Context: an optimization exercise on an open-source flow, tuned for small area, a short achievable clock period and few clock cycles per item. The choices shown serve that exercise and are no tape-out recipe. At most, simulation tests tie the RTL to the original design; equivalence was not proved. Not every run is shown, and edits may drop behaviour that the tests do not exercise. Only the layout flow was run in run 1; the RTL was not checked for function there.

Fig. 1: run 1, routed metal, one color a layer
The bar under the picture is 100 um long.
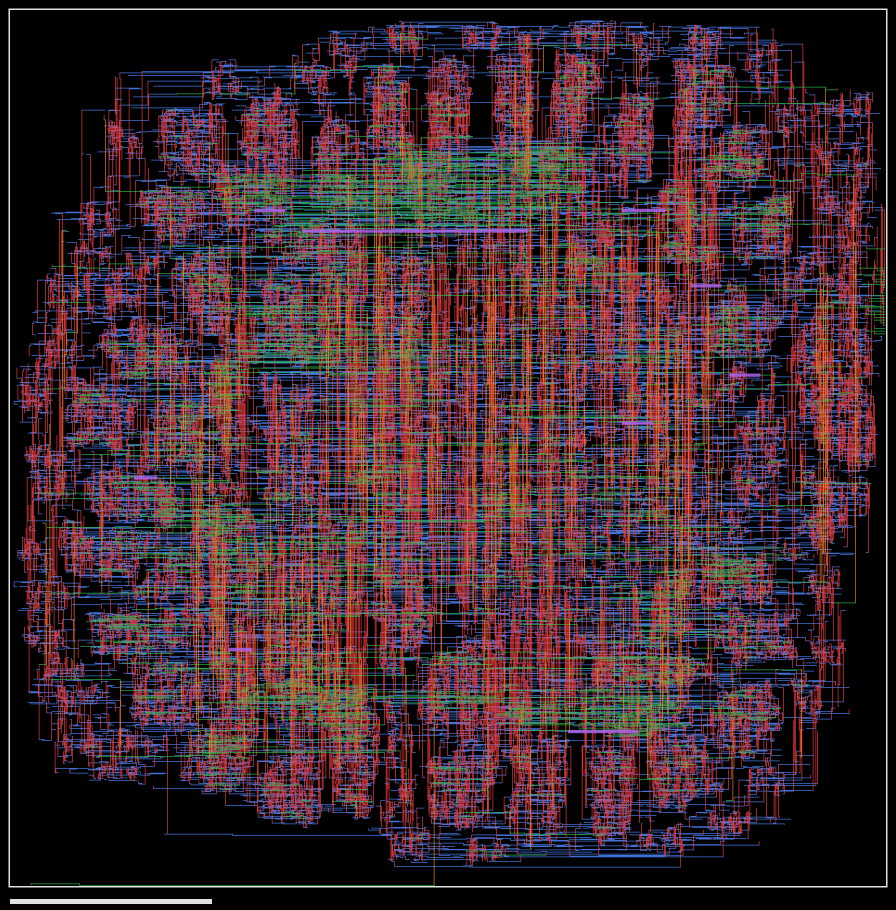
Fig. 2: run 1, path with the least slack
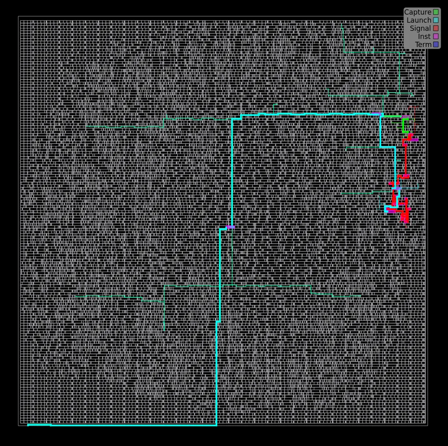
Fig. 3: run 1, zoomed window
Region (99, 316) to (119, 336) um. Cells in gray, sequential cells in the stronger gray; small squares are vias.
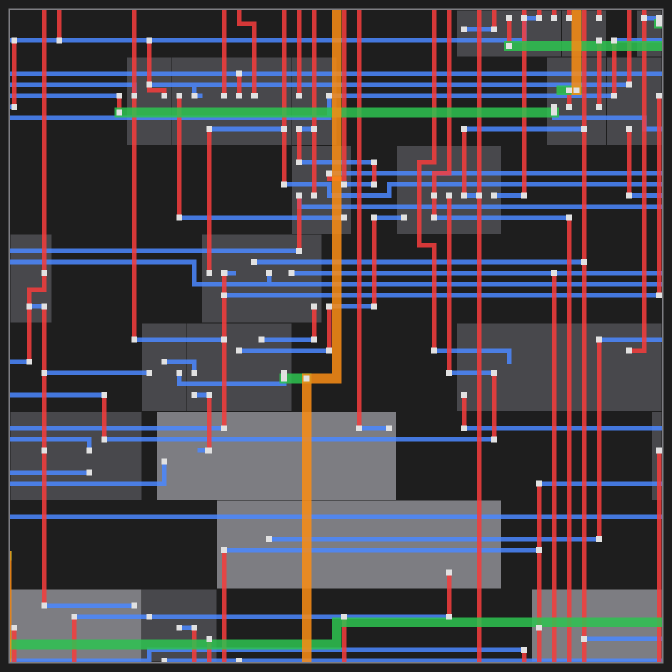
## flow/design.v in outline (module list and top-level ports)
// module LASER: 2507 lines
module LASER (
    input CLK,
    input RST,
    input [3:0] X,
    input [3:0] Y,
    output [3:0] C1X,
    output [3:0] C1Y,
    output [3:0] C2X,
    output [3:0] C2Y,
    output DONE);
  // ...
==> flow/run.sh <==
#!/bin/bash
# synth_recipe.tcl (not shown) runs the flow's synth.tcl, then flattens the netlist and writes it again
# the make line also repeats each setting of config.mk as NAME=value (left out here)
make -C /OpenROAD-flow-scripts/flow DESIGN_CONFIG=/design/flow/config.mk WORK_HOME=/design/flow/orfs CLKGATE_MAP_FILE= SYNTH_SCRIPT=/design/flow/synth_recipe.tcl finish
==> flow/config.mk <==
export PLATFORM = sky130hd
export DESIGN_NAME = LASER
export DESIGN_NICKNAME = LASER
export VERILOG_FILES = /design/flow/design.v
export SDC_FILE = /design/flow/constraint.sdc
export NUM_CORES = 4
export LEC_CHECK = 0
export CAP_MARGIN = 20
export CORE_MARGIN = 2
export CORE_UTILIZATION = 40
export SETUP_SLACK_MARGIN = 4.5
export SLEW_MARGIN = 20
==> flow/constraint.sdc <==
create_clock -name core_clock -period 8.0 [get_ports {CLK}]
set_input_delay 1.6000 -clock core_clock [delete_from_list [all_inputs] [get_ports {CLK}]]
set_output_delay 1.6000 -clock core_clock [all_outputs]
set_load 0.01 [all_outputs]
==> impl_metrics.ini, run 1 <==
[place]
gp_congestion = 1.08
pre_cts_ws_ps = 3550
placed_cells = 11499

[outcome]
status = timing/DRC/antenna clean

[setup_path]
cp.arrival_ps = 4270
cp_cell_sequence = a22oi_2 > nand2_4 > buf_6 > a2111o_1 > o211ai_1 > a21o_2 > a41oi_4 > buf_6 > o311ai_4 > a211o_1 > nand2b_4 > o211a_4 > nor2_4 > mux2_4
cp_num_buf_inv = 2
end_kind = flop
path_max_fanout = 6
path_common_cell = buf_6
cp_data_required_time_ps = 8530
cp-start-kind = flop
r2r_cells = 14
crit_type = reg -> reg
cp.depth = 14
ff2ff_setup_slack_ps = 4260

[cts]
cts_resized = 496
cts_setup_buffers = 96
clk_pin_slew_ps = 60
cts.sinks = 935
holdBufCountCts = 0
cts_tree = built
root_buffer = clkbuf_16
cts_buffer_depth = 3
cts_made_buffers = 112
clk_latency_ps = 810
cts_max_level = 3

[yosys]
synth_flop_cell = dfxtp_1
synthCells = 9560
synth_top_area_frac = 0.239
synthTopCellsByArea = dfxtp_1 (24%), fa_1 (15%), a21oi_1 (6.1%)
synthMuxAreaShare = 0.00436
synth_edf_count = 8
synth-adder-area-share = 0.197
avgSynthCellArea_um2 = 7.75
synth_nets = 10398
async_reset_ff_frac = 0.0439
synth_top_area_cell = dfxtp_1
synth_most_common_cell = nor2_1

[floorplanning]
die_h_um = 434
rows = 157
coreArea_um2 = 183000
pin_count = 27

[route]
wl_met2_mm = 130
routed_wl_mm = 304
drt_pre_antenna_iters = 7
detail_route.wl_per_cell_um = 25.4
avgViaCountPerCell = 6.11
drtAntennaViolNets = 0

[run]
drv_cap = 0

[grt]
busiest_layer = met2
globalRouteMet2Util = 0.461
grt_use_met1 = 0.420
grt_pass1_wl_mm = 438
gr-usage-met3 = 0.0747
grtUsageTotal = 0.308
antenna_found_initial = 12
grt_max_degree = 44
overflow = 0

[timing]
period_minus_slack_ps = 3740
post-route-period-util = 0.467
worst_pin_slew_ps = 1150
rsz0062_at_grt = yes
fin_worst_skew_ps = 50.2

[cells_and_area]
n_fill_cell = 17938
seq_cell_count = 935
multiInputGateArea_um2 = 51600
regArea_um2 = 19500
dominant_cells = multi-input combinational cells
final_net_count = 10231
buf_share = 0.0347
multi_input_cells = 7046
multi_input_area_share = 0.608
finalNonFillerCells = 11957
n_clock_buffer = 140

[min_path]
hold_class = reg -> reg
hold_depth = 0
-- Fig. 1 (at the start) --
blue -> M1  # wire length 127 mm
orange -> M4  # wire length 16200 um
green -> M3  # wire length 30.2 mm
purple -> M5  # wire length 239 um
red -> M2  # wire length 130 mm

-- Fig. 2 (at the start) --
Setup TNS Final: 0 ps
Post-Route Utilization: 0.463
PnR worst setup slack: 4260 ps

-- Fig. 3 (at the start) --
orange -> M4
green -> M3
red -> M2
blue -> M1
most frequent = nand2_1 (3)
sequential cells in the window = 3
cells with their middle in the window = 17

==> run 1: layout by cell type (no fill, tap or decap), types with 99 or more instances in the layout <==
| master | synthesis | layout |
|---|---|---|
| a211oi_1 | 129 | 99 |
| a21o_1 | 144 | 143 |
| a21oi_1 | 908 | 856 |
| a22oi_1 | 163 | 157 |
| buf_4 | 2 | 261 |
| clkbuf_16 | 0 | 114 |
| dfxtp_1 | 886 | 672 |
| dfxtp_2 | 0 | 121 |
| fa_1 | 552 | 495 |
| ha_1 | 276 | 273 |
| inv_1 | 941 | 883 |
| nand2_1 | 823 | 816 |
| nand3_1 | 151 | 146 |
| nor2_1 | 1083 | 1006 |
| nor2b_1 | 128 | 126 |
| nor3_1 | 215 | 163 |
| o21ai_0 | 843 | 806 |
| o22ai_1 | 150 | 147 |
| xnor2_1 | 131 | 131 |
==> run 1: per-stage QoR <==
step | instance area [um^2]
CTS | 82300
global route | 85000
floorplan | 74100
detailed placement | 75700
finish | 85000
global placement | 75700
Fig. 4: run 1, ports around the boundary
Pins as bars across the die edge, other pins in gray.
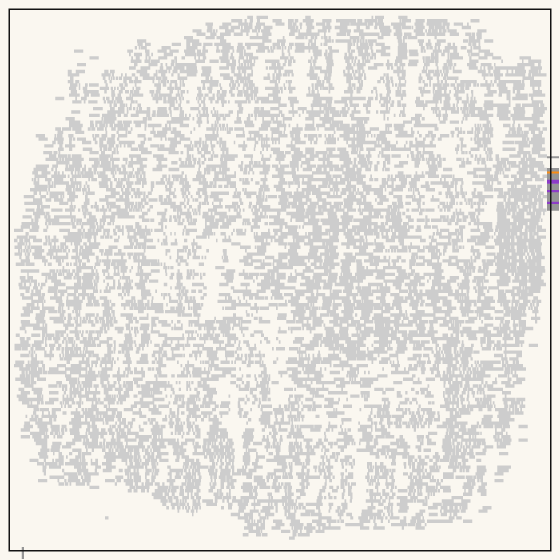

==> run 2: too many edits to list; what changed since run 1 <==
flow/design.v: 2507 -> 2452 lines; modules unchanged: 0
  LASER: edited, 2507 -> 2452 lines
--- a/flow/config.mk
+++ b/flow/config.mk
@@ -9,4 +9,4 @@
 export CORE_MARGIN = 2
 export CORE_UTILIZATION = 40
-export SETUP_SLACK_MARGIN = 4.5
+export SETUP_SLACK_MARGIN = 5.0
 export SLEW_MARGIN = 20
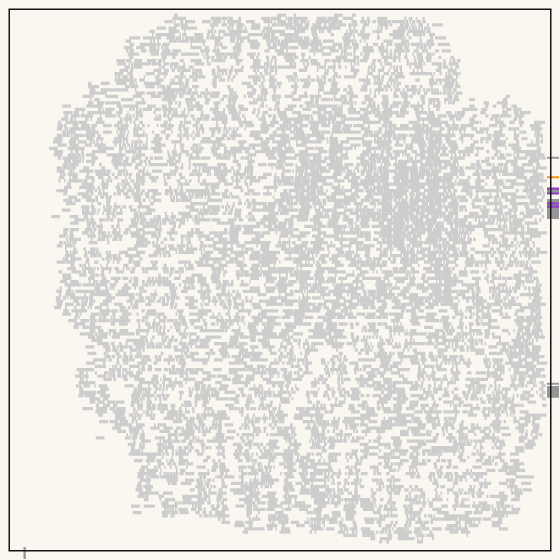
Fig. 5. Ports around the boundary (run 2).
Pins as bars across the die edge, other pins in gray.
purple -> `C1Y`  # pins 4, direction output, edge right
orange -> `DONE`  # pins 1, direction output, edge right
Die H: 452 um
buffers added on ports: 26
die width: 452 um

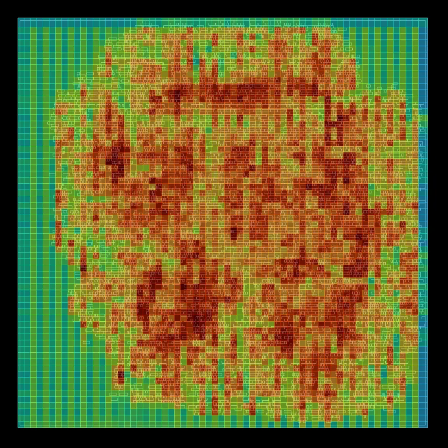
Fig. 6. Routing congestion map (run 2).
GRT Total Usage: 0.306
routing usage on met1: 0.414
post-DR wirelength/cell: 26.8 um

==> run 2 against run 1 <==
Final cell count up 1.9%. Maximum frequency up 18%. Register-to-register slack better by 560 ps. Via count up 6.0%. Area after synthesis up 8.2%. Global-route usage down 0.20 points. Flip-flop and latch count up 80. Sequential share of layout area up 0.62 points. Hold slack worse by 8.2 ps. Core utilization down 1.4 points. Non-clock buffer count down 160. Critical path depth up 3.
==> impl_metrics.ini, run 2 <==
[outcome]
status = timing/DRC/antenna clean

[cts]
cts_tree = built
cts_resized = 342
cts_buffer_depth = 3
clk_pin_slew_ps = 70
cts_setup_buffers = 38
cts_max_level = 3
holdBufCountCts = 0
cts_made_buffers = 117
cts.sinks = 1015
root_buffer = clkbuf_16
clk_latency_ps = 810

[cells_and_area]
layout_commonest_cell = inv_1
n_fill_cell = 19162
final_cell_mix = inv_1 (757), nor2_1 (750), a21oi_1 (740), dfxtp_1 (699), o21ai_0 (693)
final_net_count = 10395
finalNonFillerCells = 12190

[yosys]
ys_ff_latch = 1015
synth_top_area_cell = dfxtp_1
async_reset_ff_frac = 0.0404
yosysUniqueCellTypes = 93
synth_flop_cell = dfxtp_1
ys_seq_area_frac = 0.257
synth_most_common_cell = dfxtp_1
avgSynthCellArea_um2 = 8.18
synth_edf_count = 8
synthTopCellsByArea = dfxtp_1 (24%), fa_1 (13%), ha_1 (7.1%)
syn-cell-area_um2 = 80200
synthCells = 9805
synth.yosys.warnings = 1
synth_top_area_frac = 0.241
synth_nets = 10774

[setup_path]
r2r_cells = 17
ff2ff_setup_slack_ps = 4830
cp_num_buf_inv = 3
cp-start-kind = flop
cp.depth = 17
cp.arrival_ps = 3850
crit_type = reg -> reg
max_stage_delay_ps = 360
cp_cell_sequence = inv_2 > ha_4 > nand2_2 > a211oi_2 > o211ai_1 > buf_4 > o21ai_4 > nor2_2 > a21oi_4 > ha_4 > nand2b_1 > a21oi_1 > o211ai_1 > o21ai_4 > clkinv_4 > nor2_4 > a21oi_4
path_max_fanout = 7
cp_data_required_time_ps = 8670
end_kind = flop

[route]
drt_pre_antenna_iters = 9
vias = 77505
drtIter0Drc = 11322
top_layer_used = met5
drtAntennaViolNets = 0
wl_met3_mm = 35.1
avgViaCountPerCell = 6.36
wl_met2_mm = 138
routed_wl_mm = 327
drcViolationCount = 0

[timing]
setup_slack_ps = 4830
slew_violations = 0
hold_viol_final = 0
post-route-period-util = 0.397
tns_ps = 0
rsz0062_at_grt = yes
maxClockFrequency_ghz = 0.315
worst_pin_slew_ps = 1040
fin_worst_skew_ps = 59.5
holdWs_ps = 337

[floorplanning]
dieArea_um2 = 204000
coreArea_um2 = 199000
rows = 164
pin_count = 27

[place]
dp_hpwl_mm = 242
pre_cts_ws_ps = 4470
placed_cells = 11883
gp_congestion = 1.02
place_area_um2 = 82400

[min_path]
hold_class = reg -> reg
hold_depth = 0

[grt]
grt_max_degree = 42
antenna_found_initial = 25
overflow = 0
grt_pass1_wl_mm = 472

[run]
drv_cap = 0
Testbench counts for the RTL of run 2, summed over its fixed seeds: cycles 4,944, items 48.
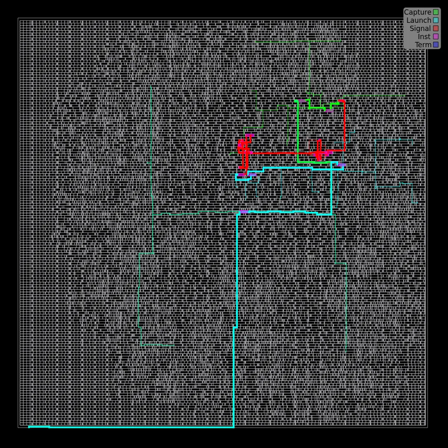
Fig. 7. Path with the least slack (run 2).
minimum clock period: 3170 ps
Post-Route Utilization: 0.449

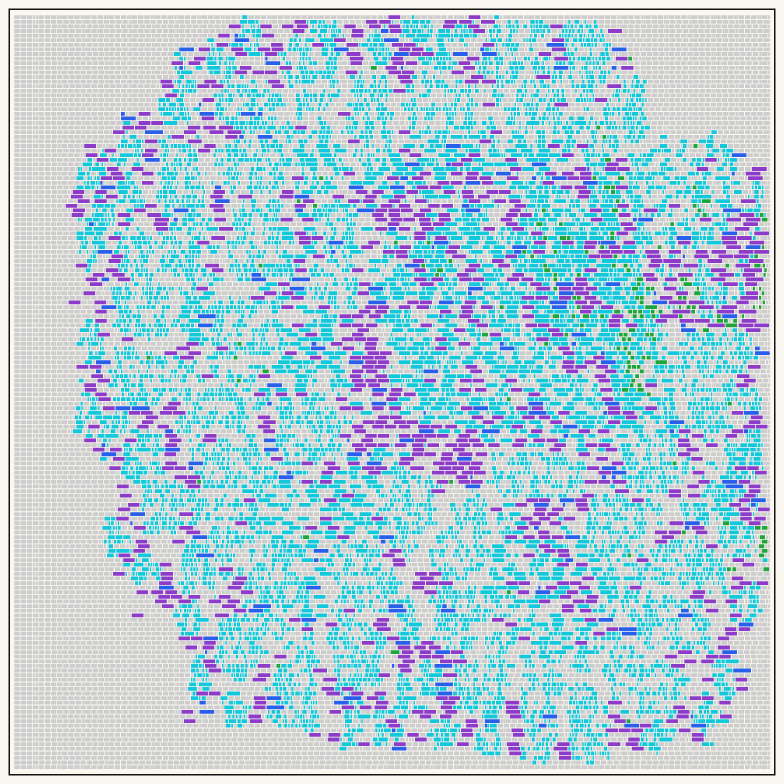
Fig. 8. Placed cells, one color a class (run 2).
Fill, decap, tap and diode cells in gray.
cyan -> remaining logic cells  # cells 8118, share of their area 69%
blue -> clock drivers and dummy loads  # cells 216, share of their area 4.9%
green -> remaining buffers and delay cells  # cells 174, share of their area 1.7%
purple -> registers  # cells 1015, share of their area 25%
sequential share of cell area: 0.236
Final Cell Area: 89500 um^2

[run 2: cell families (layout without fill, tap and decap cells)]
family	count (synthesis)	after routing	share of synthesized area
xor gates and xnor gates	183	183	0.0200
adders and majority gates	960	960	0.197
muxes	78	78	0.0103
buffers and inverters	1465	1181	0.0695
DFF	1015	1015	0.257
AOI/OAI and AO/OA	3423	3425	0.286
and+or+nand+nor	2681	2681	0.160
other	0	11	0
[run 2: metal layers]
layer | global-route usage | vias to the layer above
met5 | 0.00187 | -
met4 | 0.164 | 20
met3 | 0.0731 | 947
met2 | 0.451 | 4613
met1 | 0.414 | 37549
li1 | - | 34376
[run 2: layout make-up]
type	instances	area [um^2]	area share
clock inverters	76	1100	0.0123
well taps	2656	3320	0.0371
diodes	11	27.5	0.000308
multi-input cells	7327	56300	0.629
clock buffers	140	3150	0.0351
flip-flops and latches	1015	21100	0.236
repair buffers	174	1450	0.0161
inverters	791	3010	0.0337
[run 2: worst register-to-register path: cells and delay by family (launching register included)]
kind,cells,cell delay [ps]
AOI/OAI and AO/OA,8,1290
adders and majority gates,2,520
buffers and inverters,3,410
DFF,1,360
and+or+nand+nor,4,460
Fig. 9: run 2, routed metal, one color a layer
The bar under the picture is 100 um long.
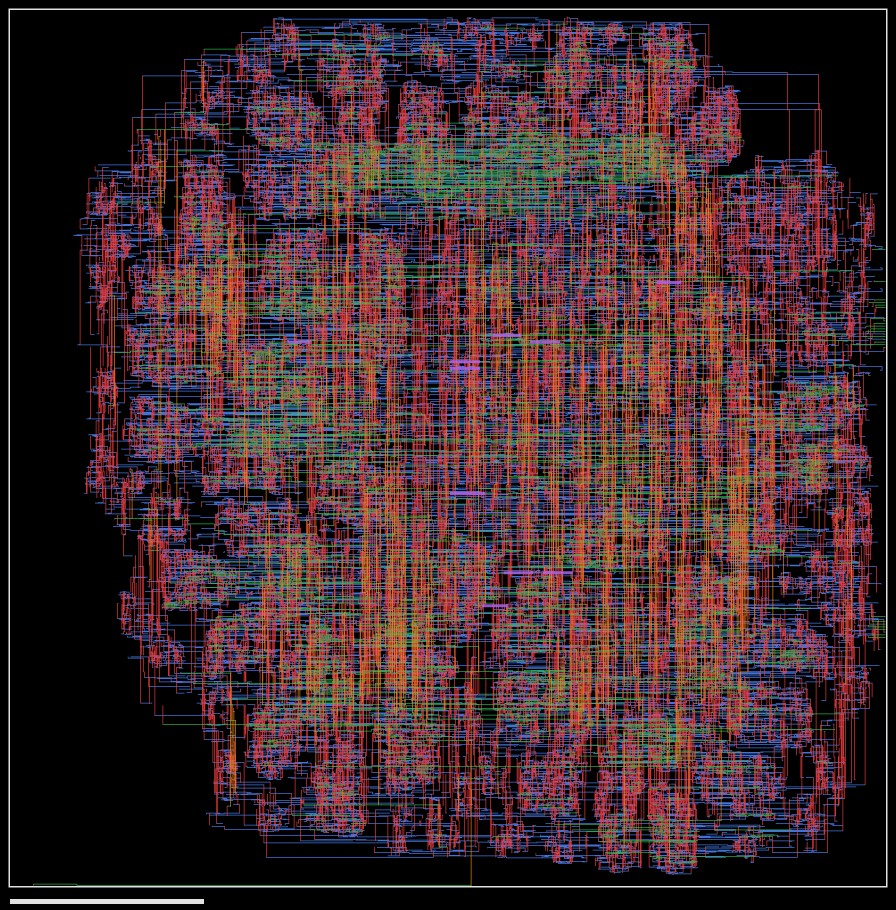

==> run 3: too many edits to list; what changed since run 2 <==
flow/design.v: 2452 -> 2683 lines; modules unchanged: 0
  LASER: edited, 2452 -> 2683 lines
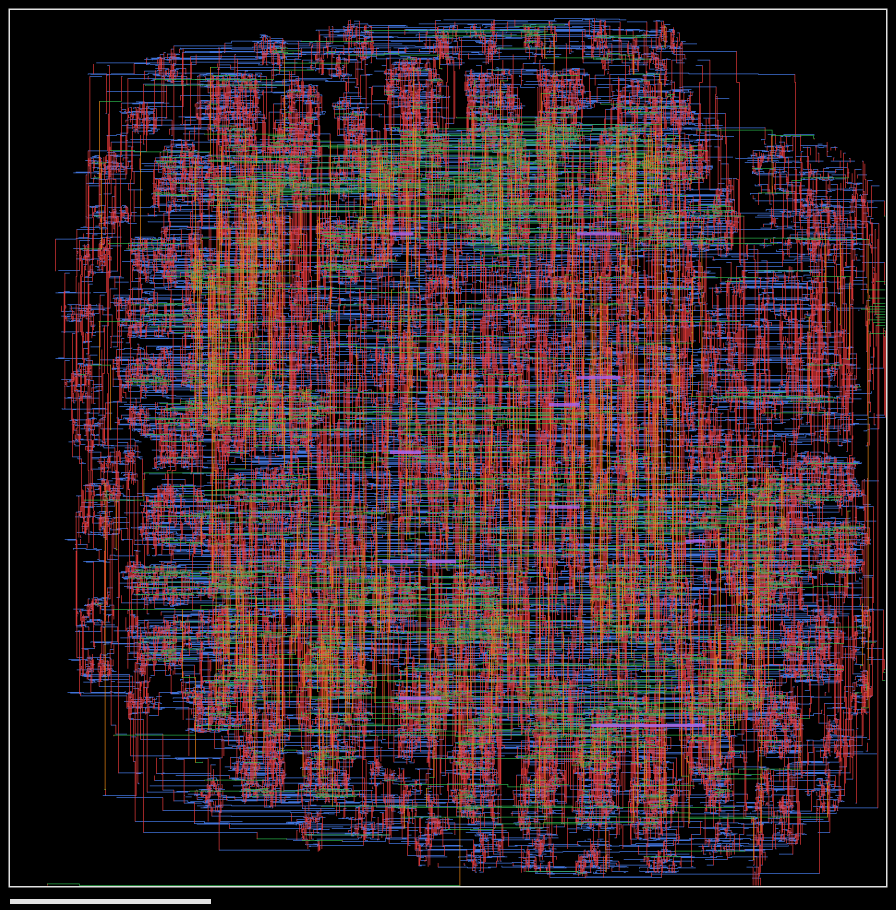
Fig. 10. Routed metal, one color a layer (run 3).
The bar under the picture is 100 um long.
blue -> M1  # wire length 125 mm
green -> M3  # wire length 32.4 mm
red -> M2  # wire length 132 mm
orange -> M4  # wire length 18700 um
purple -> M5  # wire length 202 um

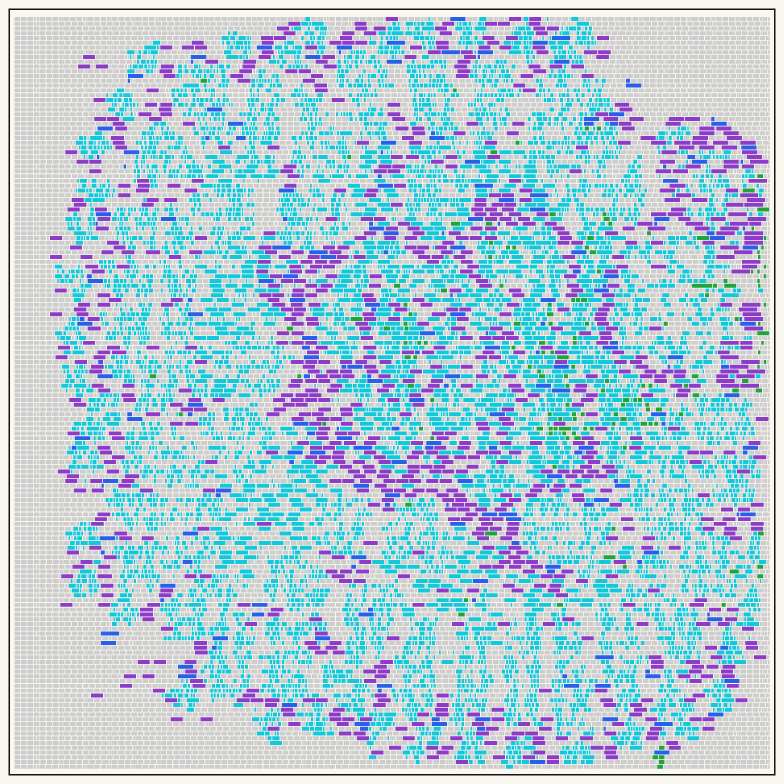
Fig. 11. Placed cells, one color a class (run 3).
Fill, decap, tap and diode cells in gray.
blue -> clock drivers and dummy loads  # cells 220, share of their area 5.2%
green -> remaining buffers and delay cells  # cells 156, share of their area 1.8%
purple -> registers  # cells 1003, share of their area 26%
cyan -> remaining logic cells  # cells 7298, share of their area 67%

==> run 3 against run 2 <==
Count of clock-buffer cells in the layout is 4 higher. Cell area is 6.8% lower. Still clean on timing, DRC and antenna. Core utilization is 0.096 points higher. Routed wire length is 5.9% lower. Maximum frequency is 6.1% higher.
==> impl_metrics.ini, run 3 <==
[setup_path]
max_stage_delay_ps = 610
ff2ff_setup_slack_ps = 5010

[outcome]
status = timing/DRC/antenna clean

[yosys]
synth.yosys.warnings = 1
synth-adder-area-share = 0.217
ys_ff_latch = 1003
syn-cell-area_um2 = 74700
synth_compound_area_frac = 0.244
synth_top_area_frac = 0.248
avgSynthCellArea_um2 = 8.49
synth_top_area_cell = dfxtp_1
synthTopCellsByArea = dfxtp_1 (25%), fa_1 (15%), ha_1 (6.8%)
yosys.area_share.simple = 0.164

[cts]
cts.sinks = 1003
holdBufCountCts = 0
cts_made_buffers = 117
cts_tree = built
cts_max_level = 3

[cells_and_area]
seq_share = 0.251
buf_share = 0.0173
num-nonclk-inverters = 863
seq_cell_count = 1003
multi_input_area_share = 0.605
multiInputGateArea_um2 = 50500
multi_input_cells = 6435
n_all_buffers = 156
fin_area_um2 = 83400

[place]
dp_hpwl_mm = 228
io_buffers = 26
gp_congestion = 1.03

[grt]
antenna_found_initial = 28
grt_pass1_wl_mm = 439

[route]
drtAntennaViolNets = 0
drcViolationCount = 0
routed_wl_mm = 308

[min_path]
hold_depth = 0

[floorplanning]
n_tap_cell = 2480
dieArea_um2 = 190000

[timing]
tns_ps = 0
hold_viol_final = 0
period_minus_slack_ps = 2990
Testbench counts for the RTL of run 3, summed over its fixed seeds: cycles 4,670, items 48.
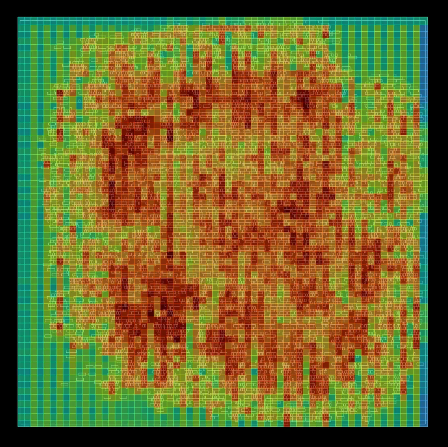
Fig. 12. Routing congestion map (run 3).
post-DR wirelength/cell: 27.6 um
routing usage on met1: 0.419
met2 global-route usage: 0.465
Post-Route Utilization: 0.450
GRT Total Usage: 0.310

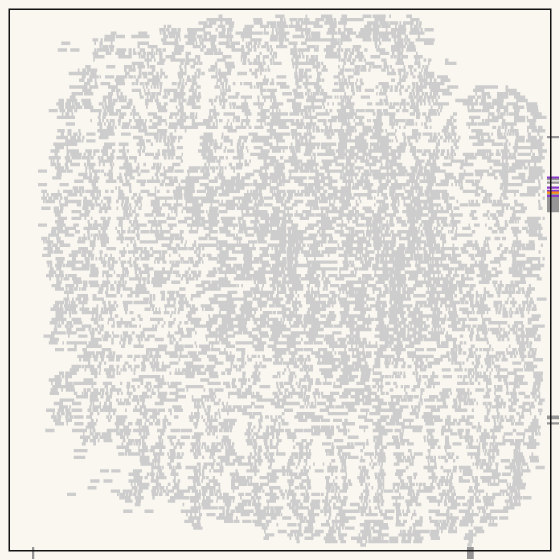
Fig. 13. Ports around the boundary (run 3).
Pins as bars across the die edge, other pins in gray.
orange -> `DONE`  # pins 1, direction output, edge right
purple -> `C1Y`  # pins 4, direction output, edge right
all pins by edge = 21 right, 6 bottom

[run 3: cell count changes in the layout (fill, tap and decap cells not counted), sizes merged, moves of 60 or more]
cell | previous run | this run
o21ai | 716 | 584
a21o | 128 | 194
nand2b | 262 | 191
o31ai | 48 | 115
nor3 | 213 | 153
a21oi | 788 | 701
nand3 | 132 | 216
a211oi | 209 | 89
nor2 | 778 | 603
nand2 | 687 | 587
inv | 793 | 865
a22o | 95 | 35
[run 3: worst max-delay path: cells and delay by family, from the launching register on]
family          cells  cell delay [ps]
buf+inv             2              860
flops               1              340
simple gates        2              950
compound gates      4              600
[run 3: routing by layer]
metal	part of all wire	GRT usage
met5	0.00065	0
met4	0.061	0.159
met3	0.11	0.0665
met2	0.43	0.465
met1	0.41	0.419
[run 3: stage by stage]
stage,hold WS (ps),util,std cells,worst slack [ps]
6_report,337,0.450,11162,5010
5_1_grt,344,0.450,11157,4920
4_1_cts,341,0.440,11131,5000
3_5_place_dp,336,0.414,10867,4100
3_3_place_gp,332,0.414,10867,4180
2_1_floorplan,326,-,8800,5080
Fig. 14: run 3, zoomed window
Region (99, 317) to (119, 337) um. Cells in gray, sequential cells in the stronger gray; small squares are vias.
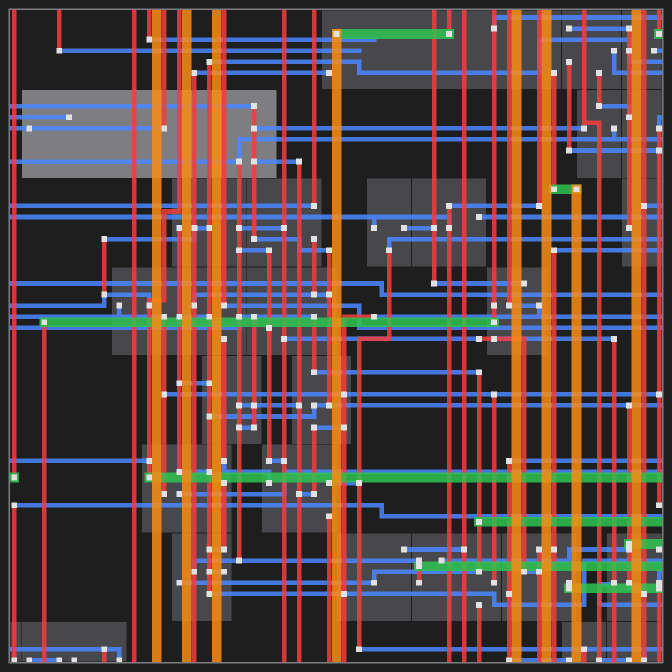

--- run 4 (diff from run 3) ---
--- a/flow/config.mk
+++ b/flow/config.mk
@@ -9,3 +9,3 @@
 export CORE_MARGIN = 2
-export CORE_UTILIZATION = 40
+export CORE_UTILIZATION = 65
 export SETUP_SLACK_MARGIN = 5.0
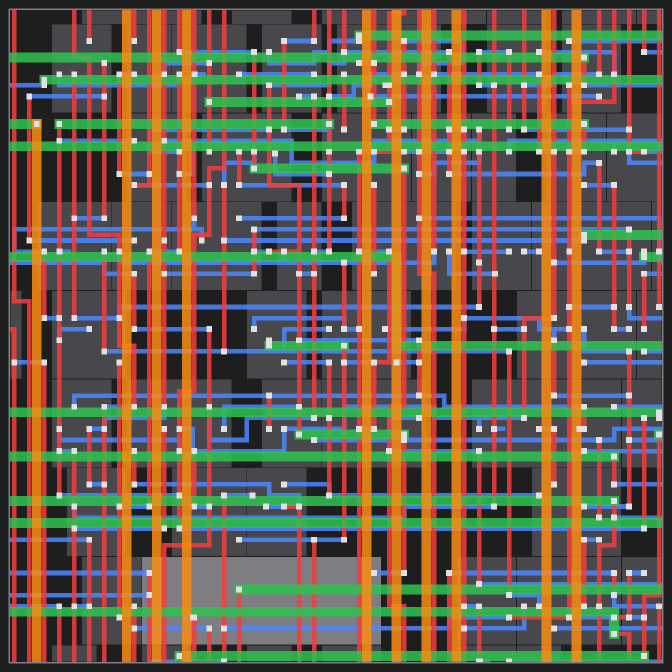
Fig. 15. Zoomed window (run 4).
Region (76, 247) to (96, 267) um. Cells in gray, sequential cells in the stronger gray; small squares are vias.
red -> M2
green -> M3
orange -> M4
blue -> M1
sequential cells in the window = 1
most frequent = a21oi_1 (7), o21ai_0 (5)
cells with their middle in the window = 42

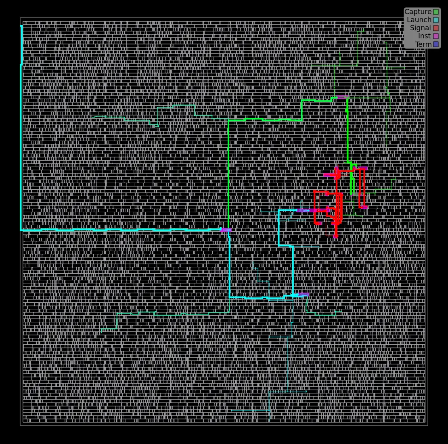
Fig. 16. Path with the least slack (run 4).
minimum clock period: 3270 ps
PnR worst setup slack: 4730 ps
Post-Route Utilization: 0.717
fin cells: 10194

==> run 4 against run 3 <==
Core utilization is 27 points higher. Die area fell by 38%. Critical path depth grew 6. Clock skew down 8.7 ps. First-iteration DRC count is 28% higher. Sequential share of layout area is 0.40 points higher. Final cell count shrank 8.7%. Highest routed layer unchanged. Cell area down 1.9%. Hold slack improved by 11 ps. Routed wire length down 5.0%. Critical endpoint is now gi3[0].
==> impl_metrics.ini, run 4 <==
[cells_and_area]
fin_area_um2 = 81800
n_fill_cell = 8507
clkCellAreaFrac = 0.0464
seq_share = 0.255
buf_share = 0.0170
num-nonclk-inverters = 863
synthToLayoutAreaGrowth_pct = 9.54
n_clock_buffer = 139
multi_input_cells = 6436
multiInputGateArea_um2 = 50500
antenna_cells = 22
n_all_buffers = 155
dominant_cells = multi-input combinational cells
multi_input_area_share = 0.617
seq_cell_count = 1003
final_net_count = 9536
final_cell_mix = inv_1 (830), dfxtp_1 (727), a21oi_1 (658), nor2_1 (591), nand2_1 (583)

[yosys]
synth_most_common_cell = dfxtp_1
avgSynthCellArea_um2 = 8.49
synthTopCellsByArea = dfxtp_1 (25%), fa_1 (15%), ha_1 (6.8%)
async_reset_ff_frac = 0.0449
ys_seq_area_frac = 0.276
synth_edf_count = 32
synth_common_cells = dfxtp_1 (926), inv_1 (850), a21oi_1 (700), nor2_1 (603), nand2_1 (586)
synth_top_area_cell = dfxtp_1
syn-cell-area_um2 = 74700
yosysUniqueCellTypes = 105
synth_nets = 9770
synth_top_area_frac = 0.248
ys_ff_latch = 1003
synth.yosys.warnings = 1
synthCells = 8800

[floorplanning]
coreArea_um2 = 114000
dieArea_um2 = 118000
n_tap_cell = 1512
die_h_um = 343

[route]
drt_pre_antenna_iters = 11
routed_wl_mm = 293
detail_route.wl_per_cell_um = 28.7
drtAntennaViolNets = 0
drcViolationCount = 0

[grt]
grt_pass1_wl_mm = 417
grt_max_degree = 46
grt_pass1_vias = 65507
antenna_found_initial = 25
overflow = 0
grtUsageTotal = 0.476

[timing]
fin_worst_skew_ps = 22.8
rsz0062_at_grt = yes
max_slew_margin = 0.327
post-route-period-util = 0.409
tns_ps = 0
hold_viol_final = 0
worst_pin_slew_ps = 1010

[setup_path]
cp.depth = 14
max_stage_delay_ps = 430
cp-start-kind = flop
r2r_cells = 14
cp_num_buf_inv = 1
path_max_fanout = 4
ff2ff_setup_slack_ps = 4730
cp.arrival_ps = 3920
critPathTopFamily = compound AO/OA/AOI/OAI gates
crit_type = reg -> reg
end_kind = flop

[place]
placed_cells = 9895
io_buffers = 26
gp_congestion = 1.09
dp_hpwl_mm = 212

[cts]
holdBufCountCts = 0
cts.sinks = 1003
cts_tree = built
cts_made_buffers = 107
cts_max_level = 3
root_buffer = clkbuf_16
clk_pin_slew_ps = 70
clk_latency_ps = 750

[run]
drv_cap = 0

[outcome]
status = timing/DRC/antenna clean

[min_path]
hold_class = reg -> reg
hold_depth = 0
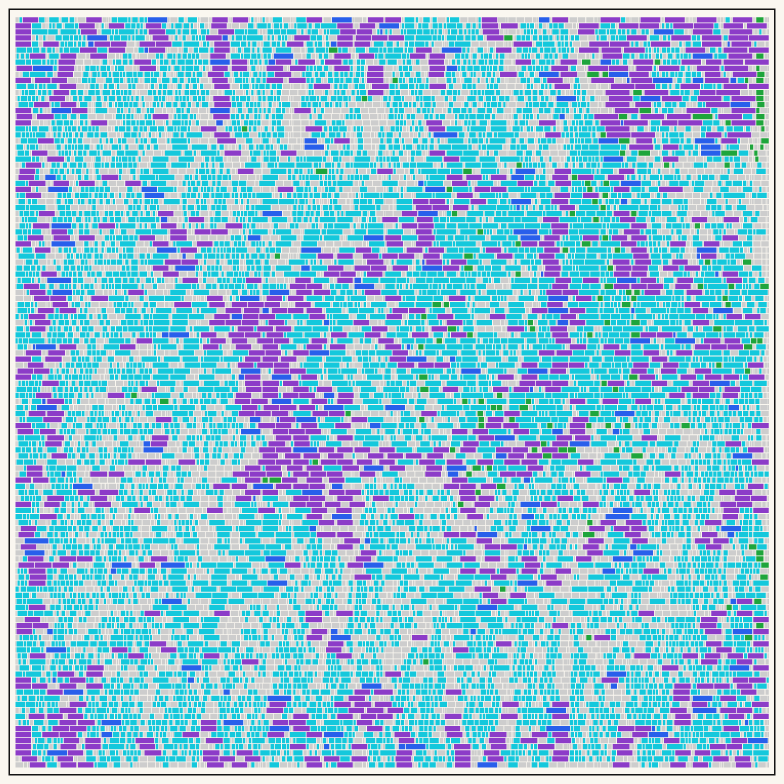
Fig. 17. Placed cells, one color a class (run 4).
Fill, decap, tap and diode cells in gray.
purple -> registers  # cells 1003, share of their area 26%
blue -> clock drivers and dummy loads  # cells 203, share of their area 4.8%
green -> remaining buffers and delay cells  # cells 155, share of their area 1.7%
cyan -> remaining logic cells  # cells 7299, share of their area 67%

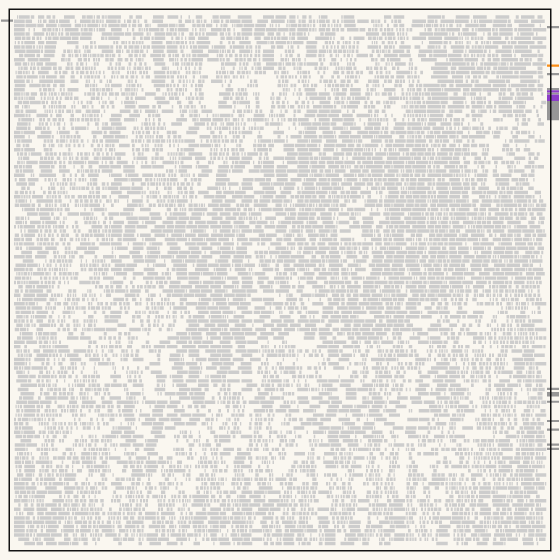
Fig. 18. Ports around the boundary (run 4).
Pins as bars across the die edge, other pins in gray.
orange -> `DONE`  # pins 1, direction output, edge right
purple -> `C1Y`  # pins 4, direction output, edge right
all pins by edge = 26 right, 1 left

[run 4: cell types whose count changed in the layout (fill, tap and decap cells not counted), sizes merged, moves of 2 or more]
cell / change
bufinv: -3
inv: -6
clkdlybuf4s15: +9
buf: -13
diode: +17
clkinv: -2
[run 4: cell families after synthesis]
group / count (synthesis) / share of synthesized area
AOI/OAI and AO/OA: 2779 / 0.244
and+or+nand+nor: 2469 / 0.164
buffers and inverters: 1365 / 0.0711
DFF: 1003 / 0.276
adders and majority gates: 966 / 0.217
xor gates and xnor gates: 161 / 0.0189
muxes: 57 / 0.00817
[run 4: what timing repair did]
action,in CTS,in global routing
setup buffers,39,30
resized for setup,203,433
pin swaps,16,61
endpoints found under the setup margin,300,290
gates cloned,3,2
[run 4: layer usage]
metal	vias up	wire length, um	track usage
met5	-	195	0
met4	24	25500	0.310
met3	1573	43100	0.168
met2	5648	118000	0.675
met1	33655	105000	0.613
li1	30574	-	-
[run 4: metrics by stage]
step	hold WS [ps]	setup slack [ps]
after floorplan	326	5080
after global placement	331	4370
after detailed placement	335	4340
after CTS	346	4880
after global routing	352	4710
final	348	4730
Fig. 19: run 4, routed metal, one color a layer
The bar under the picture is 100 um long.
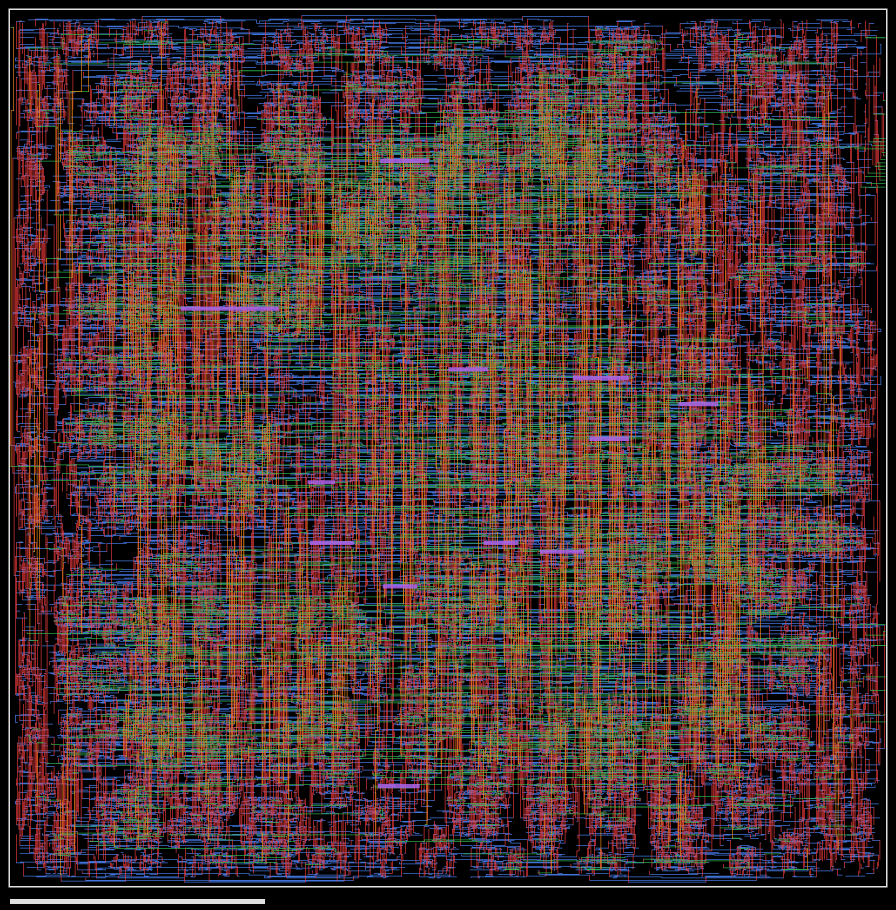

--- run 5 (diff from run 4) ---
--- a/flow/design.v
+++ b/flow/design.v
@@ -2612,8 +2612,6 @@
     end
-    if (fin & (rpass == 2'd3)) begin
-        c1x <= ox;
-        c1y <= oy;
-        c2x <= nbx;
-        c2y <= nby;
-    end
+    c1x <= ox;
+    c1y <= oy;
+    c2x <= nbx;
+    c2y <= nby;
 end
--- a/flow/config.mk
+++ b/flow/config.mk
@@ -9,3 +9,3 @@
 export CORE_MARGIN = 2
-export CORE_UTILIZATION = 65
+export CORE_UTILIZATION = 60
 export SETUP_SLACK_MARGIN = 5.0
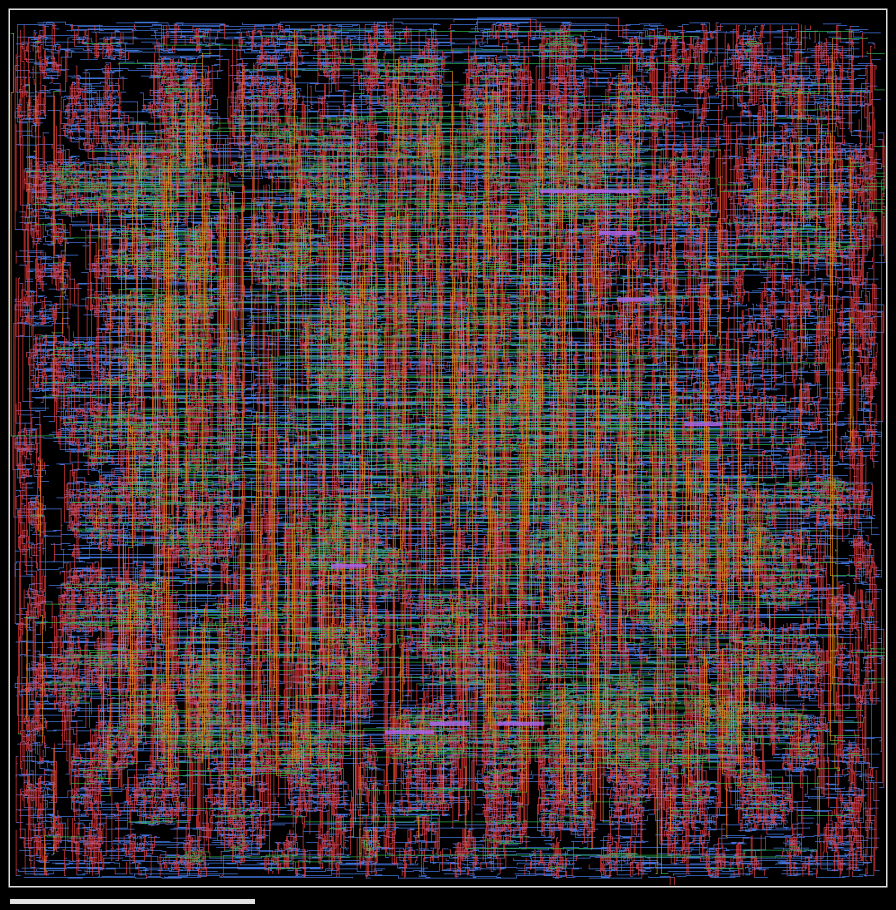
Fig. 20. Routed metal, one color a layer (run 5).
The bar under the picture is 100 um long.
green -> M3  # wire length 41.5 mm
orange -> M4  # wire length 26.0 mm
purple -> M5  # wire length 144 um
blue -> M1  # wire length 112 mm
red -> M2  # wire length 122 mm
via count: 72152
post-DR wirelength/cell: 28.6 um

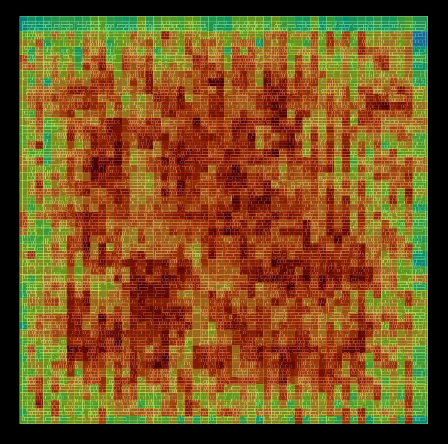
Fig. 21. Routing congestion map (run 5).
GRT busiest layer: met2
routing usage on met1: 0.584

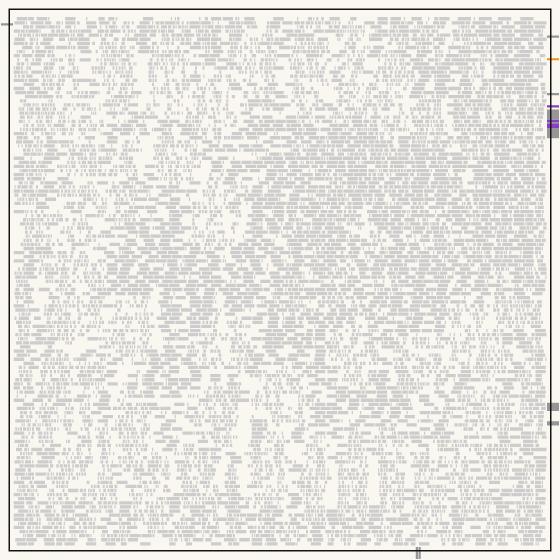
Fig. 22. Ports around the boundary (run 5).
Pins as bars across the die edge, other pins in gray.
orange -> `DONE`  # pins 1, direction output, edge right
purple -> `C1Y`  # pins 4, direction output, edge right
all pins by edge = 24 right, 2 bottom, 1 left

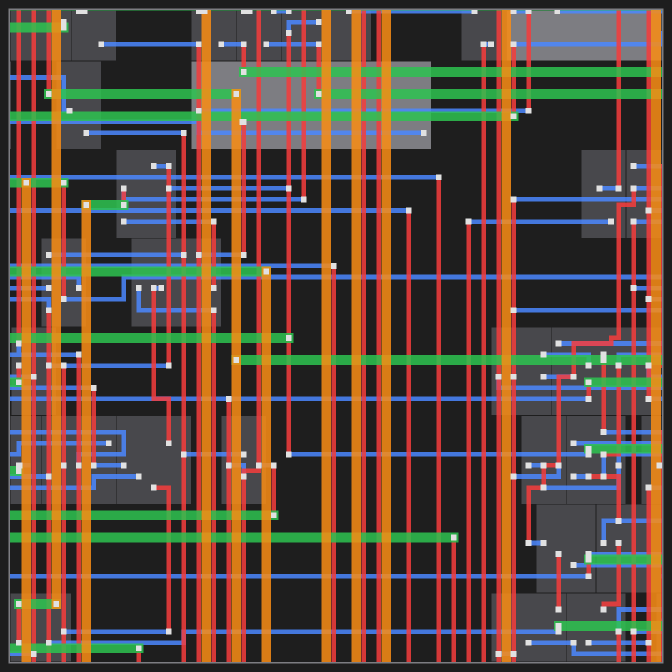
Fig. 23. Zoomed window (run 5).
Region (80, 259) to (100, 279) um. Cells in gray, sequential cells in the stronger gray; small squares are vias.
red -> M2
blue -> M1
green -> M3
orange -> M4
most frequent = inv_1 (6), o21ai_0 (3)
sequential cells in the window = 2
cells with their middle in the window = 26

==> run 5 against run 4 <==
Clock skew increased by 6.8 ps. Register-to-register slack improved by 90 ps. Worst setup slack improved by 87 ps. Flip-flop and latch count decreased by 8. Count of clock-buffer cells in the layout increased by 4.
==> impl_metrics.ini, run 5 <==
[grt]
grt_max_degree = 46
gr-usage-met3 = 0.151
grt_pass1_wl_mm = 429
grt_pass1_vias = 66275
antenna_found_initial = 20
globalRouteMet2Util = 0.646
grtUsageTotal = 0.454
overflow = 0

[yosys]
syn-cell-area_um2 = 75200
synth_edf_count = 16
synth_compound_area_frac = 0.242
avgSynthCellArea_um2 = 8.33
synth-adder-area-share = 0.215
synth_nets = 9997
yosysUniqueCellTypes = 102
synthTopCellsByArea = dfxtp_1 (25%), fa_1 (15%), ha_1 (6.8%)
synth_most_common_cell = dfxtp_1
synth_top_area_frac = 0.249
synth_common_cells = dfxtp_1 (934), inv_1 (852), nor2_1 (714), a21oi_1 (704), nand2_1 (641)
synth.yosys.warnings = 1
synthMuxAreaShare = 0.00893
ys_seq_area_frac = 0.270
async_reset_ff_frac = 0.0452
synth_top_area_cell = dfxtp_1
ys_ff_latch = 995
yosys.area_share.simple = 0.176
synth_top_family_by_area = compound AO/OA/AOI/OAI gates
synthCells = 9027
synth_xor_area_frac = 0.0178

[cts]
clk_pin_slew_ps = 60
root_buffer = clkbuf_16
cts_setup_buffers = 35
cts_made_buffers = 109
cts_tree = built
cts_max_level = 3
cts_resized = 188
clk_latency_ps = 780
cts.sinks = 995
holdBufCountCts = 0

[min_path]
hold_class = reg -> reg
hold_depth = 0

[route]
drcViolationCount = 0
routed_wl_mm = 301
avgViaCountPerCell = 6.86
top_layer_used = met5
wl_met2_mm = 122
drtIter0Drc = 10732
drtAntennaViolNets = 0
drt_pre_antenna_iters = 9
met1Wirelength_mm = 112
wl_met3_mm = 41.5

[setup_path]
cp-start-kind = flop
end_kind = flop
cp.depth = 15
critPathTopFamily = compound AO/OA/AOI/OAI gates
max_stage_delay_ps = 370
cp.arrival_ps = 3830
crit_type = reg -> reg
ff2ff_setup_slack_ps = 4820
path_max_fanout = 8
cp_num_buf_inv = 2
r2r_cells = 15

[cells_and_area]
utilization = 0.664
synthToLayoutAreaGrowth_pct = 9.54
final_cell_mix = inv_1 (826), dfxtp_1 (732), nor2_1 (691), a21oi_1 (656), nand2_1 (635)
layout_commonest_cell = inv_1
final_net_count = 9748
fin_area_um2 = 82400
drive_above_1_share = 0.107

[floorplanning]
coreArea_um2 = 124000
start_util = 0.606
die_h_um = 358
dieArea_um2 = 128000
pin_count = 27

[timing]
setup_slack_ps = 4820
hold_viol_final = 0
worst_pin_slew_ps = 1270
max_slew_margin = 0.151
fin_worst_skew_ps = 29.6
post-route-period-util = 0.398
tns_ps = 0
period_minus_slack_ps = 3180
slew_violations = 0
rsz0062_at_grt = yes
maxClockFrequency_ghz = 0.314

[place]
io_buffers = 26
pre_cts_ws_ps = 4460
gp_congestion = 1.16
dp_hpwl_mm = 221

[run]
drv_cap = 0

[outcome]
status = timing/DRC/antenna clean
Testbench counts for the RTL of run 5, summed over its fixed seeds: cycles 4,670, items 48.
run 5: changes by cell type in the layout (fill, tap and decap cells not counted), moves of 19 or more:
cell      delta
nand4_1     +19
nand2_1     +52
nor2b_1     -30
nor3_1      +45
nand2b_1    +23
nor2_1     +100
a21o_1      -22
o21ai_0     +50
and2_1      -30
run 5: cell families after synthesis:
logic type / Yosys count
xor gates and xnor gates: 153
muxes: 63
DFF: 995
adders and majority gates: 965
buffers and inverters: 1382
and+or+nand+nor: 2701
AOI/OAI and AO/OA: 2768
run 5: layout make-up:
| class | count | area [um^2] |
|---|---|---|
| antenna | 14 | 35.0 |
| clock buffer | 143 | 3040 |
| clock inverter | 62 | 762 |
| fill | 10264 | 41700 |
| inverter | 862 | 3260 |
| multi-input combinational | 6653 | 51300 |
| sequential | 995 | 20600 |
| tap | 1637 | 2050 |
| timing repair buffer | 157 | 1380 |
run 5: per-stage QoR:
step / hold slack, ps / std cells
4_1_cts: 349 / 10482
3_3_place_gp: 332 / 10239
2_1_floorplan: 326 / 9027
5_1_grt: 352 / 10509
6_report: 344 / 10523
3_5_place_dp: 335 / 10239
Fig. 24: run 5, placed cells, one color a class
Fill, decap, tap and diode cells in gray.
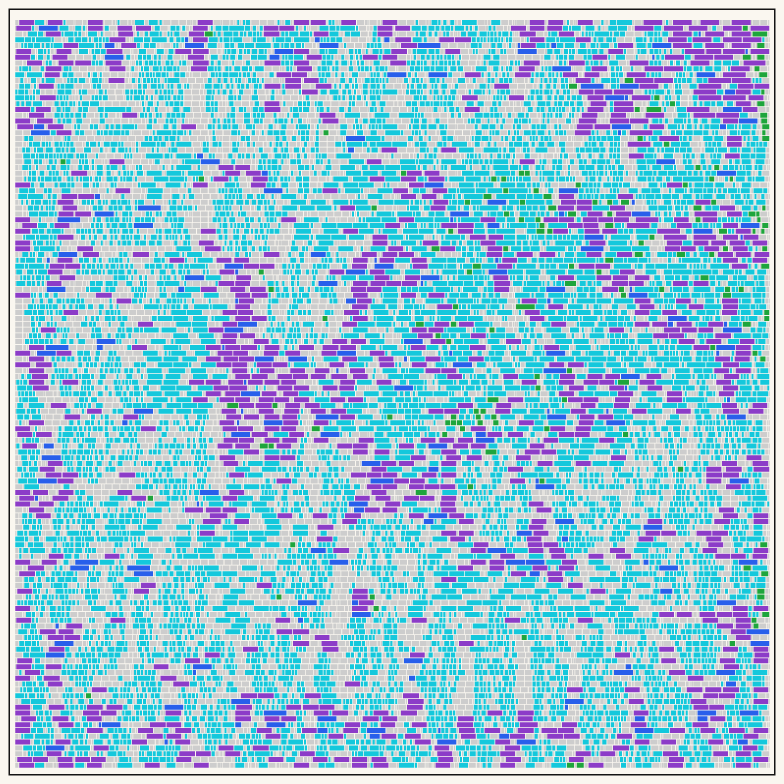

--- run 6 (diff from run 5) ---
--- a/flow/config.mk
+++ b/flow/config.mk
@@ -9,3 +9,3 @@
 export CORE_MARGIN = 2
-export CORE_UTILIZATION = 60
+export CORE_UTILIZATION = 40
 export SETUP_SLACK_MARGIN = 5.0
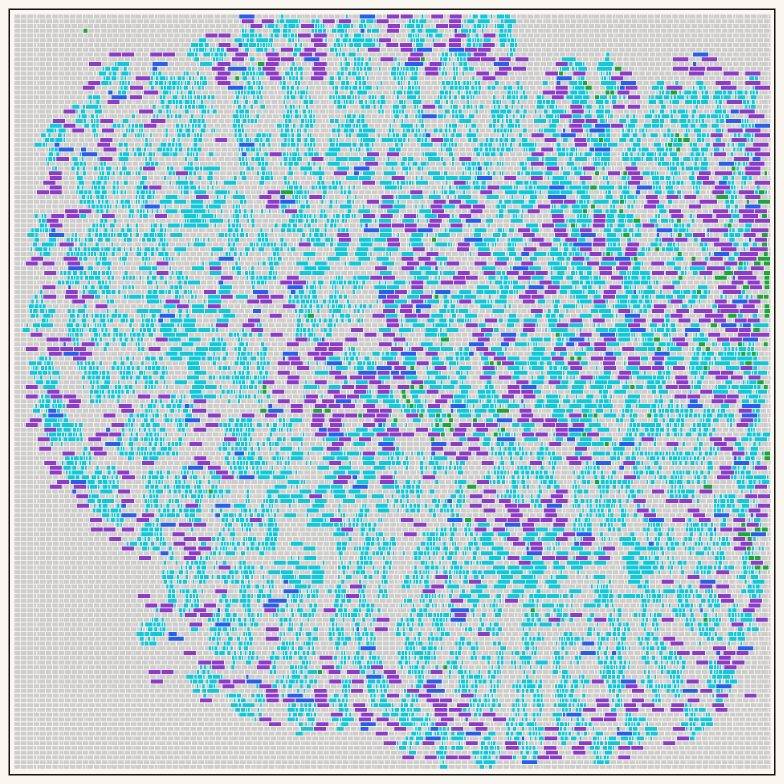
Fig. 25. Placed cells, one color a class (run 6).
Fill, decap, tap and diode cells in gray.
blue -> clock drivers and dummy loads  # cells 222, share of their area 5.1%
cyan -> remaining logic cells  # cells 7515, share of their area 68%
purple -> registers  # cells 995, share of their area 26%
green -> remaining buffers and delay cells  # cells 143, share of their area 1.7%
Final Cell Area: 83500 um^2
Post-Route Utilization: 0.445
sequential share of cell area: 0.247

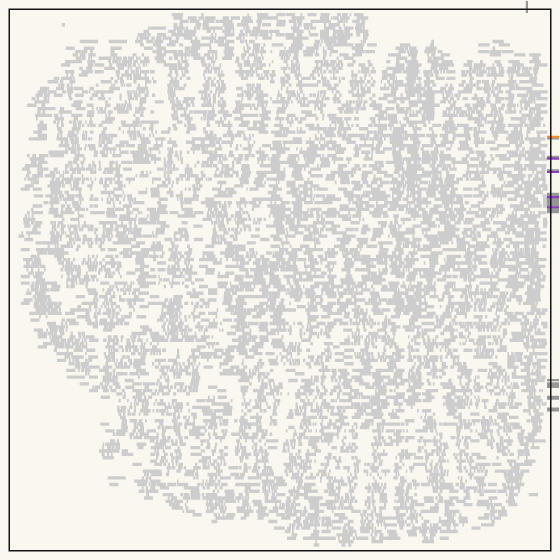
Fig. 26. Ports around the boundary (run 6).
Pins as bars across the die edge, other pins in gray.
purple -> `C1Y`  # pins 4, direction output, edge right
orange -> `DONE`  # pins 1, direction output, edge right
all pins by edge = 26 right, 1 top

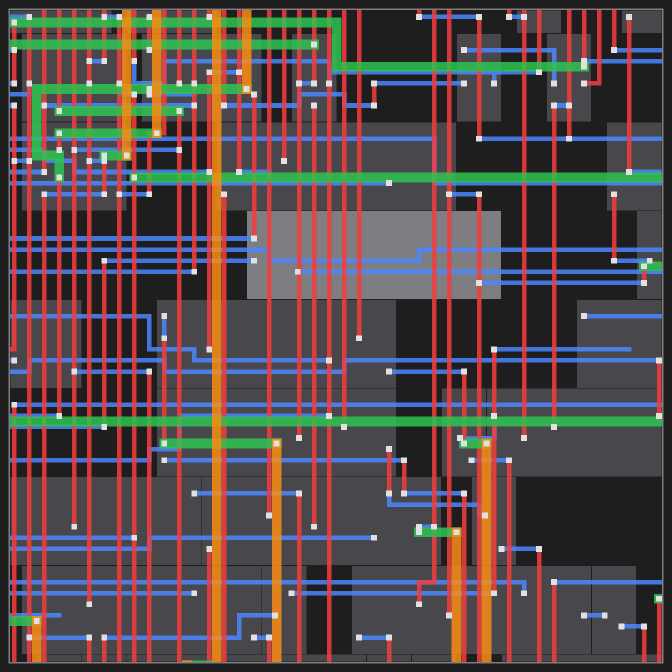
Fig. 27. Zoomed window (run 6).
Region (99, 318) to (119, 338) um. Cells in gray, sequential cells in the stronger gray; small squares are vias.
red -> M2
orange -> M4
green -> M3
blue -> M1
sequential cells in the window = 1
most frequent = fa_1 (8), inv_1 (5), nor2_1 (3)
cells with their middle in the window = 20

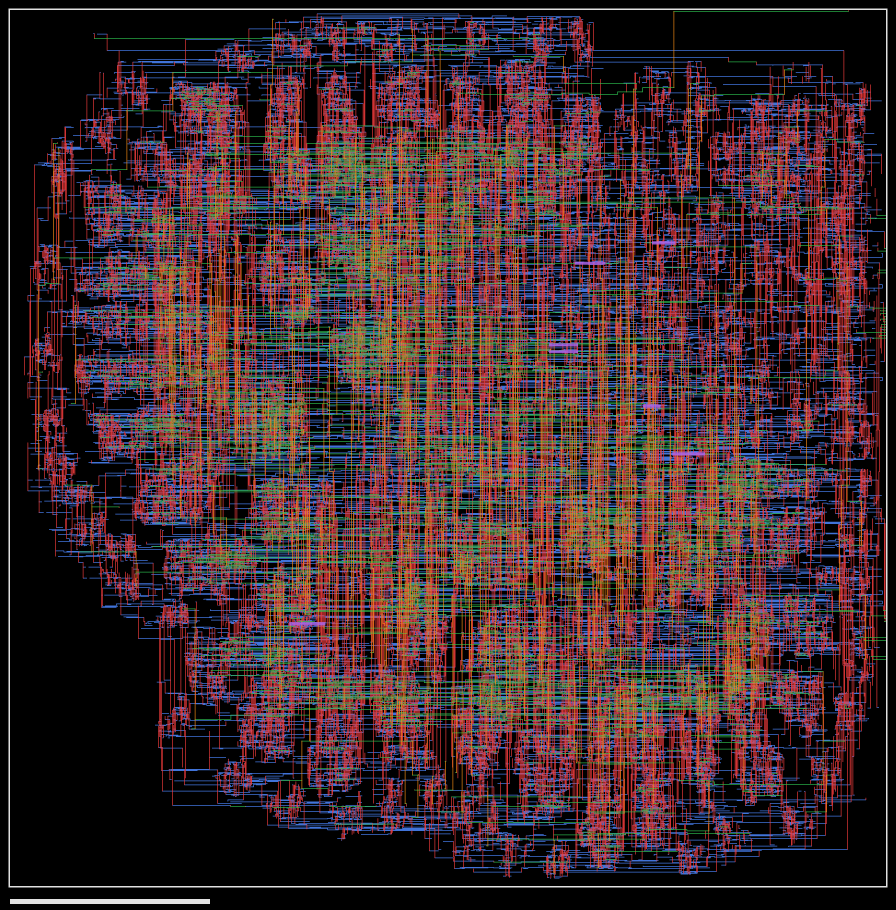
Fig. 28. Routed metal, one color a layer (run 6).
The bar under the picture is 100 um long.
orange -> M4  # wire length 23.0 mm
red -> M2  # wire length 133 mm
green -> M3  # wire length 35.6 mm
blue -> M1  # wire length 127 mm
purple -> M5  # wire length 88.3 um
post-DR wirelength/cell: 28.0 um
WL final: 319 mm
GRT Total Usage: 0.319
via count: 70665

==> run 6 against run 5 <==
Still clean. Flip-flop and latch count did not move. Maximum frequency grew 2.0%. Final cell count is 8.2% higher. Critical path depth fell by 6. Area after synthesis is the same. Global-route usage is 13 points lower. Synthesized cell count is the same. Die area is 49% higher. Sequential share of layout area fell by 0.27 points. Highest routed layer unchanged.
==> impl_metrics.ini, run 6 <==
[outcome]
status = timing/DRC/antenna clean

[setup_path]
max_stage_delay_ps = 580
crit_type = reg -> reg
r2r_cells = 9
cp.arrival_ps = 3800
path_max_fanout = 34
cp-start-kind = flop
ff2ff_setup_slack_ps = 4880
cp_num_buf_inv = 2
end_kind = flop
cp.depth = 9

[timing]
rsz0062_at_grt = yes
post-route-period-util = 0.390
holdWs_ps = 309
hold_viol_final = 0
fin_worst_skew_ps = 91.1
tns_ps = 0
period_minus_slack_ps = 3120
setup_slack_ps = 4880
max_slew_margin = 0.193
slew_violations = 0
maxClockFrequency_ghz = 0.320
setup_viol = 0
worst_pin_slew_ps = 1210

[route]
top_layer_used = met5
drtIter0Drc = 10112
met1Wirelength_mm = 127
wl_met3_mm = 35.6
drcViolationCount = 0
drt_pre_antenna_iters = 11
avgViaCountPerCell = 6.21

[yosys]
ys_seq_area_frac = 0.270
synth_most_common_cell = dfxtp_1
synth.yosys.warnings = 1
synth_nets = 9997
avgSynthCellArea_um2 = 8.33
synth_top_area_frac = 0.249
async_reset_ff_frac = 0.0452
synthCells = 9027
synthTopCellsByArea = dfxtp_1 (25%), fa_1 (15%), ha_1 (6.8%)

[grt]
busiest_layer = met2
gr-usage-met3 = 0.0809
overflow = 0
grt_pass1_wl_mm = 453
grt_use_met1 = 0.419
antenna_found_initial = 34
grt_max_degree = 46

[cells_and_area]
synthToLayoutAreaGrowth_pct = 11.0
layout_commonest_cell = inv_1
n_fill_cell = 18349
final_net_count = 9743
multiInputGateArea_um2 = 51000
finalNonFillerCells = 11381
regArea_um2 = 20600
drive_above_1_share = 0.105
final_cell_mix = inv_1 (831), dfxtp_1 (714), nor2_1 (706), a21oi_1 (670), nand2_1 (637)

[cts]
cts_tree = built
cts_max_level = 3
clk_latency_ps = 810
cts_setup_buffers = 26
root_buffer = clkbuf_16
cts_resized = 245
cts.sinks = 995
cts_made_buffers = 118
holdBufCountCts = 0
clk_pin_slew_ps = 70

[place]
dp_hpwl_mm = 236
pre_cts_ws_ps = 4230
gp_congestion = 1.10

[floorplanning]
pin_count = 27
die_h_um = 438
dieArea_um2 = 192000
coreArea_um2 = 187000

[min_path]
hold_depth = 0

[run]
drv_cap = 0
[run 6: cell count changes in the layout (fill, tap and decap cells not counted), moves of 9 or more]
cell       delta
dfxtp_2      +10
buf_4        -11
a21oi_1      +14
ha_1         +11
nor2_2       -13
dfxtp_1      -18
clkinv_4     +12
ha_4         -11
a21oi_2      -14
clkbuf_16     +9
nor2_1       +15
[run 6: final cells by class]
type | instances | share of cell area
diodes | 11 | 0.000330
repair buffers | 143 | 0.0159
clock inverters | 74 | 0.00991
flip-flops and latches | 995 | 0.247
clock buffers | 148 | 0.0394
well taps | 2495 | 0.0374
inverters | 862 | 0.0390
multi-input cells | 6653 | 0.611
[run 6: cells by family (layout without fill, tap and decap cells)]
| group | after synthesis | count (layout) | synth area share |
|---|---|---|---|
| xor+xnor | 153 | 153 | 0.0178 |
| simple gates | 2701 | 2704 | 0.176 |
| other cells | 0 | 11 | 0 |
| buf+inv | 1382 | 1227 | 0.0701 |
| mux | 63 | 63 | 0.00893 |
| fa+ha+maj | 965 | 965 | 0.215 |
| flops | 995 | 995 | 0.270 |
| compound gates | 2768 | 2768 | 0.242 |
Fig. 29: run 6, routing congestion map
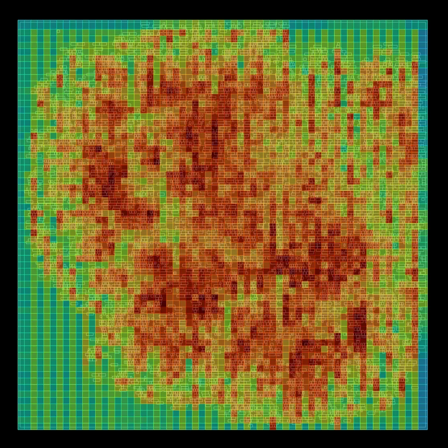

--- run 7 (diff from run 6) ---
--- a/flow/config.mk
+++ b/flow/config.mk
@@ -7,2 +7,3 @@
 export LEC_CHECK = 0
+export ABC_AREA = 1
 export CAP_MARGIN = 20
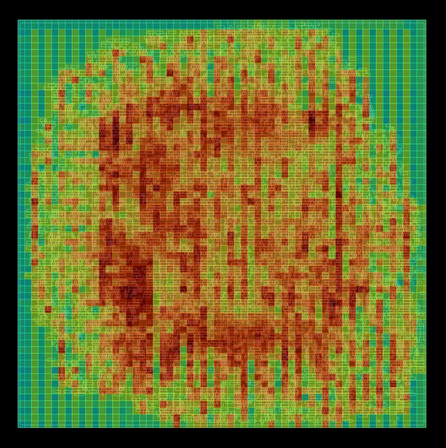
Fig. 30. Routing congestion map (run 7).
post-DR wirelength/cell: 22.7 um
grt met3 use: 0.0619

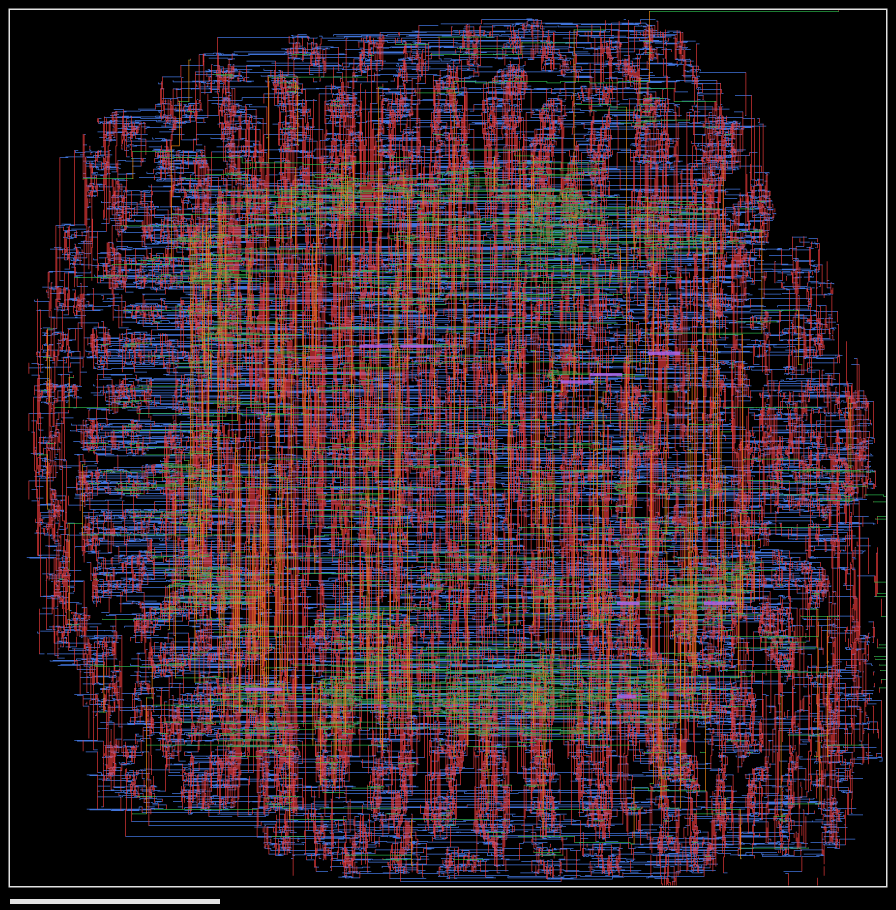
Fig. 31. Routed metal, one color a layer (run 7).
The bar under the picture is 100 um long.
purple -> M5  # wire length 114 um
blue -> M1  # wire length 112 mm
red -> M2  # wire length 111 mm
orange -> M4  # wire length 13500 um
green -> M3  # wire length 22.0 mm

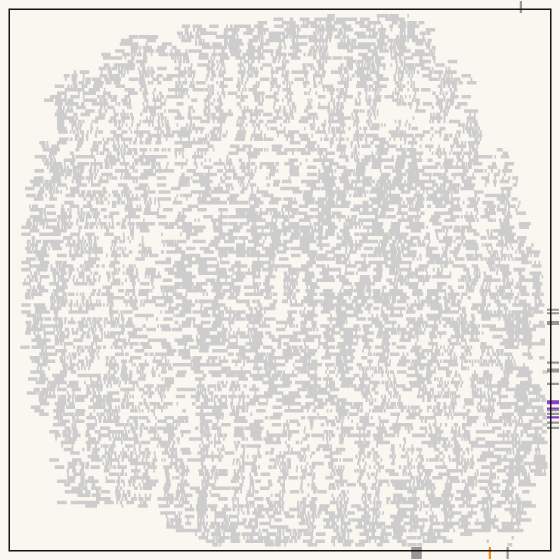
Fig. 32. Ports around the boundary (run 7).
Pins as bars across the die edge, other pins in gray.
orange -> `DONE`  # pins 1, direction output, edge bottom
purple -> `C1Y`  # pins 4, direction output, edge right
Die H: 416 um
die width: 416 um

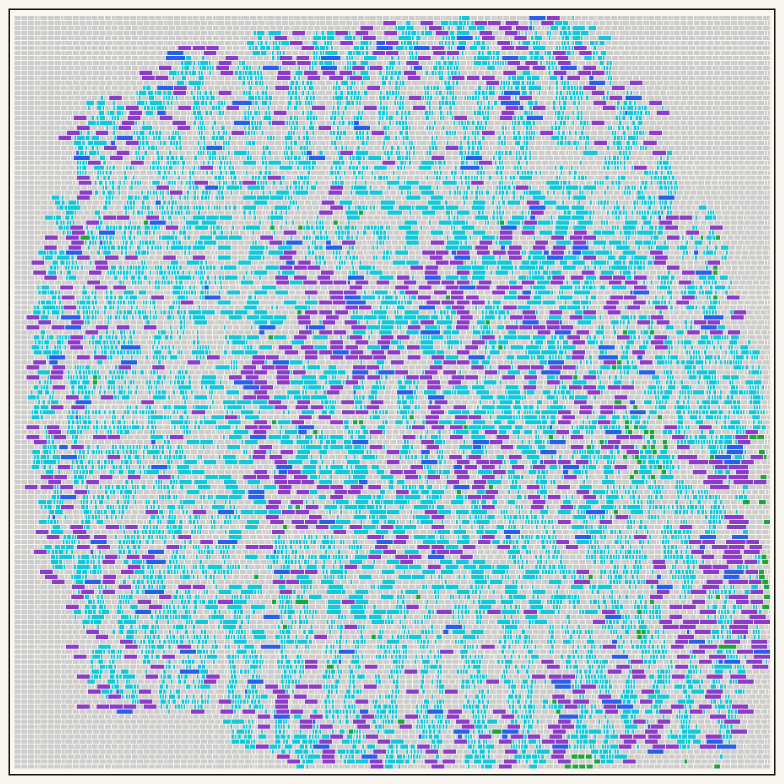
Fig. 33. Placed cells, one color a class (run 7).
Fill, decap, tap and diode cells in gray.
blue -> clock drivers and dummy loads  # cells 215, share of their area 5.8%
purple -> registers  # cells 995, share of their area 28%
green -> remaining buffers and delay cells  # cells 108, share of their area 1.2%
cyan -> remaining logic cells  # cells 7835, share of their area 65%
area of the core: 169000 um^2
Post-Route Utilization: 0.455
std cell rows: 151
Final Cell Area: 77000 um^2
sequential share of cell area: 0.265

==> run 7 against run 6 <==
Die area fell by 9.4%. Sequential share of layout area increased by 1.8 points. Highest routed layer unchanged. Register-to-register slack better by 40 ps.
==> impl_metrics.ini, run 7 <==
[cells_and_area]
n_fill_cell = 16927
layout_commonest_cell = nand2_1
finalNonFillerCells = 11401
final_net_count = 10025
regArea_um2 = 20400
drive_above_1_share = 0.0895
synthToLayoutAreaGrowth_pct = 13.2
multiInputGateArea_um2 = 43000

[timing]
maxClockFrequency_ghz = 0.324
post-route-period-util = 0.386
setup_slack_ps = 4910
tns_ps = 0
max_slew_margin = 0.234
rsz0062_at_grt = yes
hold_viol_final = 0
holdWs_ps = 325
fin_worst_skew_ps = 75.9
setup_viol = 0
slew_violations = 0
worst_pin_slew_ps = 1150
period_minus_slack_ps = 3090

[yosys]
synth.yosys.warnings = 1
synth_most_common_cell = nand2_1
synth_compound_area_frac = 0.141
synth_nets = 10037
synthMuxAreaShare = 0.000588
avgSynthCellArea_um2 = 7.51
synthTopCellsByArea = dfxtp_1 (27%), fa_1 (16%), nand2_1 (11%)
ys_seq_area_frac = 0.298
yosys.area_share.simple = 0.210
synth_xor_area_frac = 0.0175
synth_top_area_frac = 0.275
async_reset_ff_frac = 0.0452
synth-adder-area-share = 0.237

[setup_path]
cp-start-kind = flop
path_max_fanout = 32
ff2ff_setup_slack_ps = 4910
crit_type = reg -> reg
r2r_cells = 8
cp.arrival_ps = 3730
end_kind = flop

[run]
drv_cap = 0

[place]
dp_hpwl_mm = 207
pre_cts_ws_ps = 4570
gp_congestion = 1.02

[min_path]
hold_depth = 0

[cts]
cts_made_buffers = 115
cts.sinks = 995
clk_pin_slew_ps = 70
cts_tree = built
cts_max_level = 3
root_buffer = clkbuf_16
clk_latency_ps = 790

[grt]
grt_pass1_wl_mm = 375
antenna_found_initial = 25
busiest_layer = met2
overflow = 0
grt_max_degree = 46
grt_use_met1 = 0.393

[outcome]
status = timing/DRC/antenna clean

[route]
drtIter0Drc = 6120
avgViaCountPerCell = 5.36
met1Wirelength_mm = 112
routed_wl_mm = 259
vias = 61140
drt_pre_antenna_iters = 7
top_layer_used = met5

[floorplanning]
dieArea_um2 = 173000
pin_count = 27
==> run 7: changes by cell type after synthesis, sizes merged, moves of 123 or more <==
cell    change
nor2b     -210
a21oi     -249
nor2      +243
inv       +597
nand2    +1311
and2      -123
a21o      -132
nand2b    -212
clkbuf    -232
o21ai     +260
==> run 7: cell type report <==
| class | instances | share of cell area |
|---|---|---|
| multi-input cells | 6354 | 0.558 |
| flip-flops and latches | 995 | 0.265 |
| inverters | 1481 | 0.0729 |
| clock buffers | 146 | 0.0419 |
| well taps | 2218 | 0.0360 |
| clock inverters | 69 | 0.0136 |
| repair buffers | 108 | 0.0120 |
| diodes | 30 | 0.000975 |
==> run 7: critical path, stage by stage, from the launching register on <==
cell and delay (ps):
edfxtp_1 550, buf_4 230, nor4_4 250, buf_4 700, inv_2 550, nor3_1 350
nor3_1 100, nand4_1 90, nand2_1 90
==> run 7: what timing repair did <==
item	in CTS	in global routing
setup endpoints to repair	261	321
gates resized for setup	194	499
hold buffers	0	0
pin swaps	13	91
buffers inserted	0	36
gates cloned	0	2
Fig. 34: run 7, zoomed window
Region (94, 302) to (114, 322) um. Cells in gray, sequential cells in the stronger gray; small squares are vias.
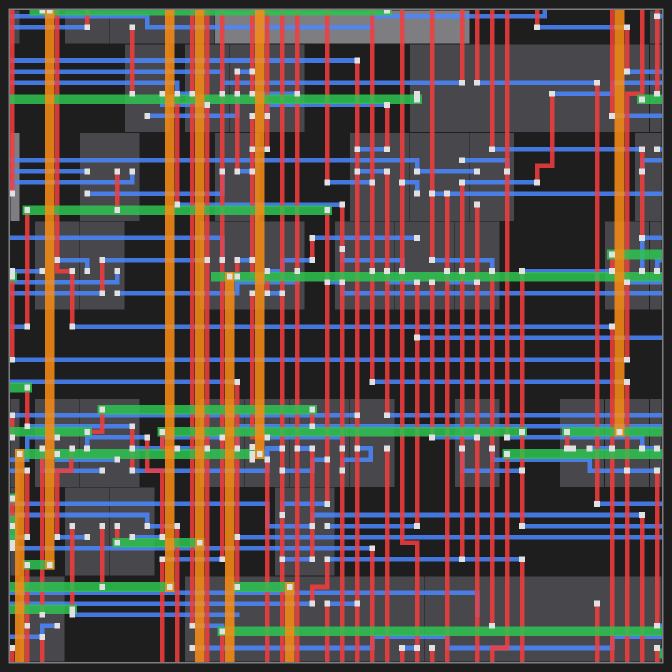

--- run 8 (diff from run 7) ---
--- a/flow/config.mk
+++ b/flow/config.mk
@@ -7,6 +7,5 @@
 export LEC_CHECK = 0
-export ABC_AREA = 1
 export CAP_MARGIN = 20
 export CORE_MARGIN = 2
-export CORE_UTILIZATION = 40
+export CORE_UTILIZATION = 30
 export SETUP_SLACK_MARGIN = 5.0
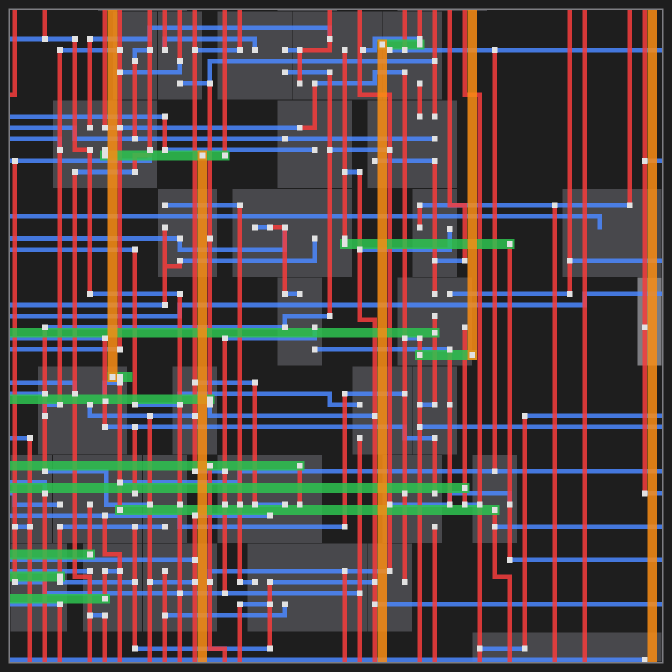
Fig. 35. Zoomed window (run 8).
Region (116, 369) to (136, 389) um. Cells in gray, sequential cells in the stronger gray; small squares are vias.
orange -> M4
green -> M3
red -> M2
blue -> M1
sequential cells in the window = 0
most frequent = nor2_1 (5), nand2_1 (4), nor3_1 (3)
cells with their middle in the window = 28

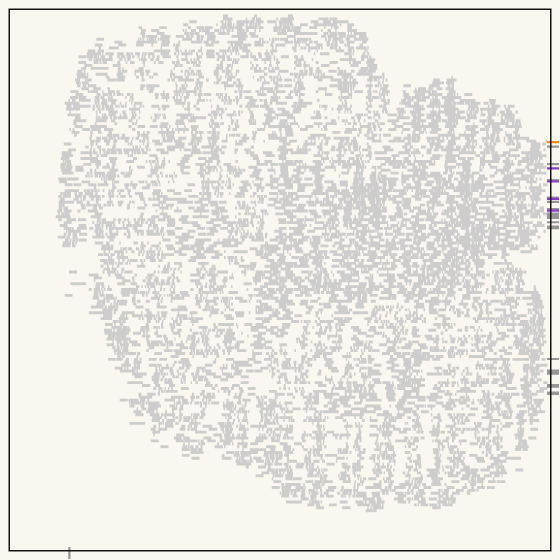
Fig. 36. Ports around the boundary (run 8).
Pins as bars across the die edge, other pins in gray.
purple -> `C1Y`  # pins 4, direction output, edge right
orange -> `DONE`  # pins 1, direction output, edge right
Die H: 505 um
die width: 505 um

==> run 8 against run 7 <==
Still clean. First-iteration DRC count up 49%. Sequential share of layout area down 2.2 points. Core utilization down 11 points. Largest cell class unchanged. Highest routed layer unchanged.
==> impl_metrics.ini, run 8 <==
[timing]
worst_pin_slew_ps = 1010
slew_violations = 0
fin_worst_skew_ps = 102
tns_ps = 0
maxClockFrequency_ghz = 0.320
hold_viol_final = 0
setup_viol = 0
post-route-period-util = 0.391
max_slew_margin = 0.327

[route]
avgViaCountPerCell = 5.76
drtIter0Drc = 9128
detail_route.wl_per_cell_um = 26.7
met1Wirelength_mm = 136
vias = 70474

[cts]
cts_setup_buffers = 38
cts.sinks = 995
clk_pin_slew_ps = 70
root_buffer = clkbuf_16
holdBufCountCts = 0
cts_tree = built
cts_made_buffers = 120

[cells_and_area]
multiInputGateArea_um2 = 51200
regArea_um2 = 20600
n_fill_cell = 25506
synthToLayoutAreaGrowth_pct = 13.0

[yosys]
synth_xor_area_frac = 0.0178
synth.yosys.warnings = 1
synth_nets = 9997
synth_compound_area_frac = 0.242
synthMuxAreaShare = 0.00893
yosys.area_share.simple = 0.176
synth_top_area_frac = 0.249

[setup_path]
ff2ff_setup_slack_ps = 4870
max_stage_delay_ps = 940
end_kind = flop
cp.arrival_ps = 3870
cp_slowest_cell = and3_4
path_max_fanout = 33

[place]
dp_hpwl_mm = 245
gp_congestion = 1.02
pre_cts_ws_ps = 4080

[outcome]
status = timing/DRC/antenna clean

[floorplanning]
dieArea_um2 = 255000
pin_count = 27

[grt]
gr-usage-met3 = 0.0501
overflow = 0
antenna_found_initial = 18
busiest_layer = met2
grt_max_degree = 46
grt_use_met1 = 0.328

[min_path]
hold_depth = 0
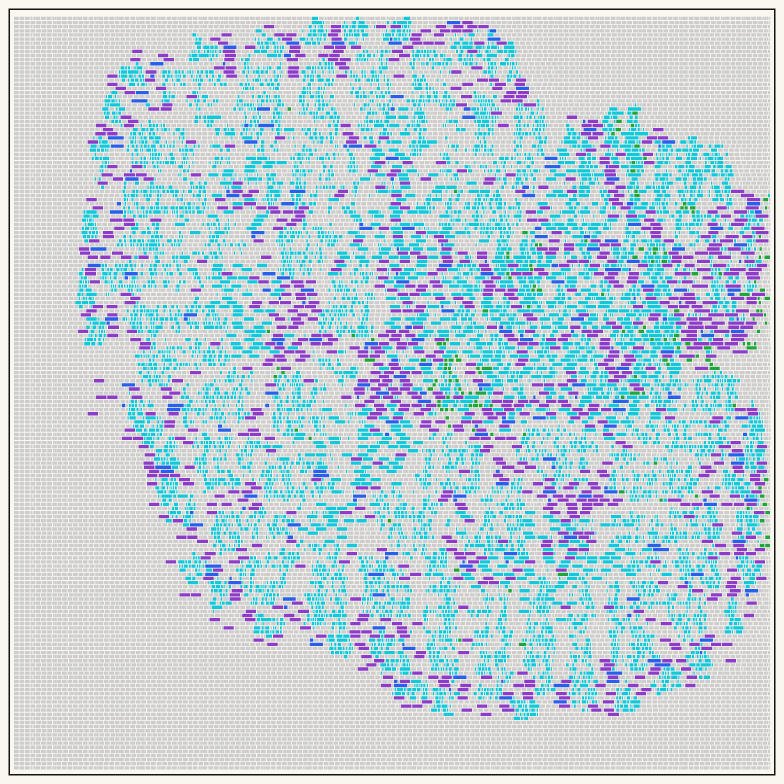
Fig. 37. Placed cells, one color a class (run 8).
Fill, decap, tap and diode cells in gray.
cyan -> remaining logic cells  # cells 7513, share of their area 67%
blue -> clock drivers and dummy loads  # cells 229, share of their area 5.3%
purple -> registers  # cells 995, share of their area 26%
green -> remaining buffers and delay cells  # cells 157, share of their area 1.7%

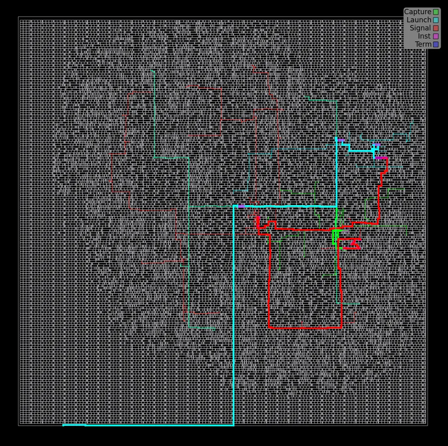
Fig. 38. Path with the least slack (run 8).
minimum clock period: 3130 ps
fin cells: 12233
Post-Route Utilization: 0.341

==> run 8: cell count changes after synthesis, sizes merged, moves of 132 or more <==
cell    change
clkbuf    +232
inv       -597
nand2    -1311
nor2b     +210
a21o      +132
a21oi     +249
nor2      -243
nand2b    +212
o21ai     -260
==> run 8: final cells by class <==
type,instances,share of cell area
antenna,9,0.000265
clock buffer,145,0.0381
clock inverter,84,0.0121
inverter,862,0.0385
multi-input combinational,6651,0.602
sequential,995,0.243
tap,3330,0.0490
timing repair buffer,157,0.0166
==> run 8: worst max-delay path, delay by kind of cell, from the launching register on <==
kind / cells / cell delay [ps]
AOI/OAI and AO/OA: 4 / 850
buffers and inverters: 1 / 330
DFF: 1 / 330
and+or+nand+nor: 2 / 1420
Fig. 39: run 8, routed metal, one color a layer
The bar under the picture is 200 um long.
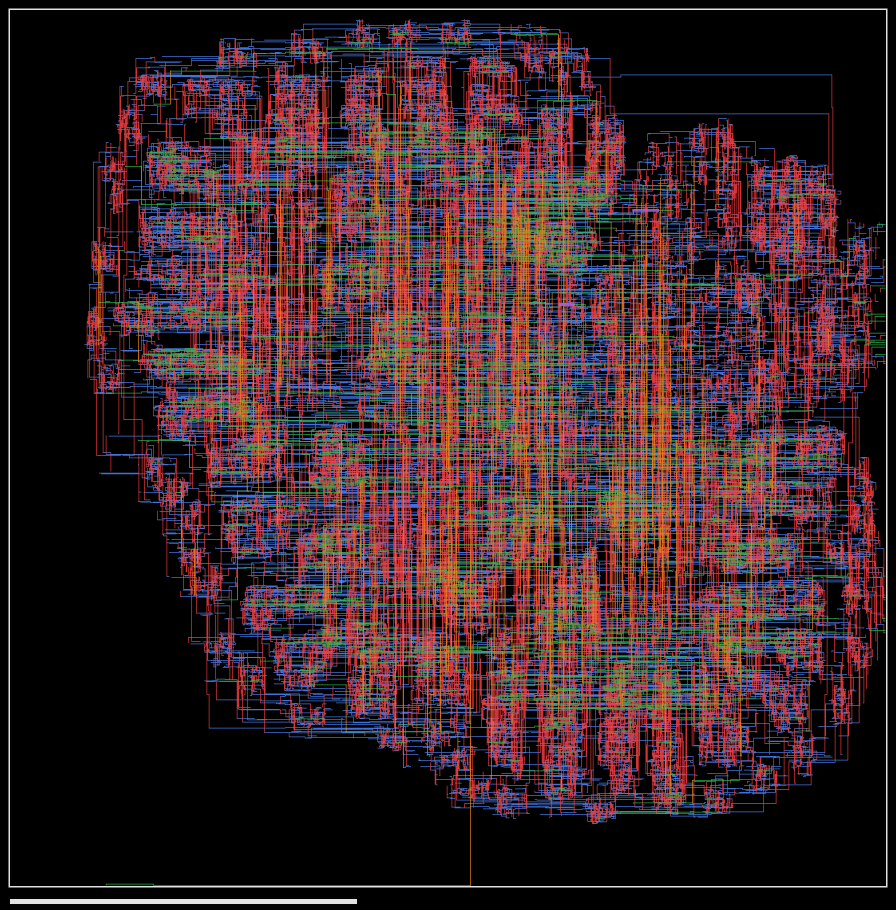

--- run 9 (diff from run 8) ---
--- a/flow/config.mk
+++ b/flow/config.mk
@@ -7,5 +7,8 @@
 export LEC_CHECK = 0
+export ABC_AREA = 1
 export CAP_MARGIN = 20
 export CORE_MARGIN = 2
-export CORE_UTILIZATION = 30
+export CORE_UTILIZATION = 40
+export CTS_CLUSTER_DIAMETER = 70
+export CTS_CLUSTER_SIZE = 30
 export SETUP_SLACK_MARGIN = 5.0
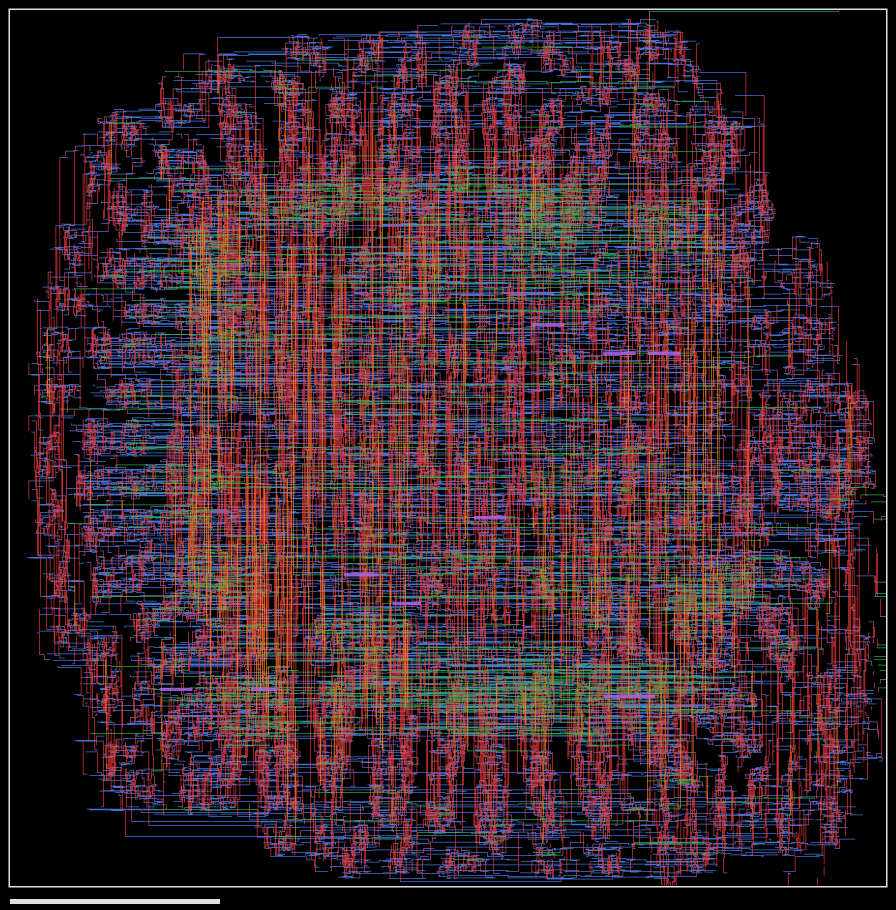
Fig. 40. Routed metal, one color a layer (run 9).
The bar under the picture is 100 um long.
blue -> M1  # wire length 111 mm
red -> M2  # wire length 111 mm
orange -> M4  # wire length 13700 um
green -> M3  # wire length 22.9 mm
purple -> M5  # wire length 130 um
WL final: 258 mm
via count: 60978

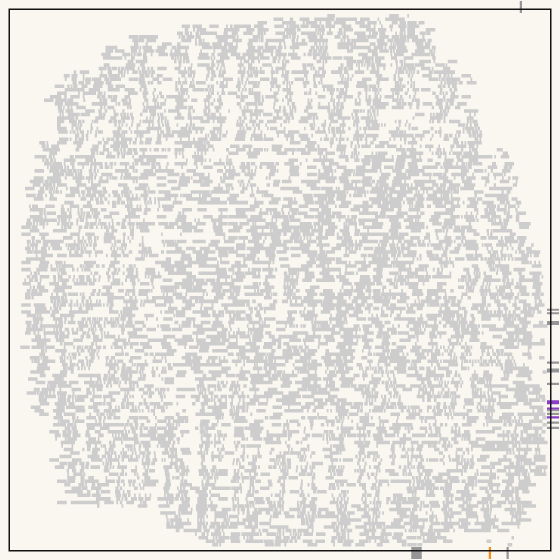
Fig. 41. Ports around the boundary (run 9).
Pins as bars across the die edge, other pins in gray.
purple -> `C1Y`  # pins 4, direction output, edge right
orange -> `DONE`  # pins 1, direction output, edge bottom
die width: 416 um
Die H: 416 um

==> run 9 against run 8 <==
Still clean. Via count down 13%. Sequential share of layout area is 2.5 points higher. Flip-flop and latch count unchanged. Hold slack gained 33 ps. Clock skew fell by 33 ps. Cell area shrank 11%. Worst setup slack better by 110 ps. Global-route usage up 4.5 points. Synthesized cell count is 0.44% higher. Critical endpoint is now r11[3].
==> impl_metrics.ini, run 9 <==
[route]
drtAntennaViolNets = 0
met1Wirelength_mm = 111
wl_met3_mm = 22.9
drcViolationCount = 0
drt_pre_antenna_iters = 8
drtIter0Drc = 6195
detail_route.wl_per_cell_um = 22.7
top_layer_used = met5
wl_met2_mm = 111
avgViaCountPerCell = 5.37

[yosys]
ys_seq_area_frac = 0.298
synth_edf_count = 16
synth_most_common_cell = nand2_1
syn-cell-area_um2 = 68100
avgSynthCellArea_um2 = 7.51
synth_top_area_frac = 0.275
synthCells = 9067
synth.yosys.warnings = 1
yosysUniqueCellTypes = 61
synth_top_area_cell = dfxtp_1
ys_ff_latch = 995
synth_nets = 10037
synthTopCellsByArea = dfxtp_1 (27%), fa_1 (16%), nand2_1 (11%)

[cells_and_area]
antenna_cells = 19
regArea_um2 = 20400
n_fill_cell = 17000
multi_input_area_share = 0.562
n_all_buffers = 103
finalNonFillerCells = 11347
multi_input_cells = 6354
synthToLayoutAreaGrowth_pct = 11.7
buf_share = 0.0117
layout_commonest_cell = nand2_1
drive_above_1_share = 0.0793
n_clock_buffer = 107
seq_cell_count = 995
seq_share = 0.268
fin_area_um2 = 76000
num-nonclk-inverters = 1481
multiInputGateArea_um2 = 42700
dominant_cells = multi-input combinational cells
final_cell_mix = nand2_1 (1930), inv_1 (1401), nor2_1 (897), dfxtp_1 (874), o21ai_0 (701)
clkCellAreaFrac = 0.0467

[setup_path]
cp-start-kind = flop
cp.depth = 10
cp_slowest_cell = fa_2
critPathTopFamily = adder cells
end_kind = flop
max_stage_delay_ps = 670
crit_type = reg -> reg
cp_num_buf_inv = 2
ff2ff_setup_slack_ps = 4980
path_max_fanout = 6
cp.arrival_ps = 3690
cp_data_required_time_ps = 8670

[floorplanning]
n_tap_cell = 2218
start_util = 0.402
pin_count = 27
dieArea_um2 = 173000
rows = 151

[timing]
worst_pin_slew_ps = 1150
max_slew_margin = 0.233
fin_worst_skew_ps = 68.7
maxClockFrequency_ghz = 0.331
setup_viol = 0
slew_violations = 0
post-route-period-util = 0.377
rsz0062_at_grt = yes
hold_viol_final = 0
holdWs_ps = 341
tns_ps = 0

[grt]
grt_max_degree = 46
grt_use_met1 = 0.393
grt_pass1_vias = 57603
busiest_layer = met2
antenna_found_initial = 21
grtUsageTotal = 0.291
grt_pass1_wl_mm = 374
overflow = 0

[place]
io_buffers = 26
gp_congestion = 1.02
dp_hpwl_mm = 207
pre_cts_ws_ps = 4570
place_area_um2 = 70500
placed_cells = 11118

[min_path]
hold_depth = 0
hold_class = reg -> reg

[cts]
cts_tree = built
holdBufCountCts = 0
cts_made_buffers = 95
root_buffer = clkbuf_16
cts_buffer_depth = 3
clk_pin_slew_ps = 90
cts_max_level = 3
cts.sinks = 995

[outcome]
status = timing/DRC/antenna clean
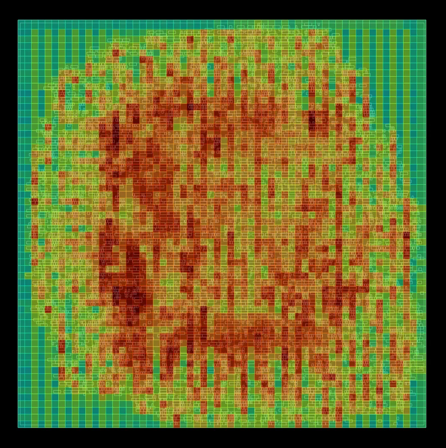
Fig. 42. Routing congestion map (run 9).
met2 global-route usage: 0.445
grt met3 use: 0.0611

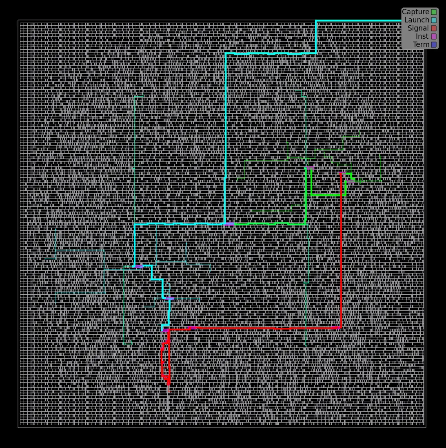
Fig. 43. Path with the least slack (run 9).
PnR worst setup slack: 4980 ps
Post-Route Utilization: 0.449
minimum clock period: 3020 ps

==> run 9: cell types whose count changed in the layout (fill, tap and decap cells not counted), moves of 175 or more <==
| cell | before | now |
|---|---|---|
| a21oi_1 | 658 | 410 |
| nand2_1 | 637 | 1930 |
| nor2b_1 | 203 | 0 |
| dfxtp_1 | 699 | 874 |
| nor2_1 | 698 | 897 |
| nand2b_1 | 198 | 0 |
| inv_1 | 828 | 1401 |
==> run 9: cells by family (layout without fill, tap and decap cells) <==
kind of cell	Yosys count	after routing	share of synthesized area
AO/OA/AOI/OAI	1737	1737	0.141
XOR/XNOR	136	136	0.0175
adder cells (fa/ha/maj)	960	960	0.237
buffers and inverters	1719	1761	0.0958
flip-flops	995	995	0.298
multiplexers	4	4	0.000588
other	0	19	0
AND/OR/NAND/NOR	3516	3517	0.210
==> run 9: what timing repair did <==
item	in CTS	in global routing
endpoints found under the setup margin	247	312
pin swaps	9	79
buffers inserted	6	25
gates resized for setup	145	461
gates cloned	0	2
Fig. 44: run 9, zoomed window
Region (94, 302) to (114, 322) um. Cells in gray, sequential cells in the stronger gray; small squares are vias.
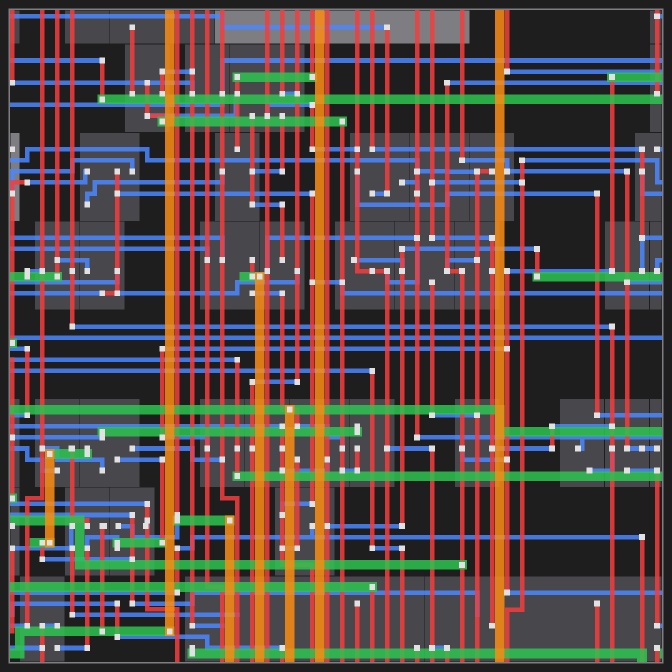

--- run 10 (diff from run 9) ---
--- a/flow/config.mk
+++ b/flow/config.mk
@@ -13,2 +13,3 @@
 export CTS_CLUSTER_SIZE = 30
+export GPL_ROUTABILITY_DRIVEN = 0
 export SETUP_SLACK_MARGIN = 5.0
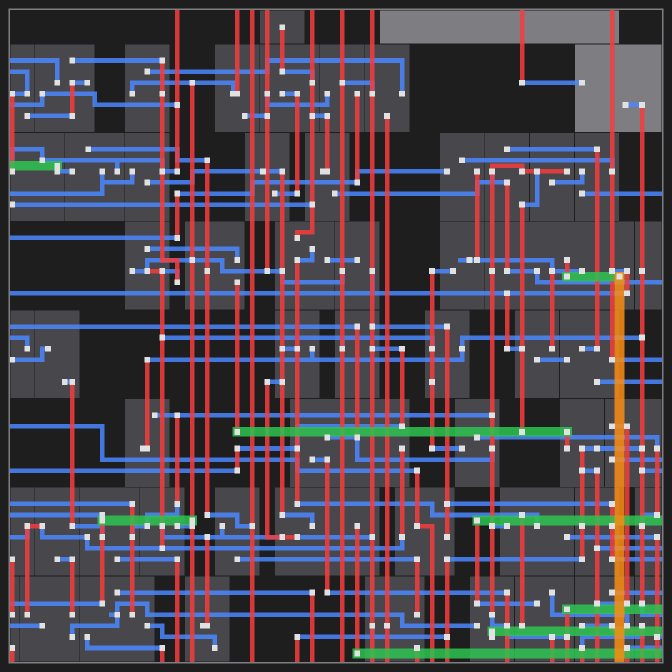
Fig. 45. Zoomed window (run 10).
Region (94, 302) to (114, 322) um. Cells in gray, sequential cells in the stronger gray; small squares are vias.
blue -> M1
red -> M2
green -> M3
orange -> M4
cells with their middle in the window = 52
sequential cells in the window = 0
most frequent = nand2_1 (13), nor2_1 (13)

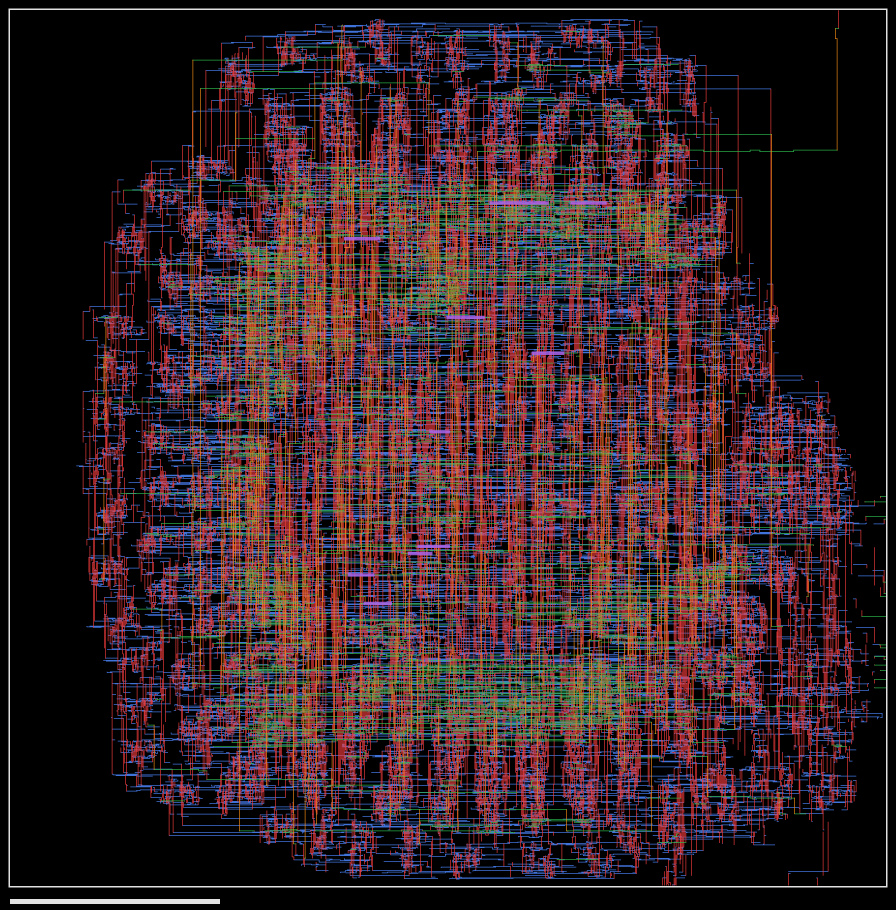
Fig. 46. Routed metal, one color a layer (run 10).
The bar under the picture is 100 um long.
orange -> M4  # wire length 16900 um
green -> M3  # wire length 23.5 mm
blue -> M1  # wire length 97.0 mm
red -> M2  # wire length 105 mm
purple -> M5  # wire length 144 um
post-DR wirelength/cell: 21.4 um
via count: 60995
WL final: 242 mm
GRT Total Usage: 0.272

==> run 10 against run 9 <==
Core utilization decreased by 0.49 points. Critical endpoint is now PA[36]. Die area is the same. Register-to-register slack improved by 20 ps. Routed wire length decreased by 6.1%. Count of clock-buffer cells in the layout decreased by 24. Non-clock buffer count decreased by 7. Sequential share of layout area increased by 0.29 points.
==> impl_metrics.ini, run 10 <==
[outcome]
status = timing/DRC/antenna clean

[cts]
cts_max_level = 3
clk_pin_slew_ps = 90
cts.sinks = 995
clk_latency_ps = 760
cts_tree = built
root_buffer = clkbuf_16
cts_made_buffers = 79
cts_buffer_depth = 3

[floorplanning]
start_util = 0.402
coreArea_um2 = 169000
fp.dieW_um = 416
rows = 151
dieArea_um2 = 173000
die_h_um = 416
pin_count = 27

[cells_and_area]
final_cell_mix = nand2_1 (1941), inv_1 (1400), nor2_1 (920), dfxtp_1 (881), o21ai_0 (721)
layout_commonest_cell = nand2_1
drive_above_1_share = 0.0680
synthToLayoutAreaGrowth_pct = 10.5
final_net_count = 9978

[timing]
hold_viol_final = 0
max_slew_margin = 0.215
tns_ps = 0
fin_worst_skew_ps = 75.9
setup_viol = 0
holdWs_ps = 327
post-route-period-util = 0.374
rsz0062_at_grt = yes
maxClockFrequency_ghz = 0.334
slew_violations = 0
worst_pin_slew_ps = 1180

[grt]
grt_pass1_wl_mm = 355
globalRouteMet2Util = 0.420
busiest_layer = met2
grt_use_met1 = 0.345
gr-usage-met3 = 0.0648
grt_pass1_vias = 57246
overflow = 0
grt_max_degree = 46
antenna_found_initial = 20

[run]
drv_cap = 0

[yosys]
ys_ff_latch = 995
synth-adder-area-share = 0.237
yosysUniqueCellTypes = 61
syn-cell-area_um2 = 68100
synthCells = 9067
synth_top_family_by_area = adder cells
async_reset_ff_frac = 0.0452
avgSynthCellArea_um2 = 7.51
yosys.area_share.simple = 0.210
synth_top_area_frac = 0.275
synth_nets = 10037
synth_xor_area_frac = 0.0175
synth_common_cells = nand2_1 (1950), inv_1 (1435), nor2_1 (950), dfxtp_1 (934), o21ai_0 (833)
synth_flop_cell = dfxtp_1
synth_edf_count = 16
synth_compound_area_frac = 0.141
synth.yosys.warnings = 1
ys_seq_area_frac = 0.298
synthTopCellsByArea = dfxtp_1 (27%), fa_1 (16%), nand2_1 (11%)
synthMuxAreaShare = 0.000588
synth_top_area_cell = dfxtp_1
synth_most_common_cell = nand2_1

[setup_path]
crit_type = reg -> reg
end_kind = flop
cp.arrival_ps = 3600
ff2ff_setup_slack_ps = 5010
cp_data_required_time_ps = 8610
path_max_fanout = 32
cp-start-kind = flop
r2r_cells = 8

[place]
io_buffers = 26
place_area_um2 = 70500
dp_hpwl_mm = 188

[route]
drtAntennaViolNets = 0
top_layer_used = met5
met1Wirelength_mm = 97.0
avgViaCountPerCell = 5.39
wl_met2_mm = 105
drt_pre_antenna_iters = 10
drcViolationCount = 0
drtIter0Drc = 6867
wl_met3_mm = 23.5

[min_path]
hold_depth = 0
hold_class = reg -> reg
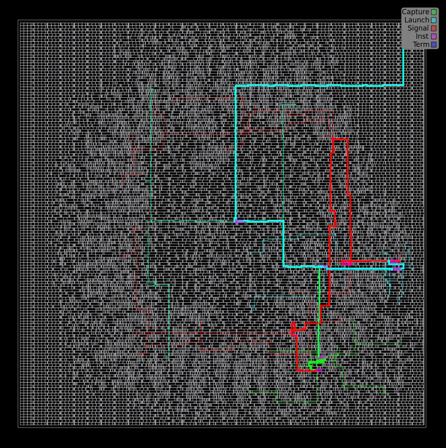
Fig. 47. Path with the least slack (run 10).
fin cells: 11307
minimum clock period: 2990 ps
PnR worst setup slack: 5010 ps

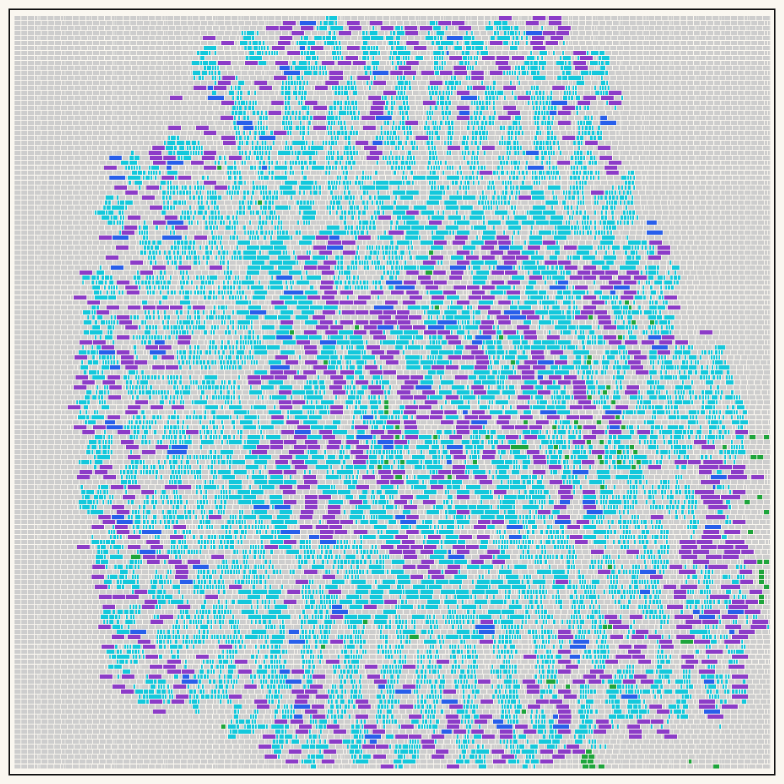
Fig. 48. Placed cells, one color a class (run 10).
Fill, decap, tap and diode cells in gray.
cyan -> remaining logic cells  # cells 7836, share of their area 66%
purple -> registers  # cells 995, share of their area 28%
blue -> clock drivers and dummy loads  # cells 145, share of their area 4.2%
green -> remaining buffers and delay cells  # cells 96, share of their area 1.1%
Post-Route Utilization: 0.444
Final Cell Area: 75200 um^2
sequential share of cell area: 0.271

run 10: through the flow:
| stage | std cells | setup slack (ps) |
|---|---|---|
| final | 11307 | 5010 |
| after CTS | 11260 | 5000 |
| after global placement | 11108 | 4220 |
| after floorplan | 9067 | 5020 |
| after global routing | 11291 | 4930 |
| after detailed placement | 11108 | 4620 |
run 10: repair_timing:
| action | 4_1_cts | 5_1_grt |
|---|---|---|
| resized for setup | 94 | 409 |
| setup buffers | 7 | 26 |
| setup endpoints to repair | 187 | 300 |
| hold buffers | 0 | 0 |
| pin swaps | 5 | 57 |
| gates cloned | 0 | 3 |
run 10: worst max-delay path, stage by stage (launching register included):
cell,delay [ps]
edfxtp_1,500
buf_4,220
nor4_4,250
buf_4,670
inv_2,540
nor3_1,330
nor3_1,100
nand4_1,140
nand2_1,80
run 10: area by class of cell:
type / instances / area (um^2)
tap: 2218 / 2780
clock inverter: 62 / 1050
fill: 16666 / 94100
sequential: 995 / 20400
timing repair buffer: 96 / 828
inverter: 1481 / 5620
antenna: 17 / 42.5
multi-input combinational: 6355 / 42400
clock buffer: 83 / 2020
Fig. 49: run 10, routing congestion map
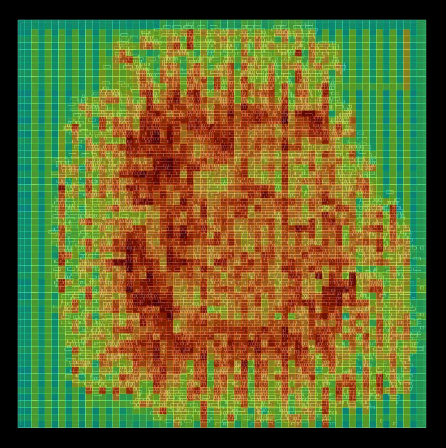

--- run 11 (diff from run 10) ---
--- a/flow/config.mk
+++ b/flow/config.mk
@@ -11,4 +11,2 @@
 export CORE_UTILIZATION = 40
-export CTS_CLUSTER_DIAMETER = 70
-export CTS_CLUSTER_SIZE = 30
 export GPL_ROUTABILITY_DRIVEN = 0
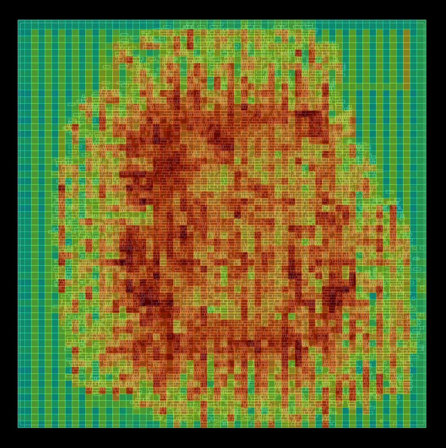
Fig. 50. Routing congestion map (run 11).
Post-Route Utilization: 0.449
met2 global-route usage: 0.425

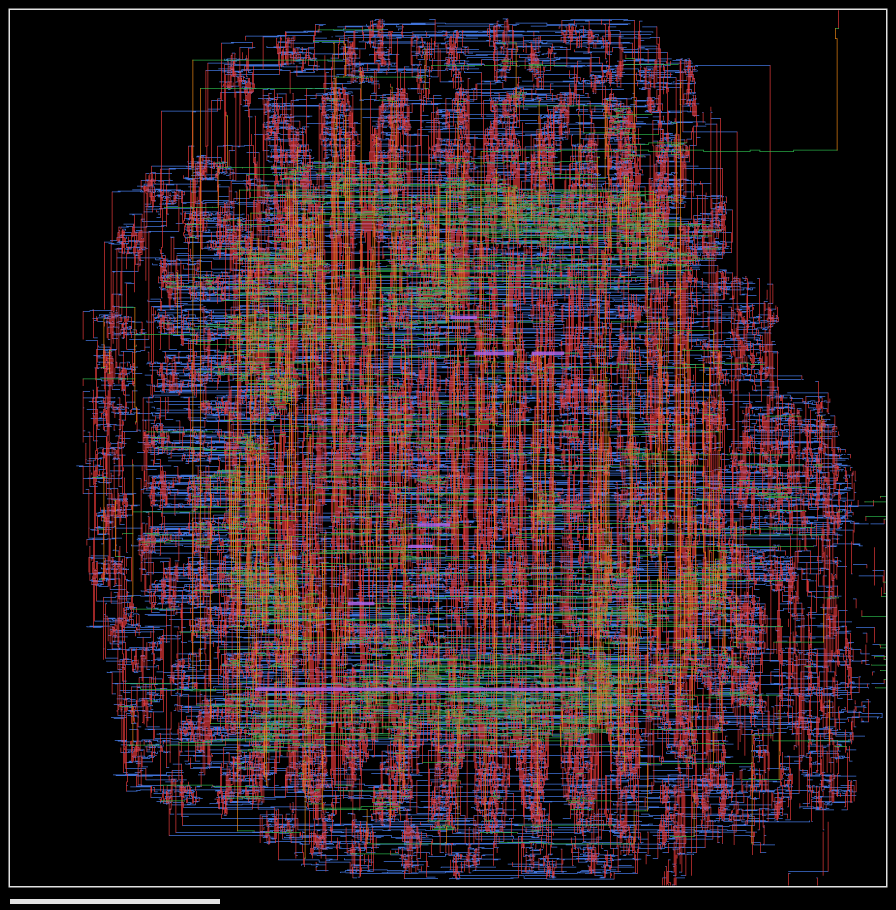
Fig. 51. Routed metal, one color a layer (run 11).
The bar under the picture is 100 um long.
blue -> M1  # wire length 97.2 mm
red -> M2  # wire length 106 mm
orange -> M4  # wire length 16000 um
purple -> M5  # wire length 231 um
green -> M3  # wire length 24.0 mm
WL final: 243 mm
via count: 61288
GRT Total Usage: 0.272
post-DR wirelength/cell: 21.4 um

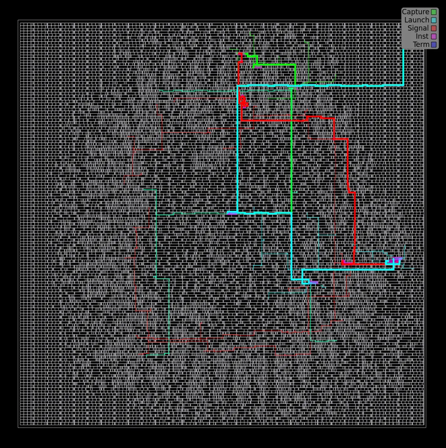
Fig. 52. Path with the least slack (run 11).
fin cells: 11370
minimum clock period: 3030 ps
PnR worst setup slack: 4970 ps

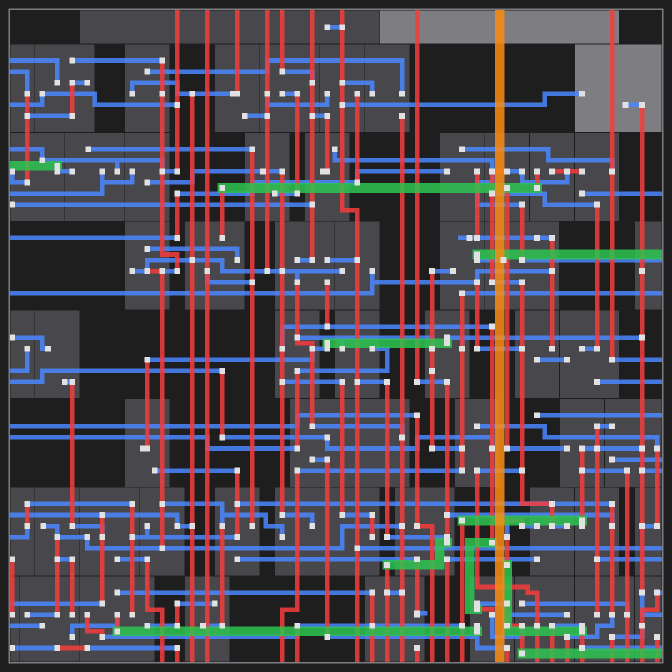
Fig. 53. Zoomed window (run 11).
Region (94, 302) to (114, 322) um. Cells in gray, sequential cells in the stronger gray; small squares are vias.
blue -> M1
green -> M3
orange -> M4
red -> M2
most frequent = nor2_1 (14), nand2_1 (13)
sequential cells in the window = 0
cells with their middle in the window = 52

==> run 11 against run 10 <==
Critical path type unchanged. Core utilization is 0.45 points higher. First-iteration DRC count fell by 2.3%. Worst setup slack got worse by 36 ps. Flip-flop and latch count unchanged. Non-clock buffer count is 3 higher. Die area unchanged. Final cell count grew 0.56%.
==> impl_metrics.ini, run 11 <==
[yosys]
synth_top_area_frac = 0.275
synth_top_area_cell = dfxtp_1
avgSynthCellArea_um2 = 7.51
synth-adder-area-share = 0.237
synthMuxAreaShare = 0.000588
synth_flop_cell = dfxtp_1
synth.yosys.warnings = 1
synth_common_cells = nand2_1 (1950), inv_1 (1435), nor2_1 (950), dfxtp_1 (934), o21ai_0 (833)
synth_compound_area_frac = 0.141
ys_ff_latch = 995
async_reset_ff_frac = 0.0452
synthCells = 9067
yosysUniqueCellTypes = 61

[cells_and_area]
n_fill_cell = 16606
regArea_um2 = 20400
final_net_count = 10012
drive_above_1_share = 0.0718
layout_commonest_cell = nand2_1

[route]
wl_met2_mm = 106
wl_met3_mm = 24.0
drcViolationCount = 0
avgViaCountPerCell = 5.39
top_layer_used = met5

[timing]
holdWs_ps = 325
maxClockFrequency_ghz = 0.330
fin_worst_skew_ps = 81.2
worst_pin_slew_ps = 1350
tns_ps = 0
hold_viol_final = 0
max_slew_margin = 0.101
slew_violations = 0
setup_viol = 0
post-route-period-util = 0.379

[setup_path]
end_kind = flop
crit_type = reg -> reg
max_stage_delay_ps = 680
cp_data_required_time_ps = 8600
cp_cell_sequence = buf_4 > nor4_4 > buf_4 > inv_2 > nor3_1 > nor3_1 > nand4_1 > nand2_1
cp.depth = 8
cp.arrival_ps = 3630
r2r_cells = 8
critPathTopFamily = buffers and inverters

[cts]
cts.sinks = 995
root_buffer = clkbuf_16
cts_made_buffers = 110
clk_pin_slew_ps = 70
cts_tree = built

[place]
dp_hpwl_mm = 188

[grt]
grt_pass1_wl_mm = 355
grt_max_degree = 46
grt_pass1_vias = 57632
grt_use_met1 = 0.345
busiest_layer = met2

[min_path]
hold_class = reg -> reg
hold_depth = 0

[floorplanning]
coreArea_um2 = 169000
fp.dieW_um = 416
start_util = 0.402
die_h_um = 416

[outcome]
status = timing/DRC/antenna clean
-- run 11: changes by cell type in the layout (fill, tap and decap cells not counted), sizes merged --
cell           before   now
clkinvlp           14    26
buf                71    74
clkdlybuf4s15       3     6
diode              17    15
inv              1484  1454
dlygate4sd2        13     6
clkbuf             83   141
bufinv              1    12
clkinv             44    60
nand2            1954  1953
-- run 11: metrics by stage --
| stage | instance area (um^2) |
|---|---|
| 2_1_floorplan | 68100 |
| 6_report | 75900 |
| 5_1_grt | 75900 |
| 4_1_cts | 74700 |
| 3_3_place_gp | 70500 |
| 3_5_place_dp | 70500 |
-- run 11: cell type report --
type	instances	area share
Sequential cell	995	0.268
Multi-Input combinational cell	6354	0.559
Tap cell	2218	0.0365
Timing Repair inverter	1	0.0000989
Antenna cell	15	0.000494
Timing Repair Buffer	99	0.0108
Inverter	1481	0.0741
Clock buffer	137	0.0405
Clock inverter	70	0.0108

==> notes/layouts.md <==
Pictures saved along the way, in no particular order.

Path with the least slack.
picture 1
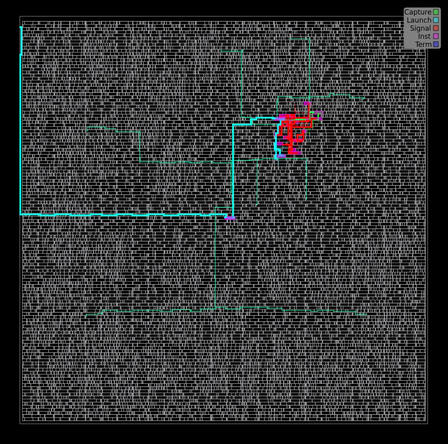
picture 2
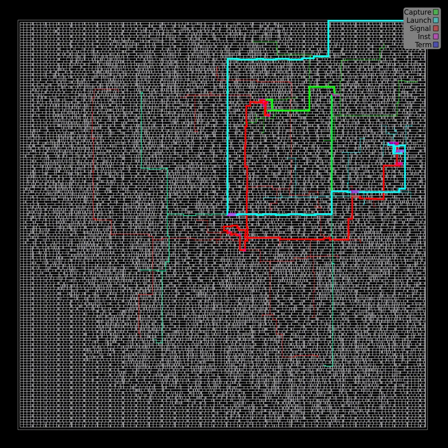
picture 3
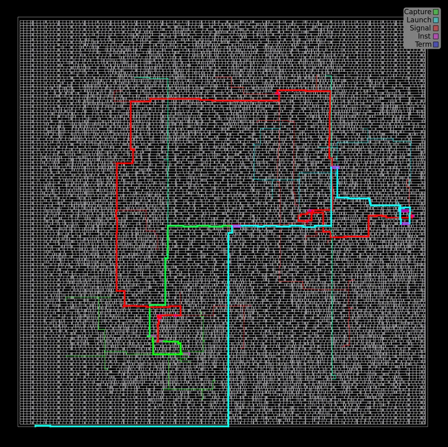
The one with the highest utilization is picture 1.
run 6: picture 2
run 3: picture 3
run 5: picture 1


==> gallery <==
Routing congestion map.
panel A
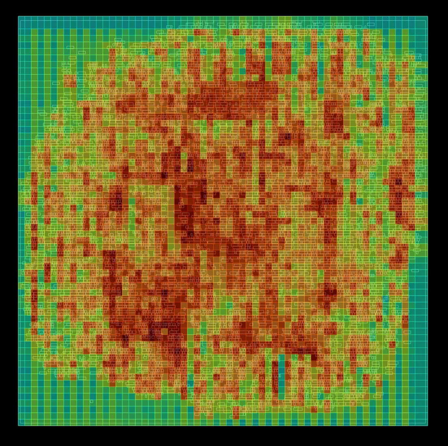
panel B
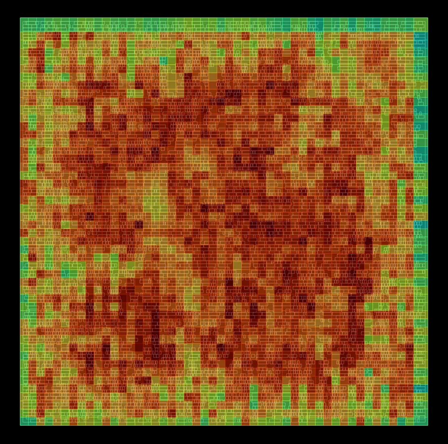
panel C
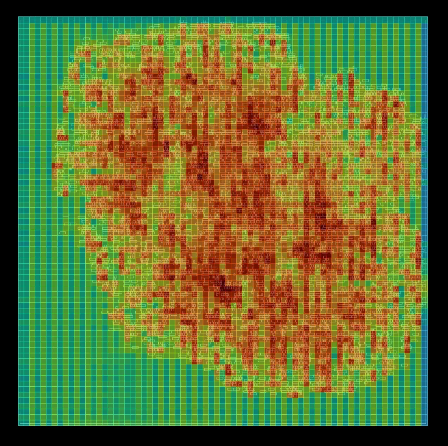
Run 8 is panel C.
Run 1 is panel A.
Run 4 is panel B.
- highest track usage: panel B

-- separate check: timing with driven ports --
The results above use ideal ports. As a check the final layouts listed here were re-extracted and re-timed, cells and wires unchanged.
Step 1: set_driving_cell puts a clkbuf_16 on CLK and a buf_2 on each other input, an assumption about the parent block.
Step 2 adds t to the input delays and takes it off the output delays; t is the mean of the earliest and latest rising clock arrival at the registers after step 1. Input paths then give back, and output paths get back, about the clock's delay inside the block.
Slacks: no drivers / after step 1 / after step 2; pairs: no drivers / after step 1.
run	t (ns)	setup slack, ns	cell pins on the clock port's net
run 1	0.865	4.263 / 4.263 / 4.263	1
run 2	0.872	4.827 / 4.827 / 4.526	1
run 3	0.859	5.008 / 4.995 / 5.008	1
run 4	0.827	4.732 / 4.732 / 4.732	1
run 5	0.845	4.819 / 4.819 / 4.819	1
run 6	0.852	4.880 / 4.880 / 4.880	1
run 7	0.842	4.915 / 4.915 / 4.915	1
run 8	0.902	4.871 / 4.871 / 4.871	1
run 9	0.812	4.983 / 4.955 / 4.983	1
run 10	0.799	5.008 / 4.964 / 5.008	1
run 11	0.835	4.971 / 4.969 / 4.971	1
After both steps every run listed still meets setup and hold. For run 2, which loses most, drivers alone change the setup slack by 0.000 ns; drivers and shift together by -0.301 ns.
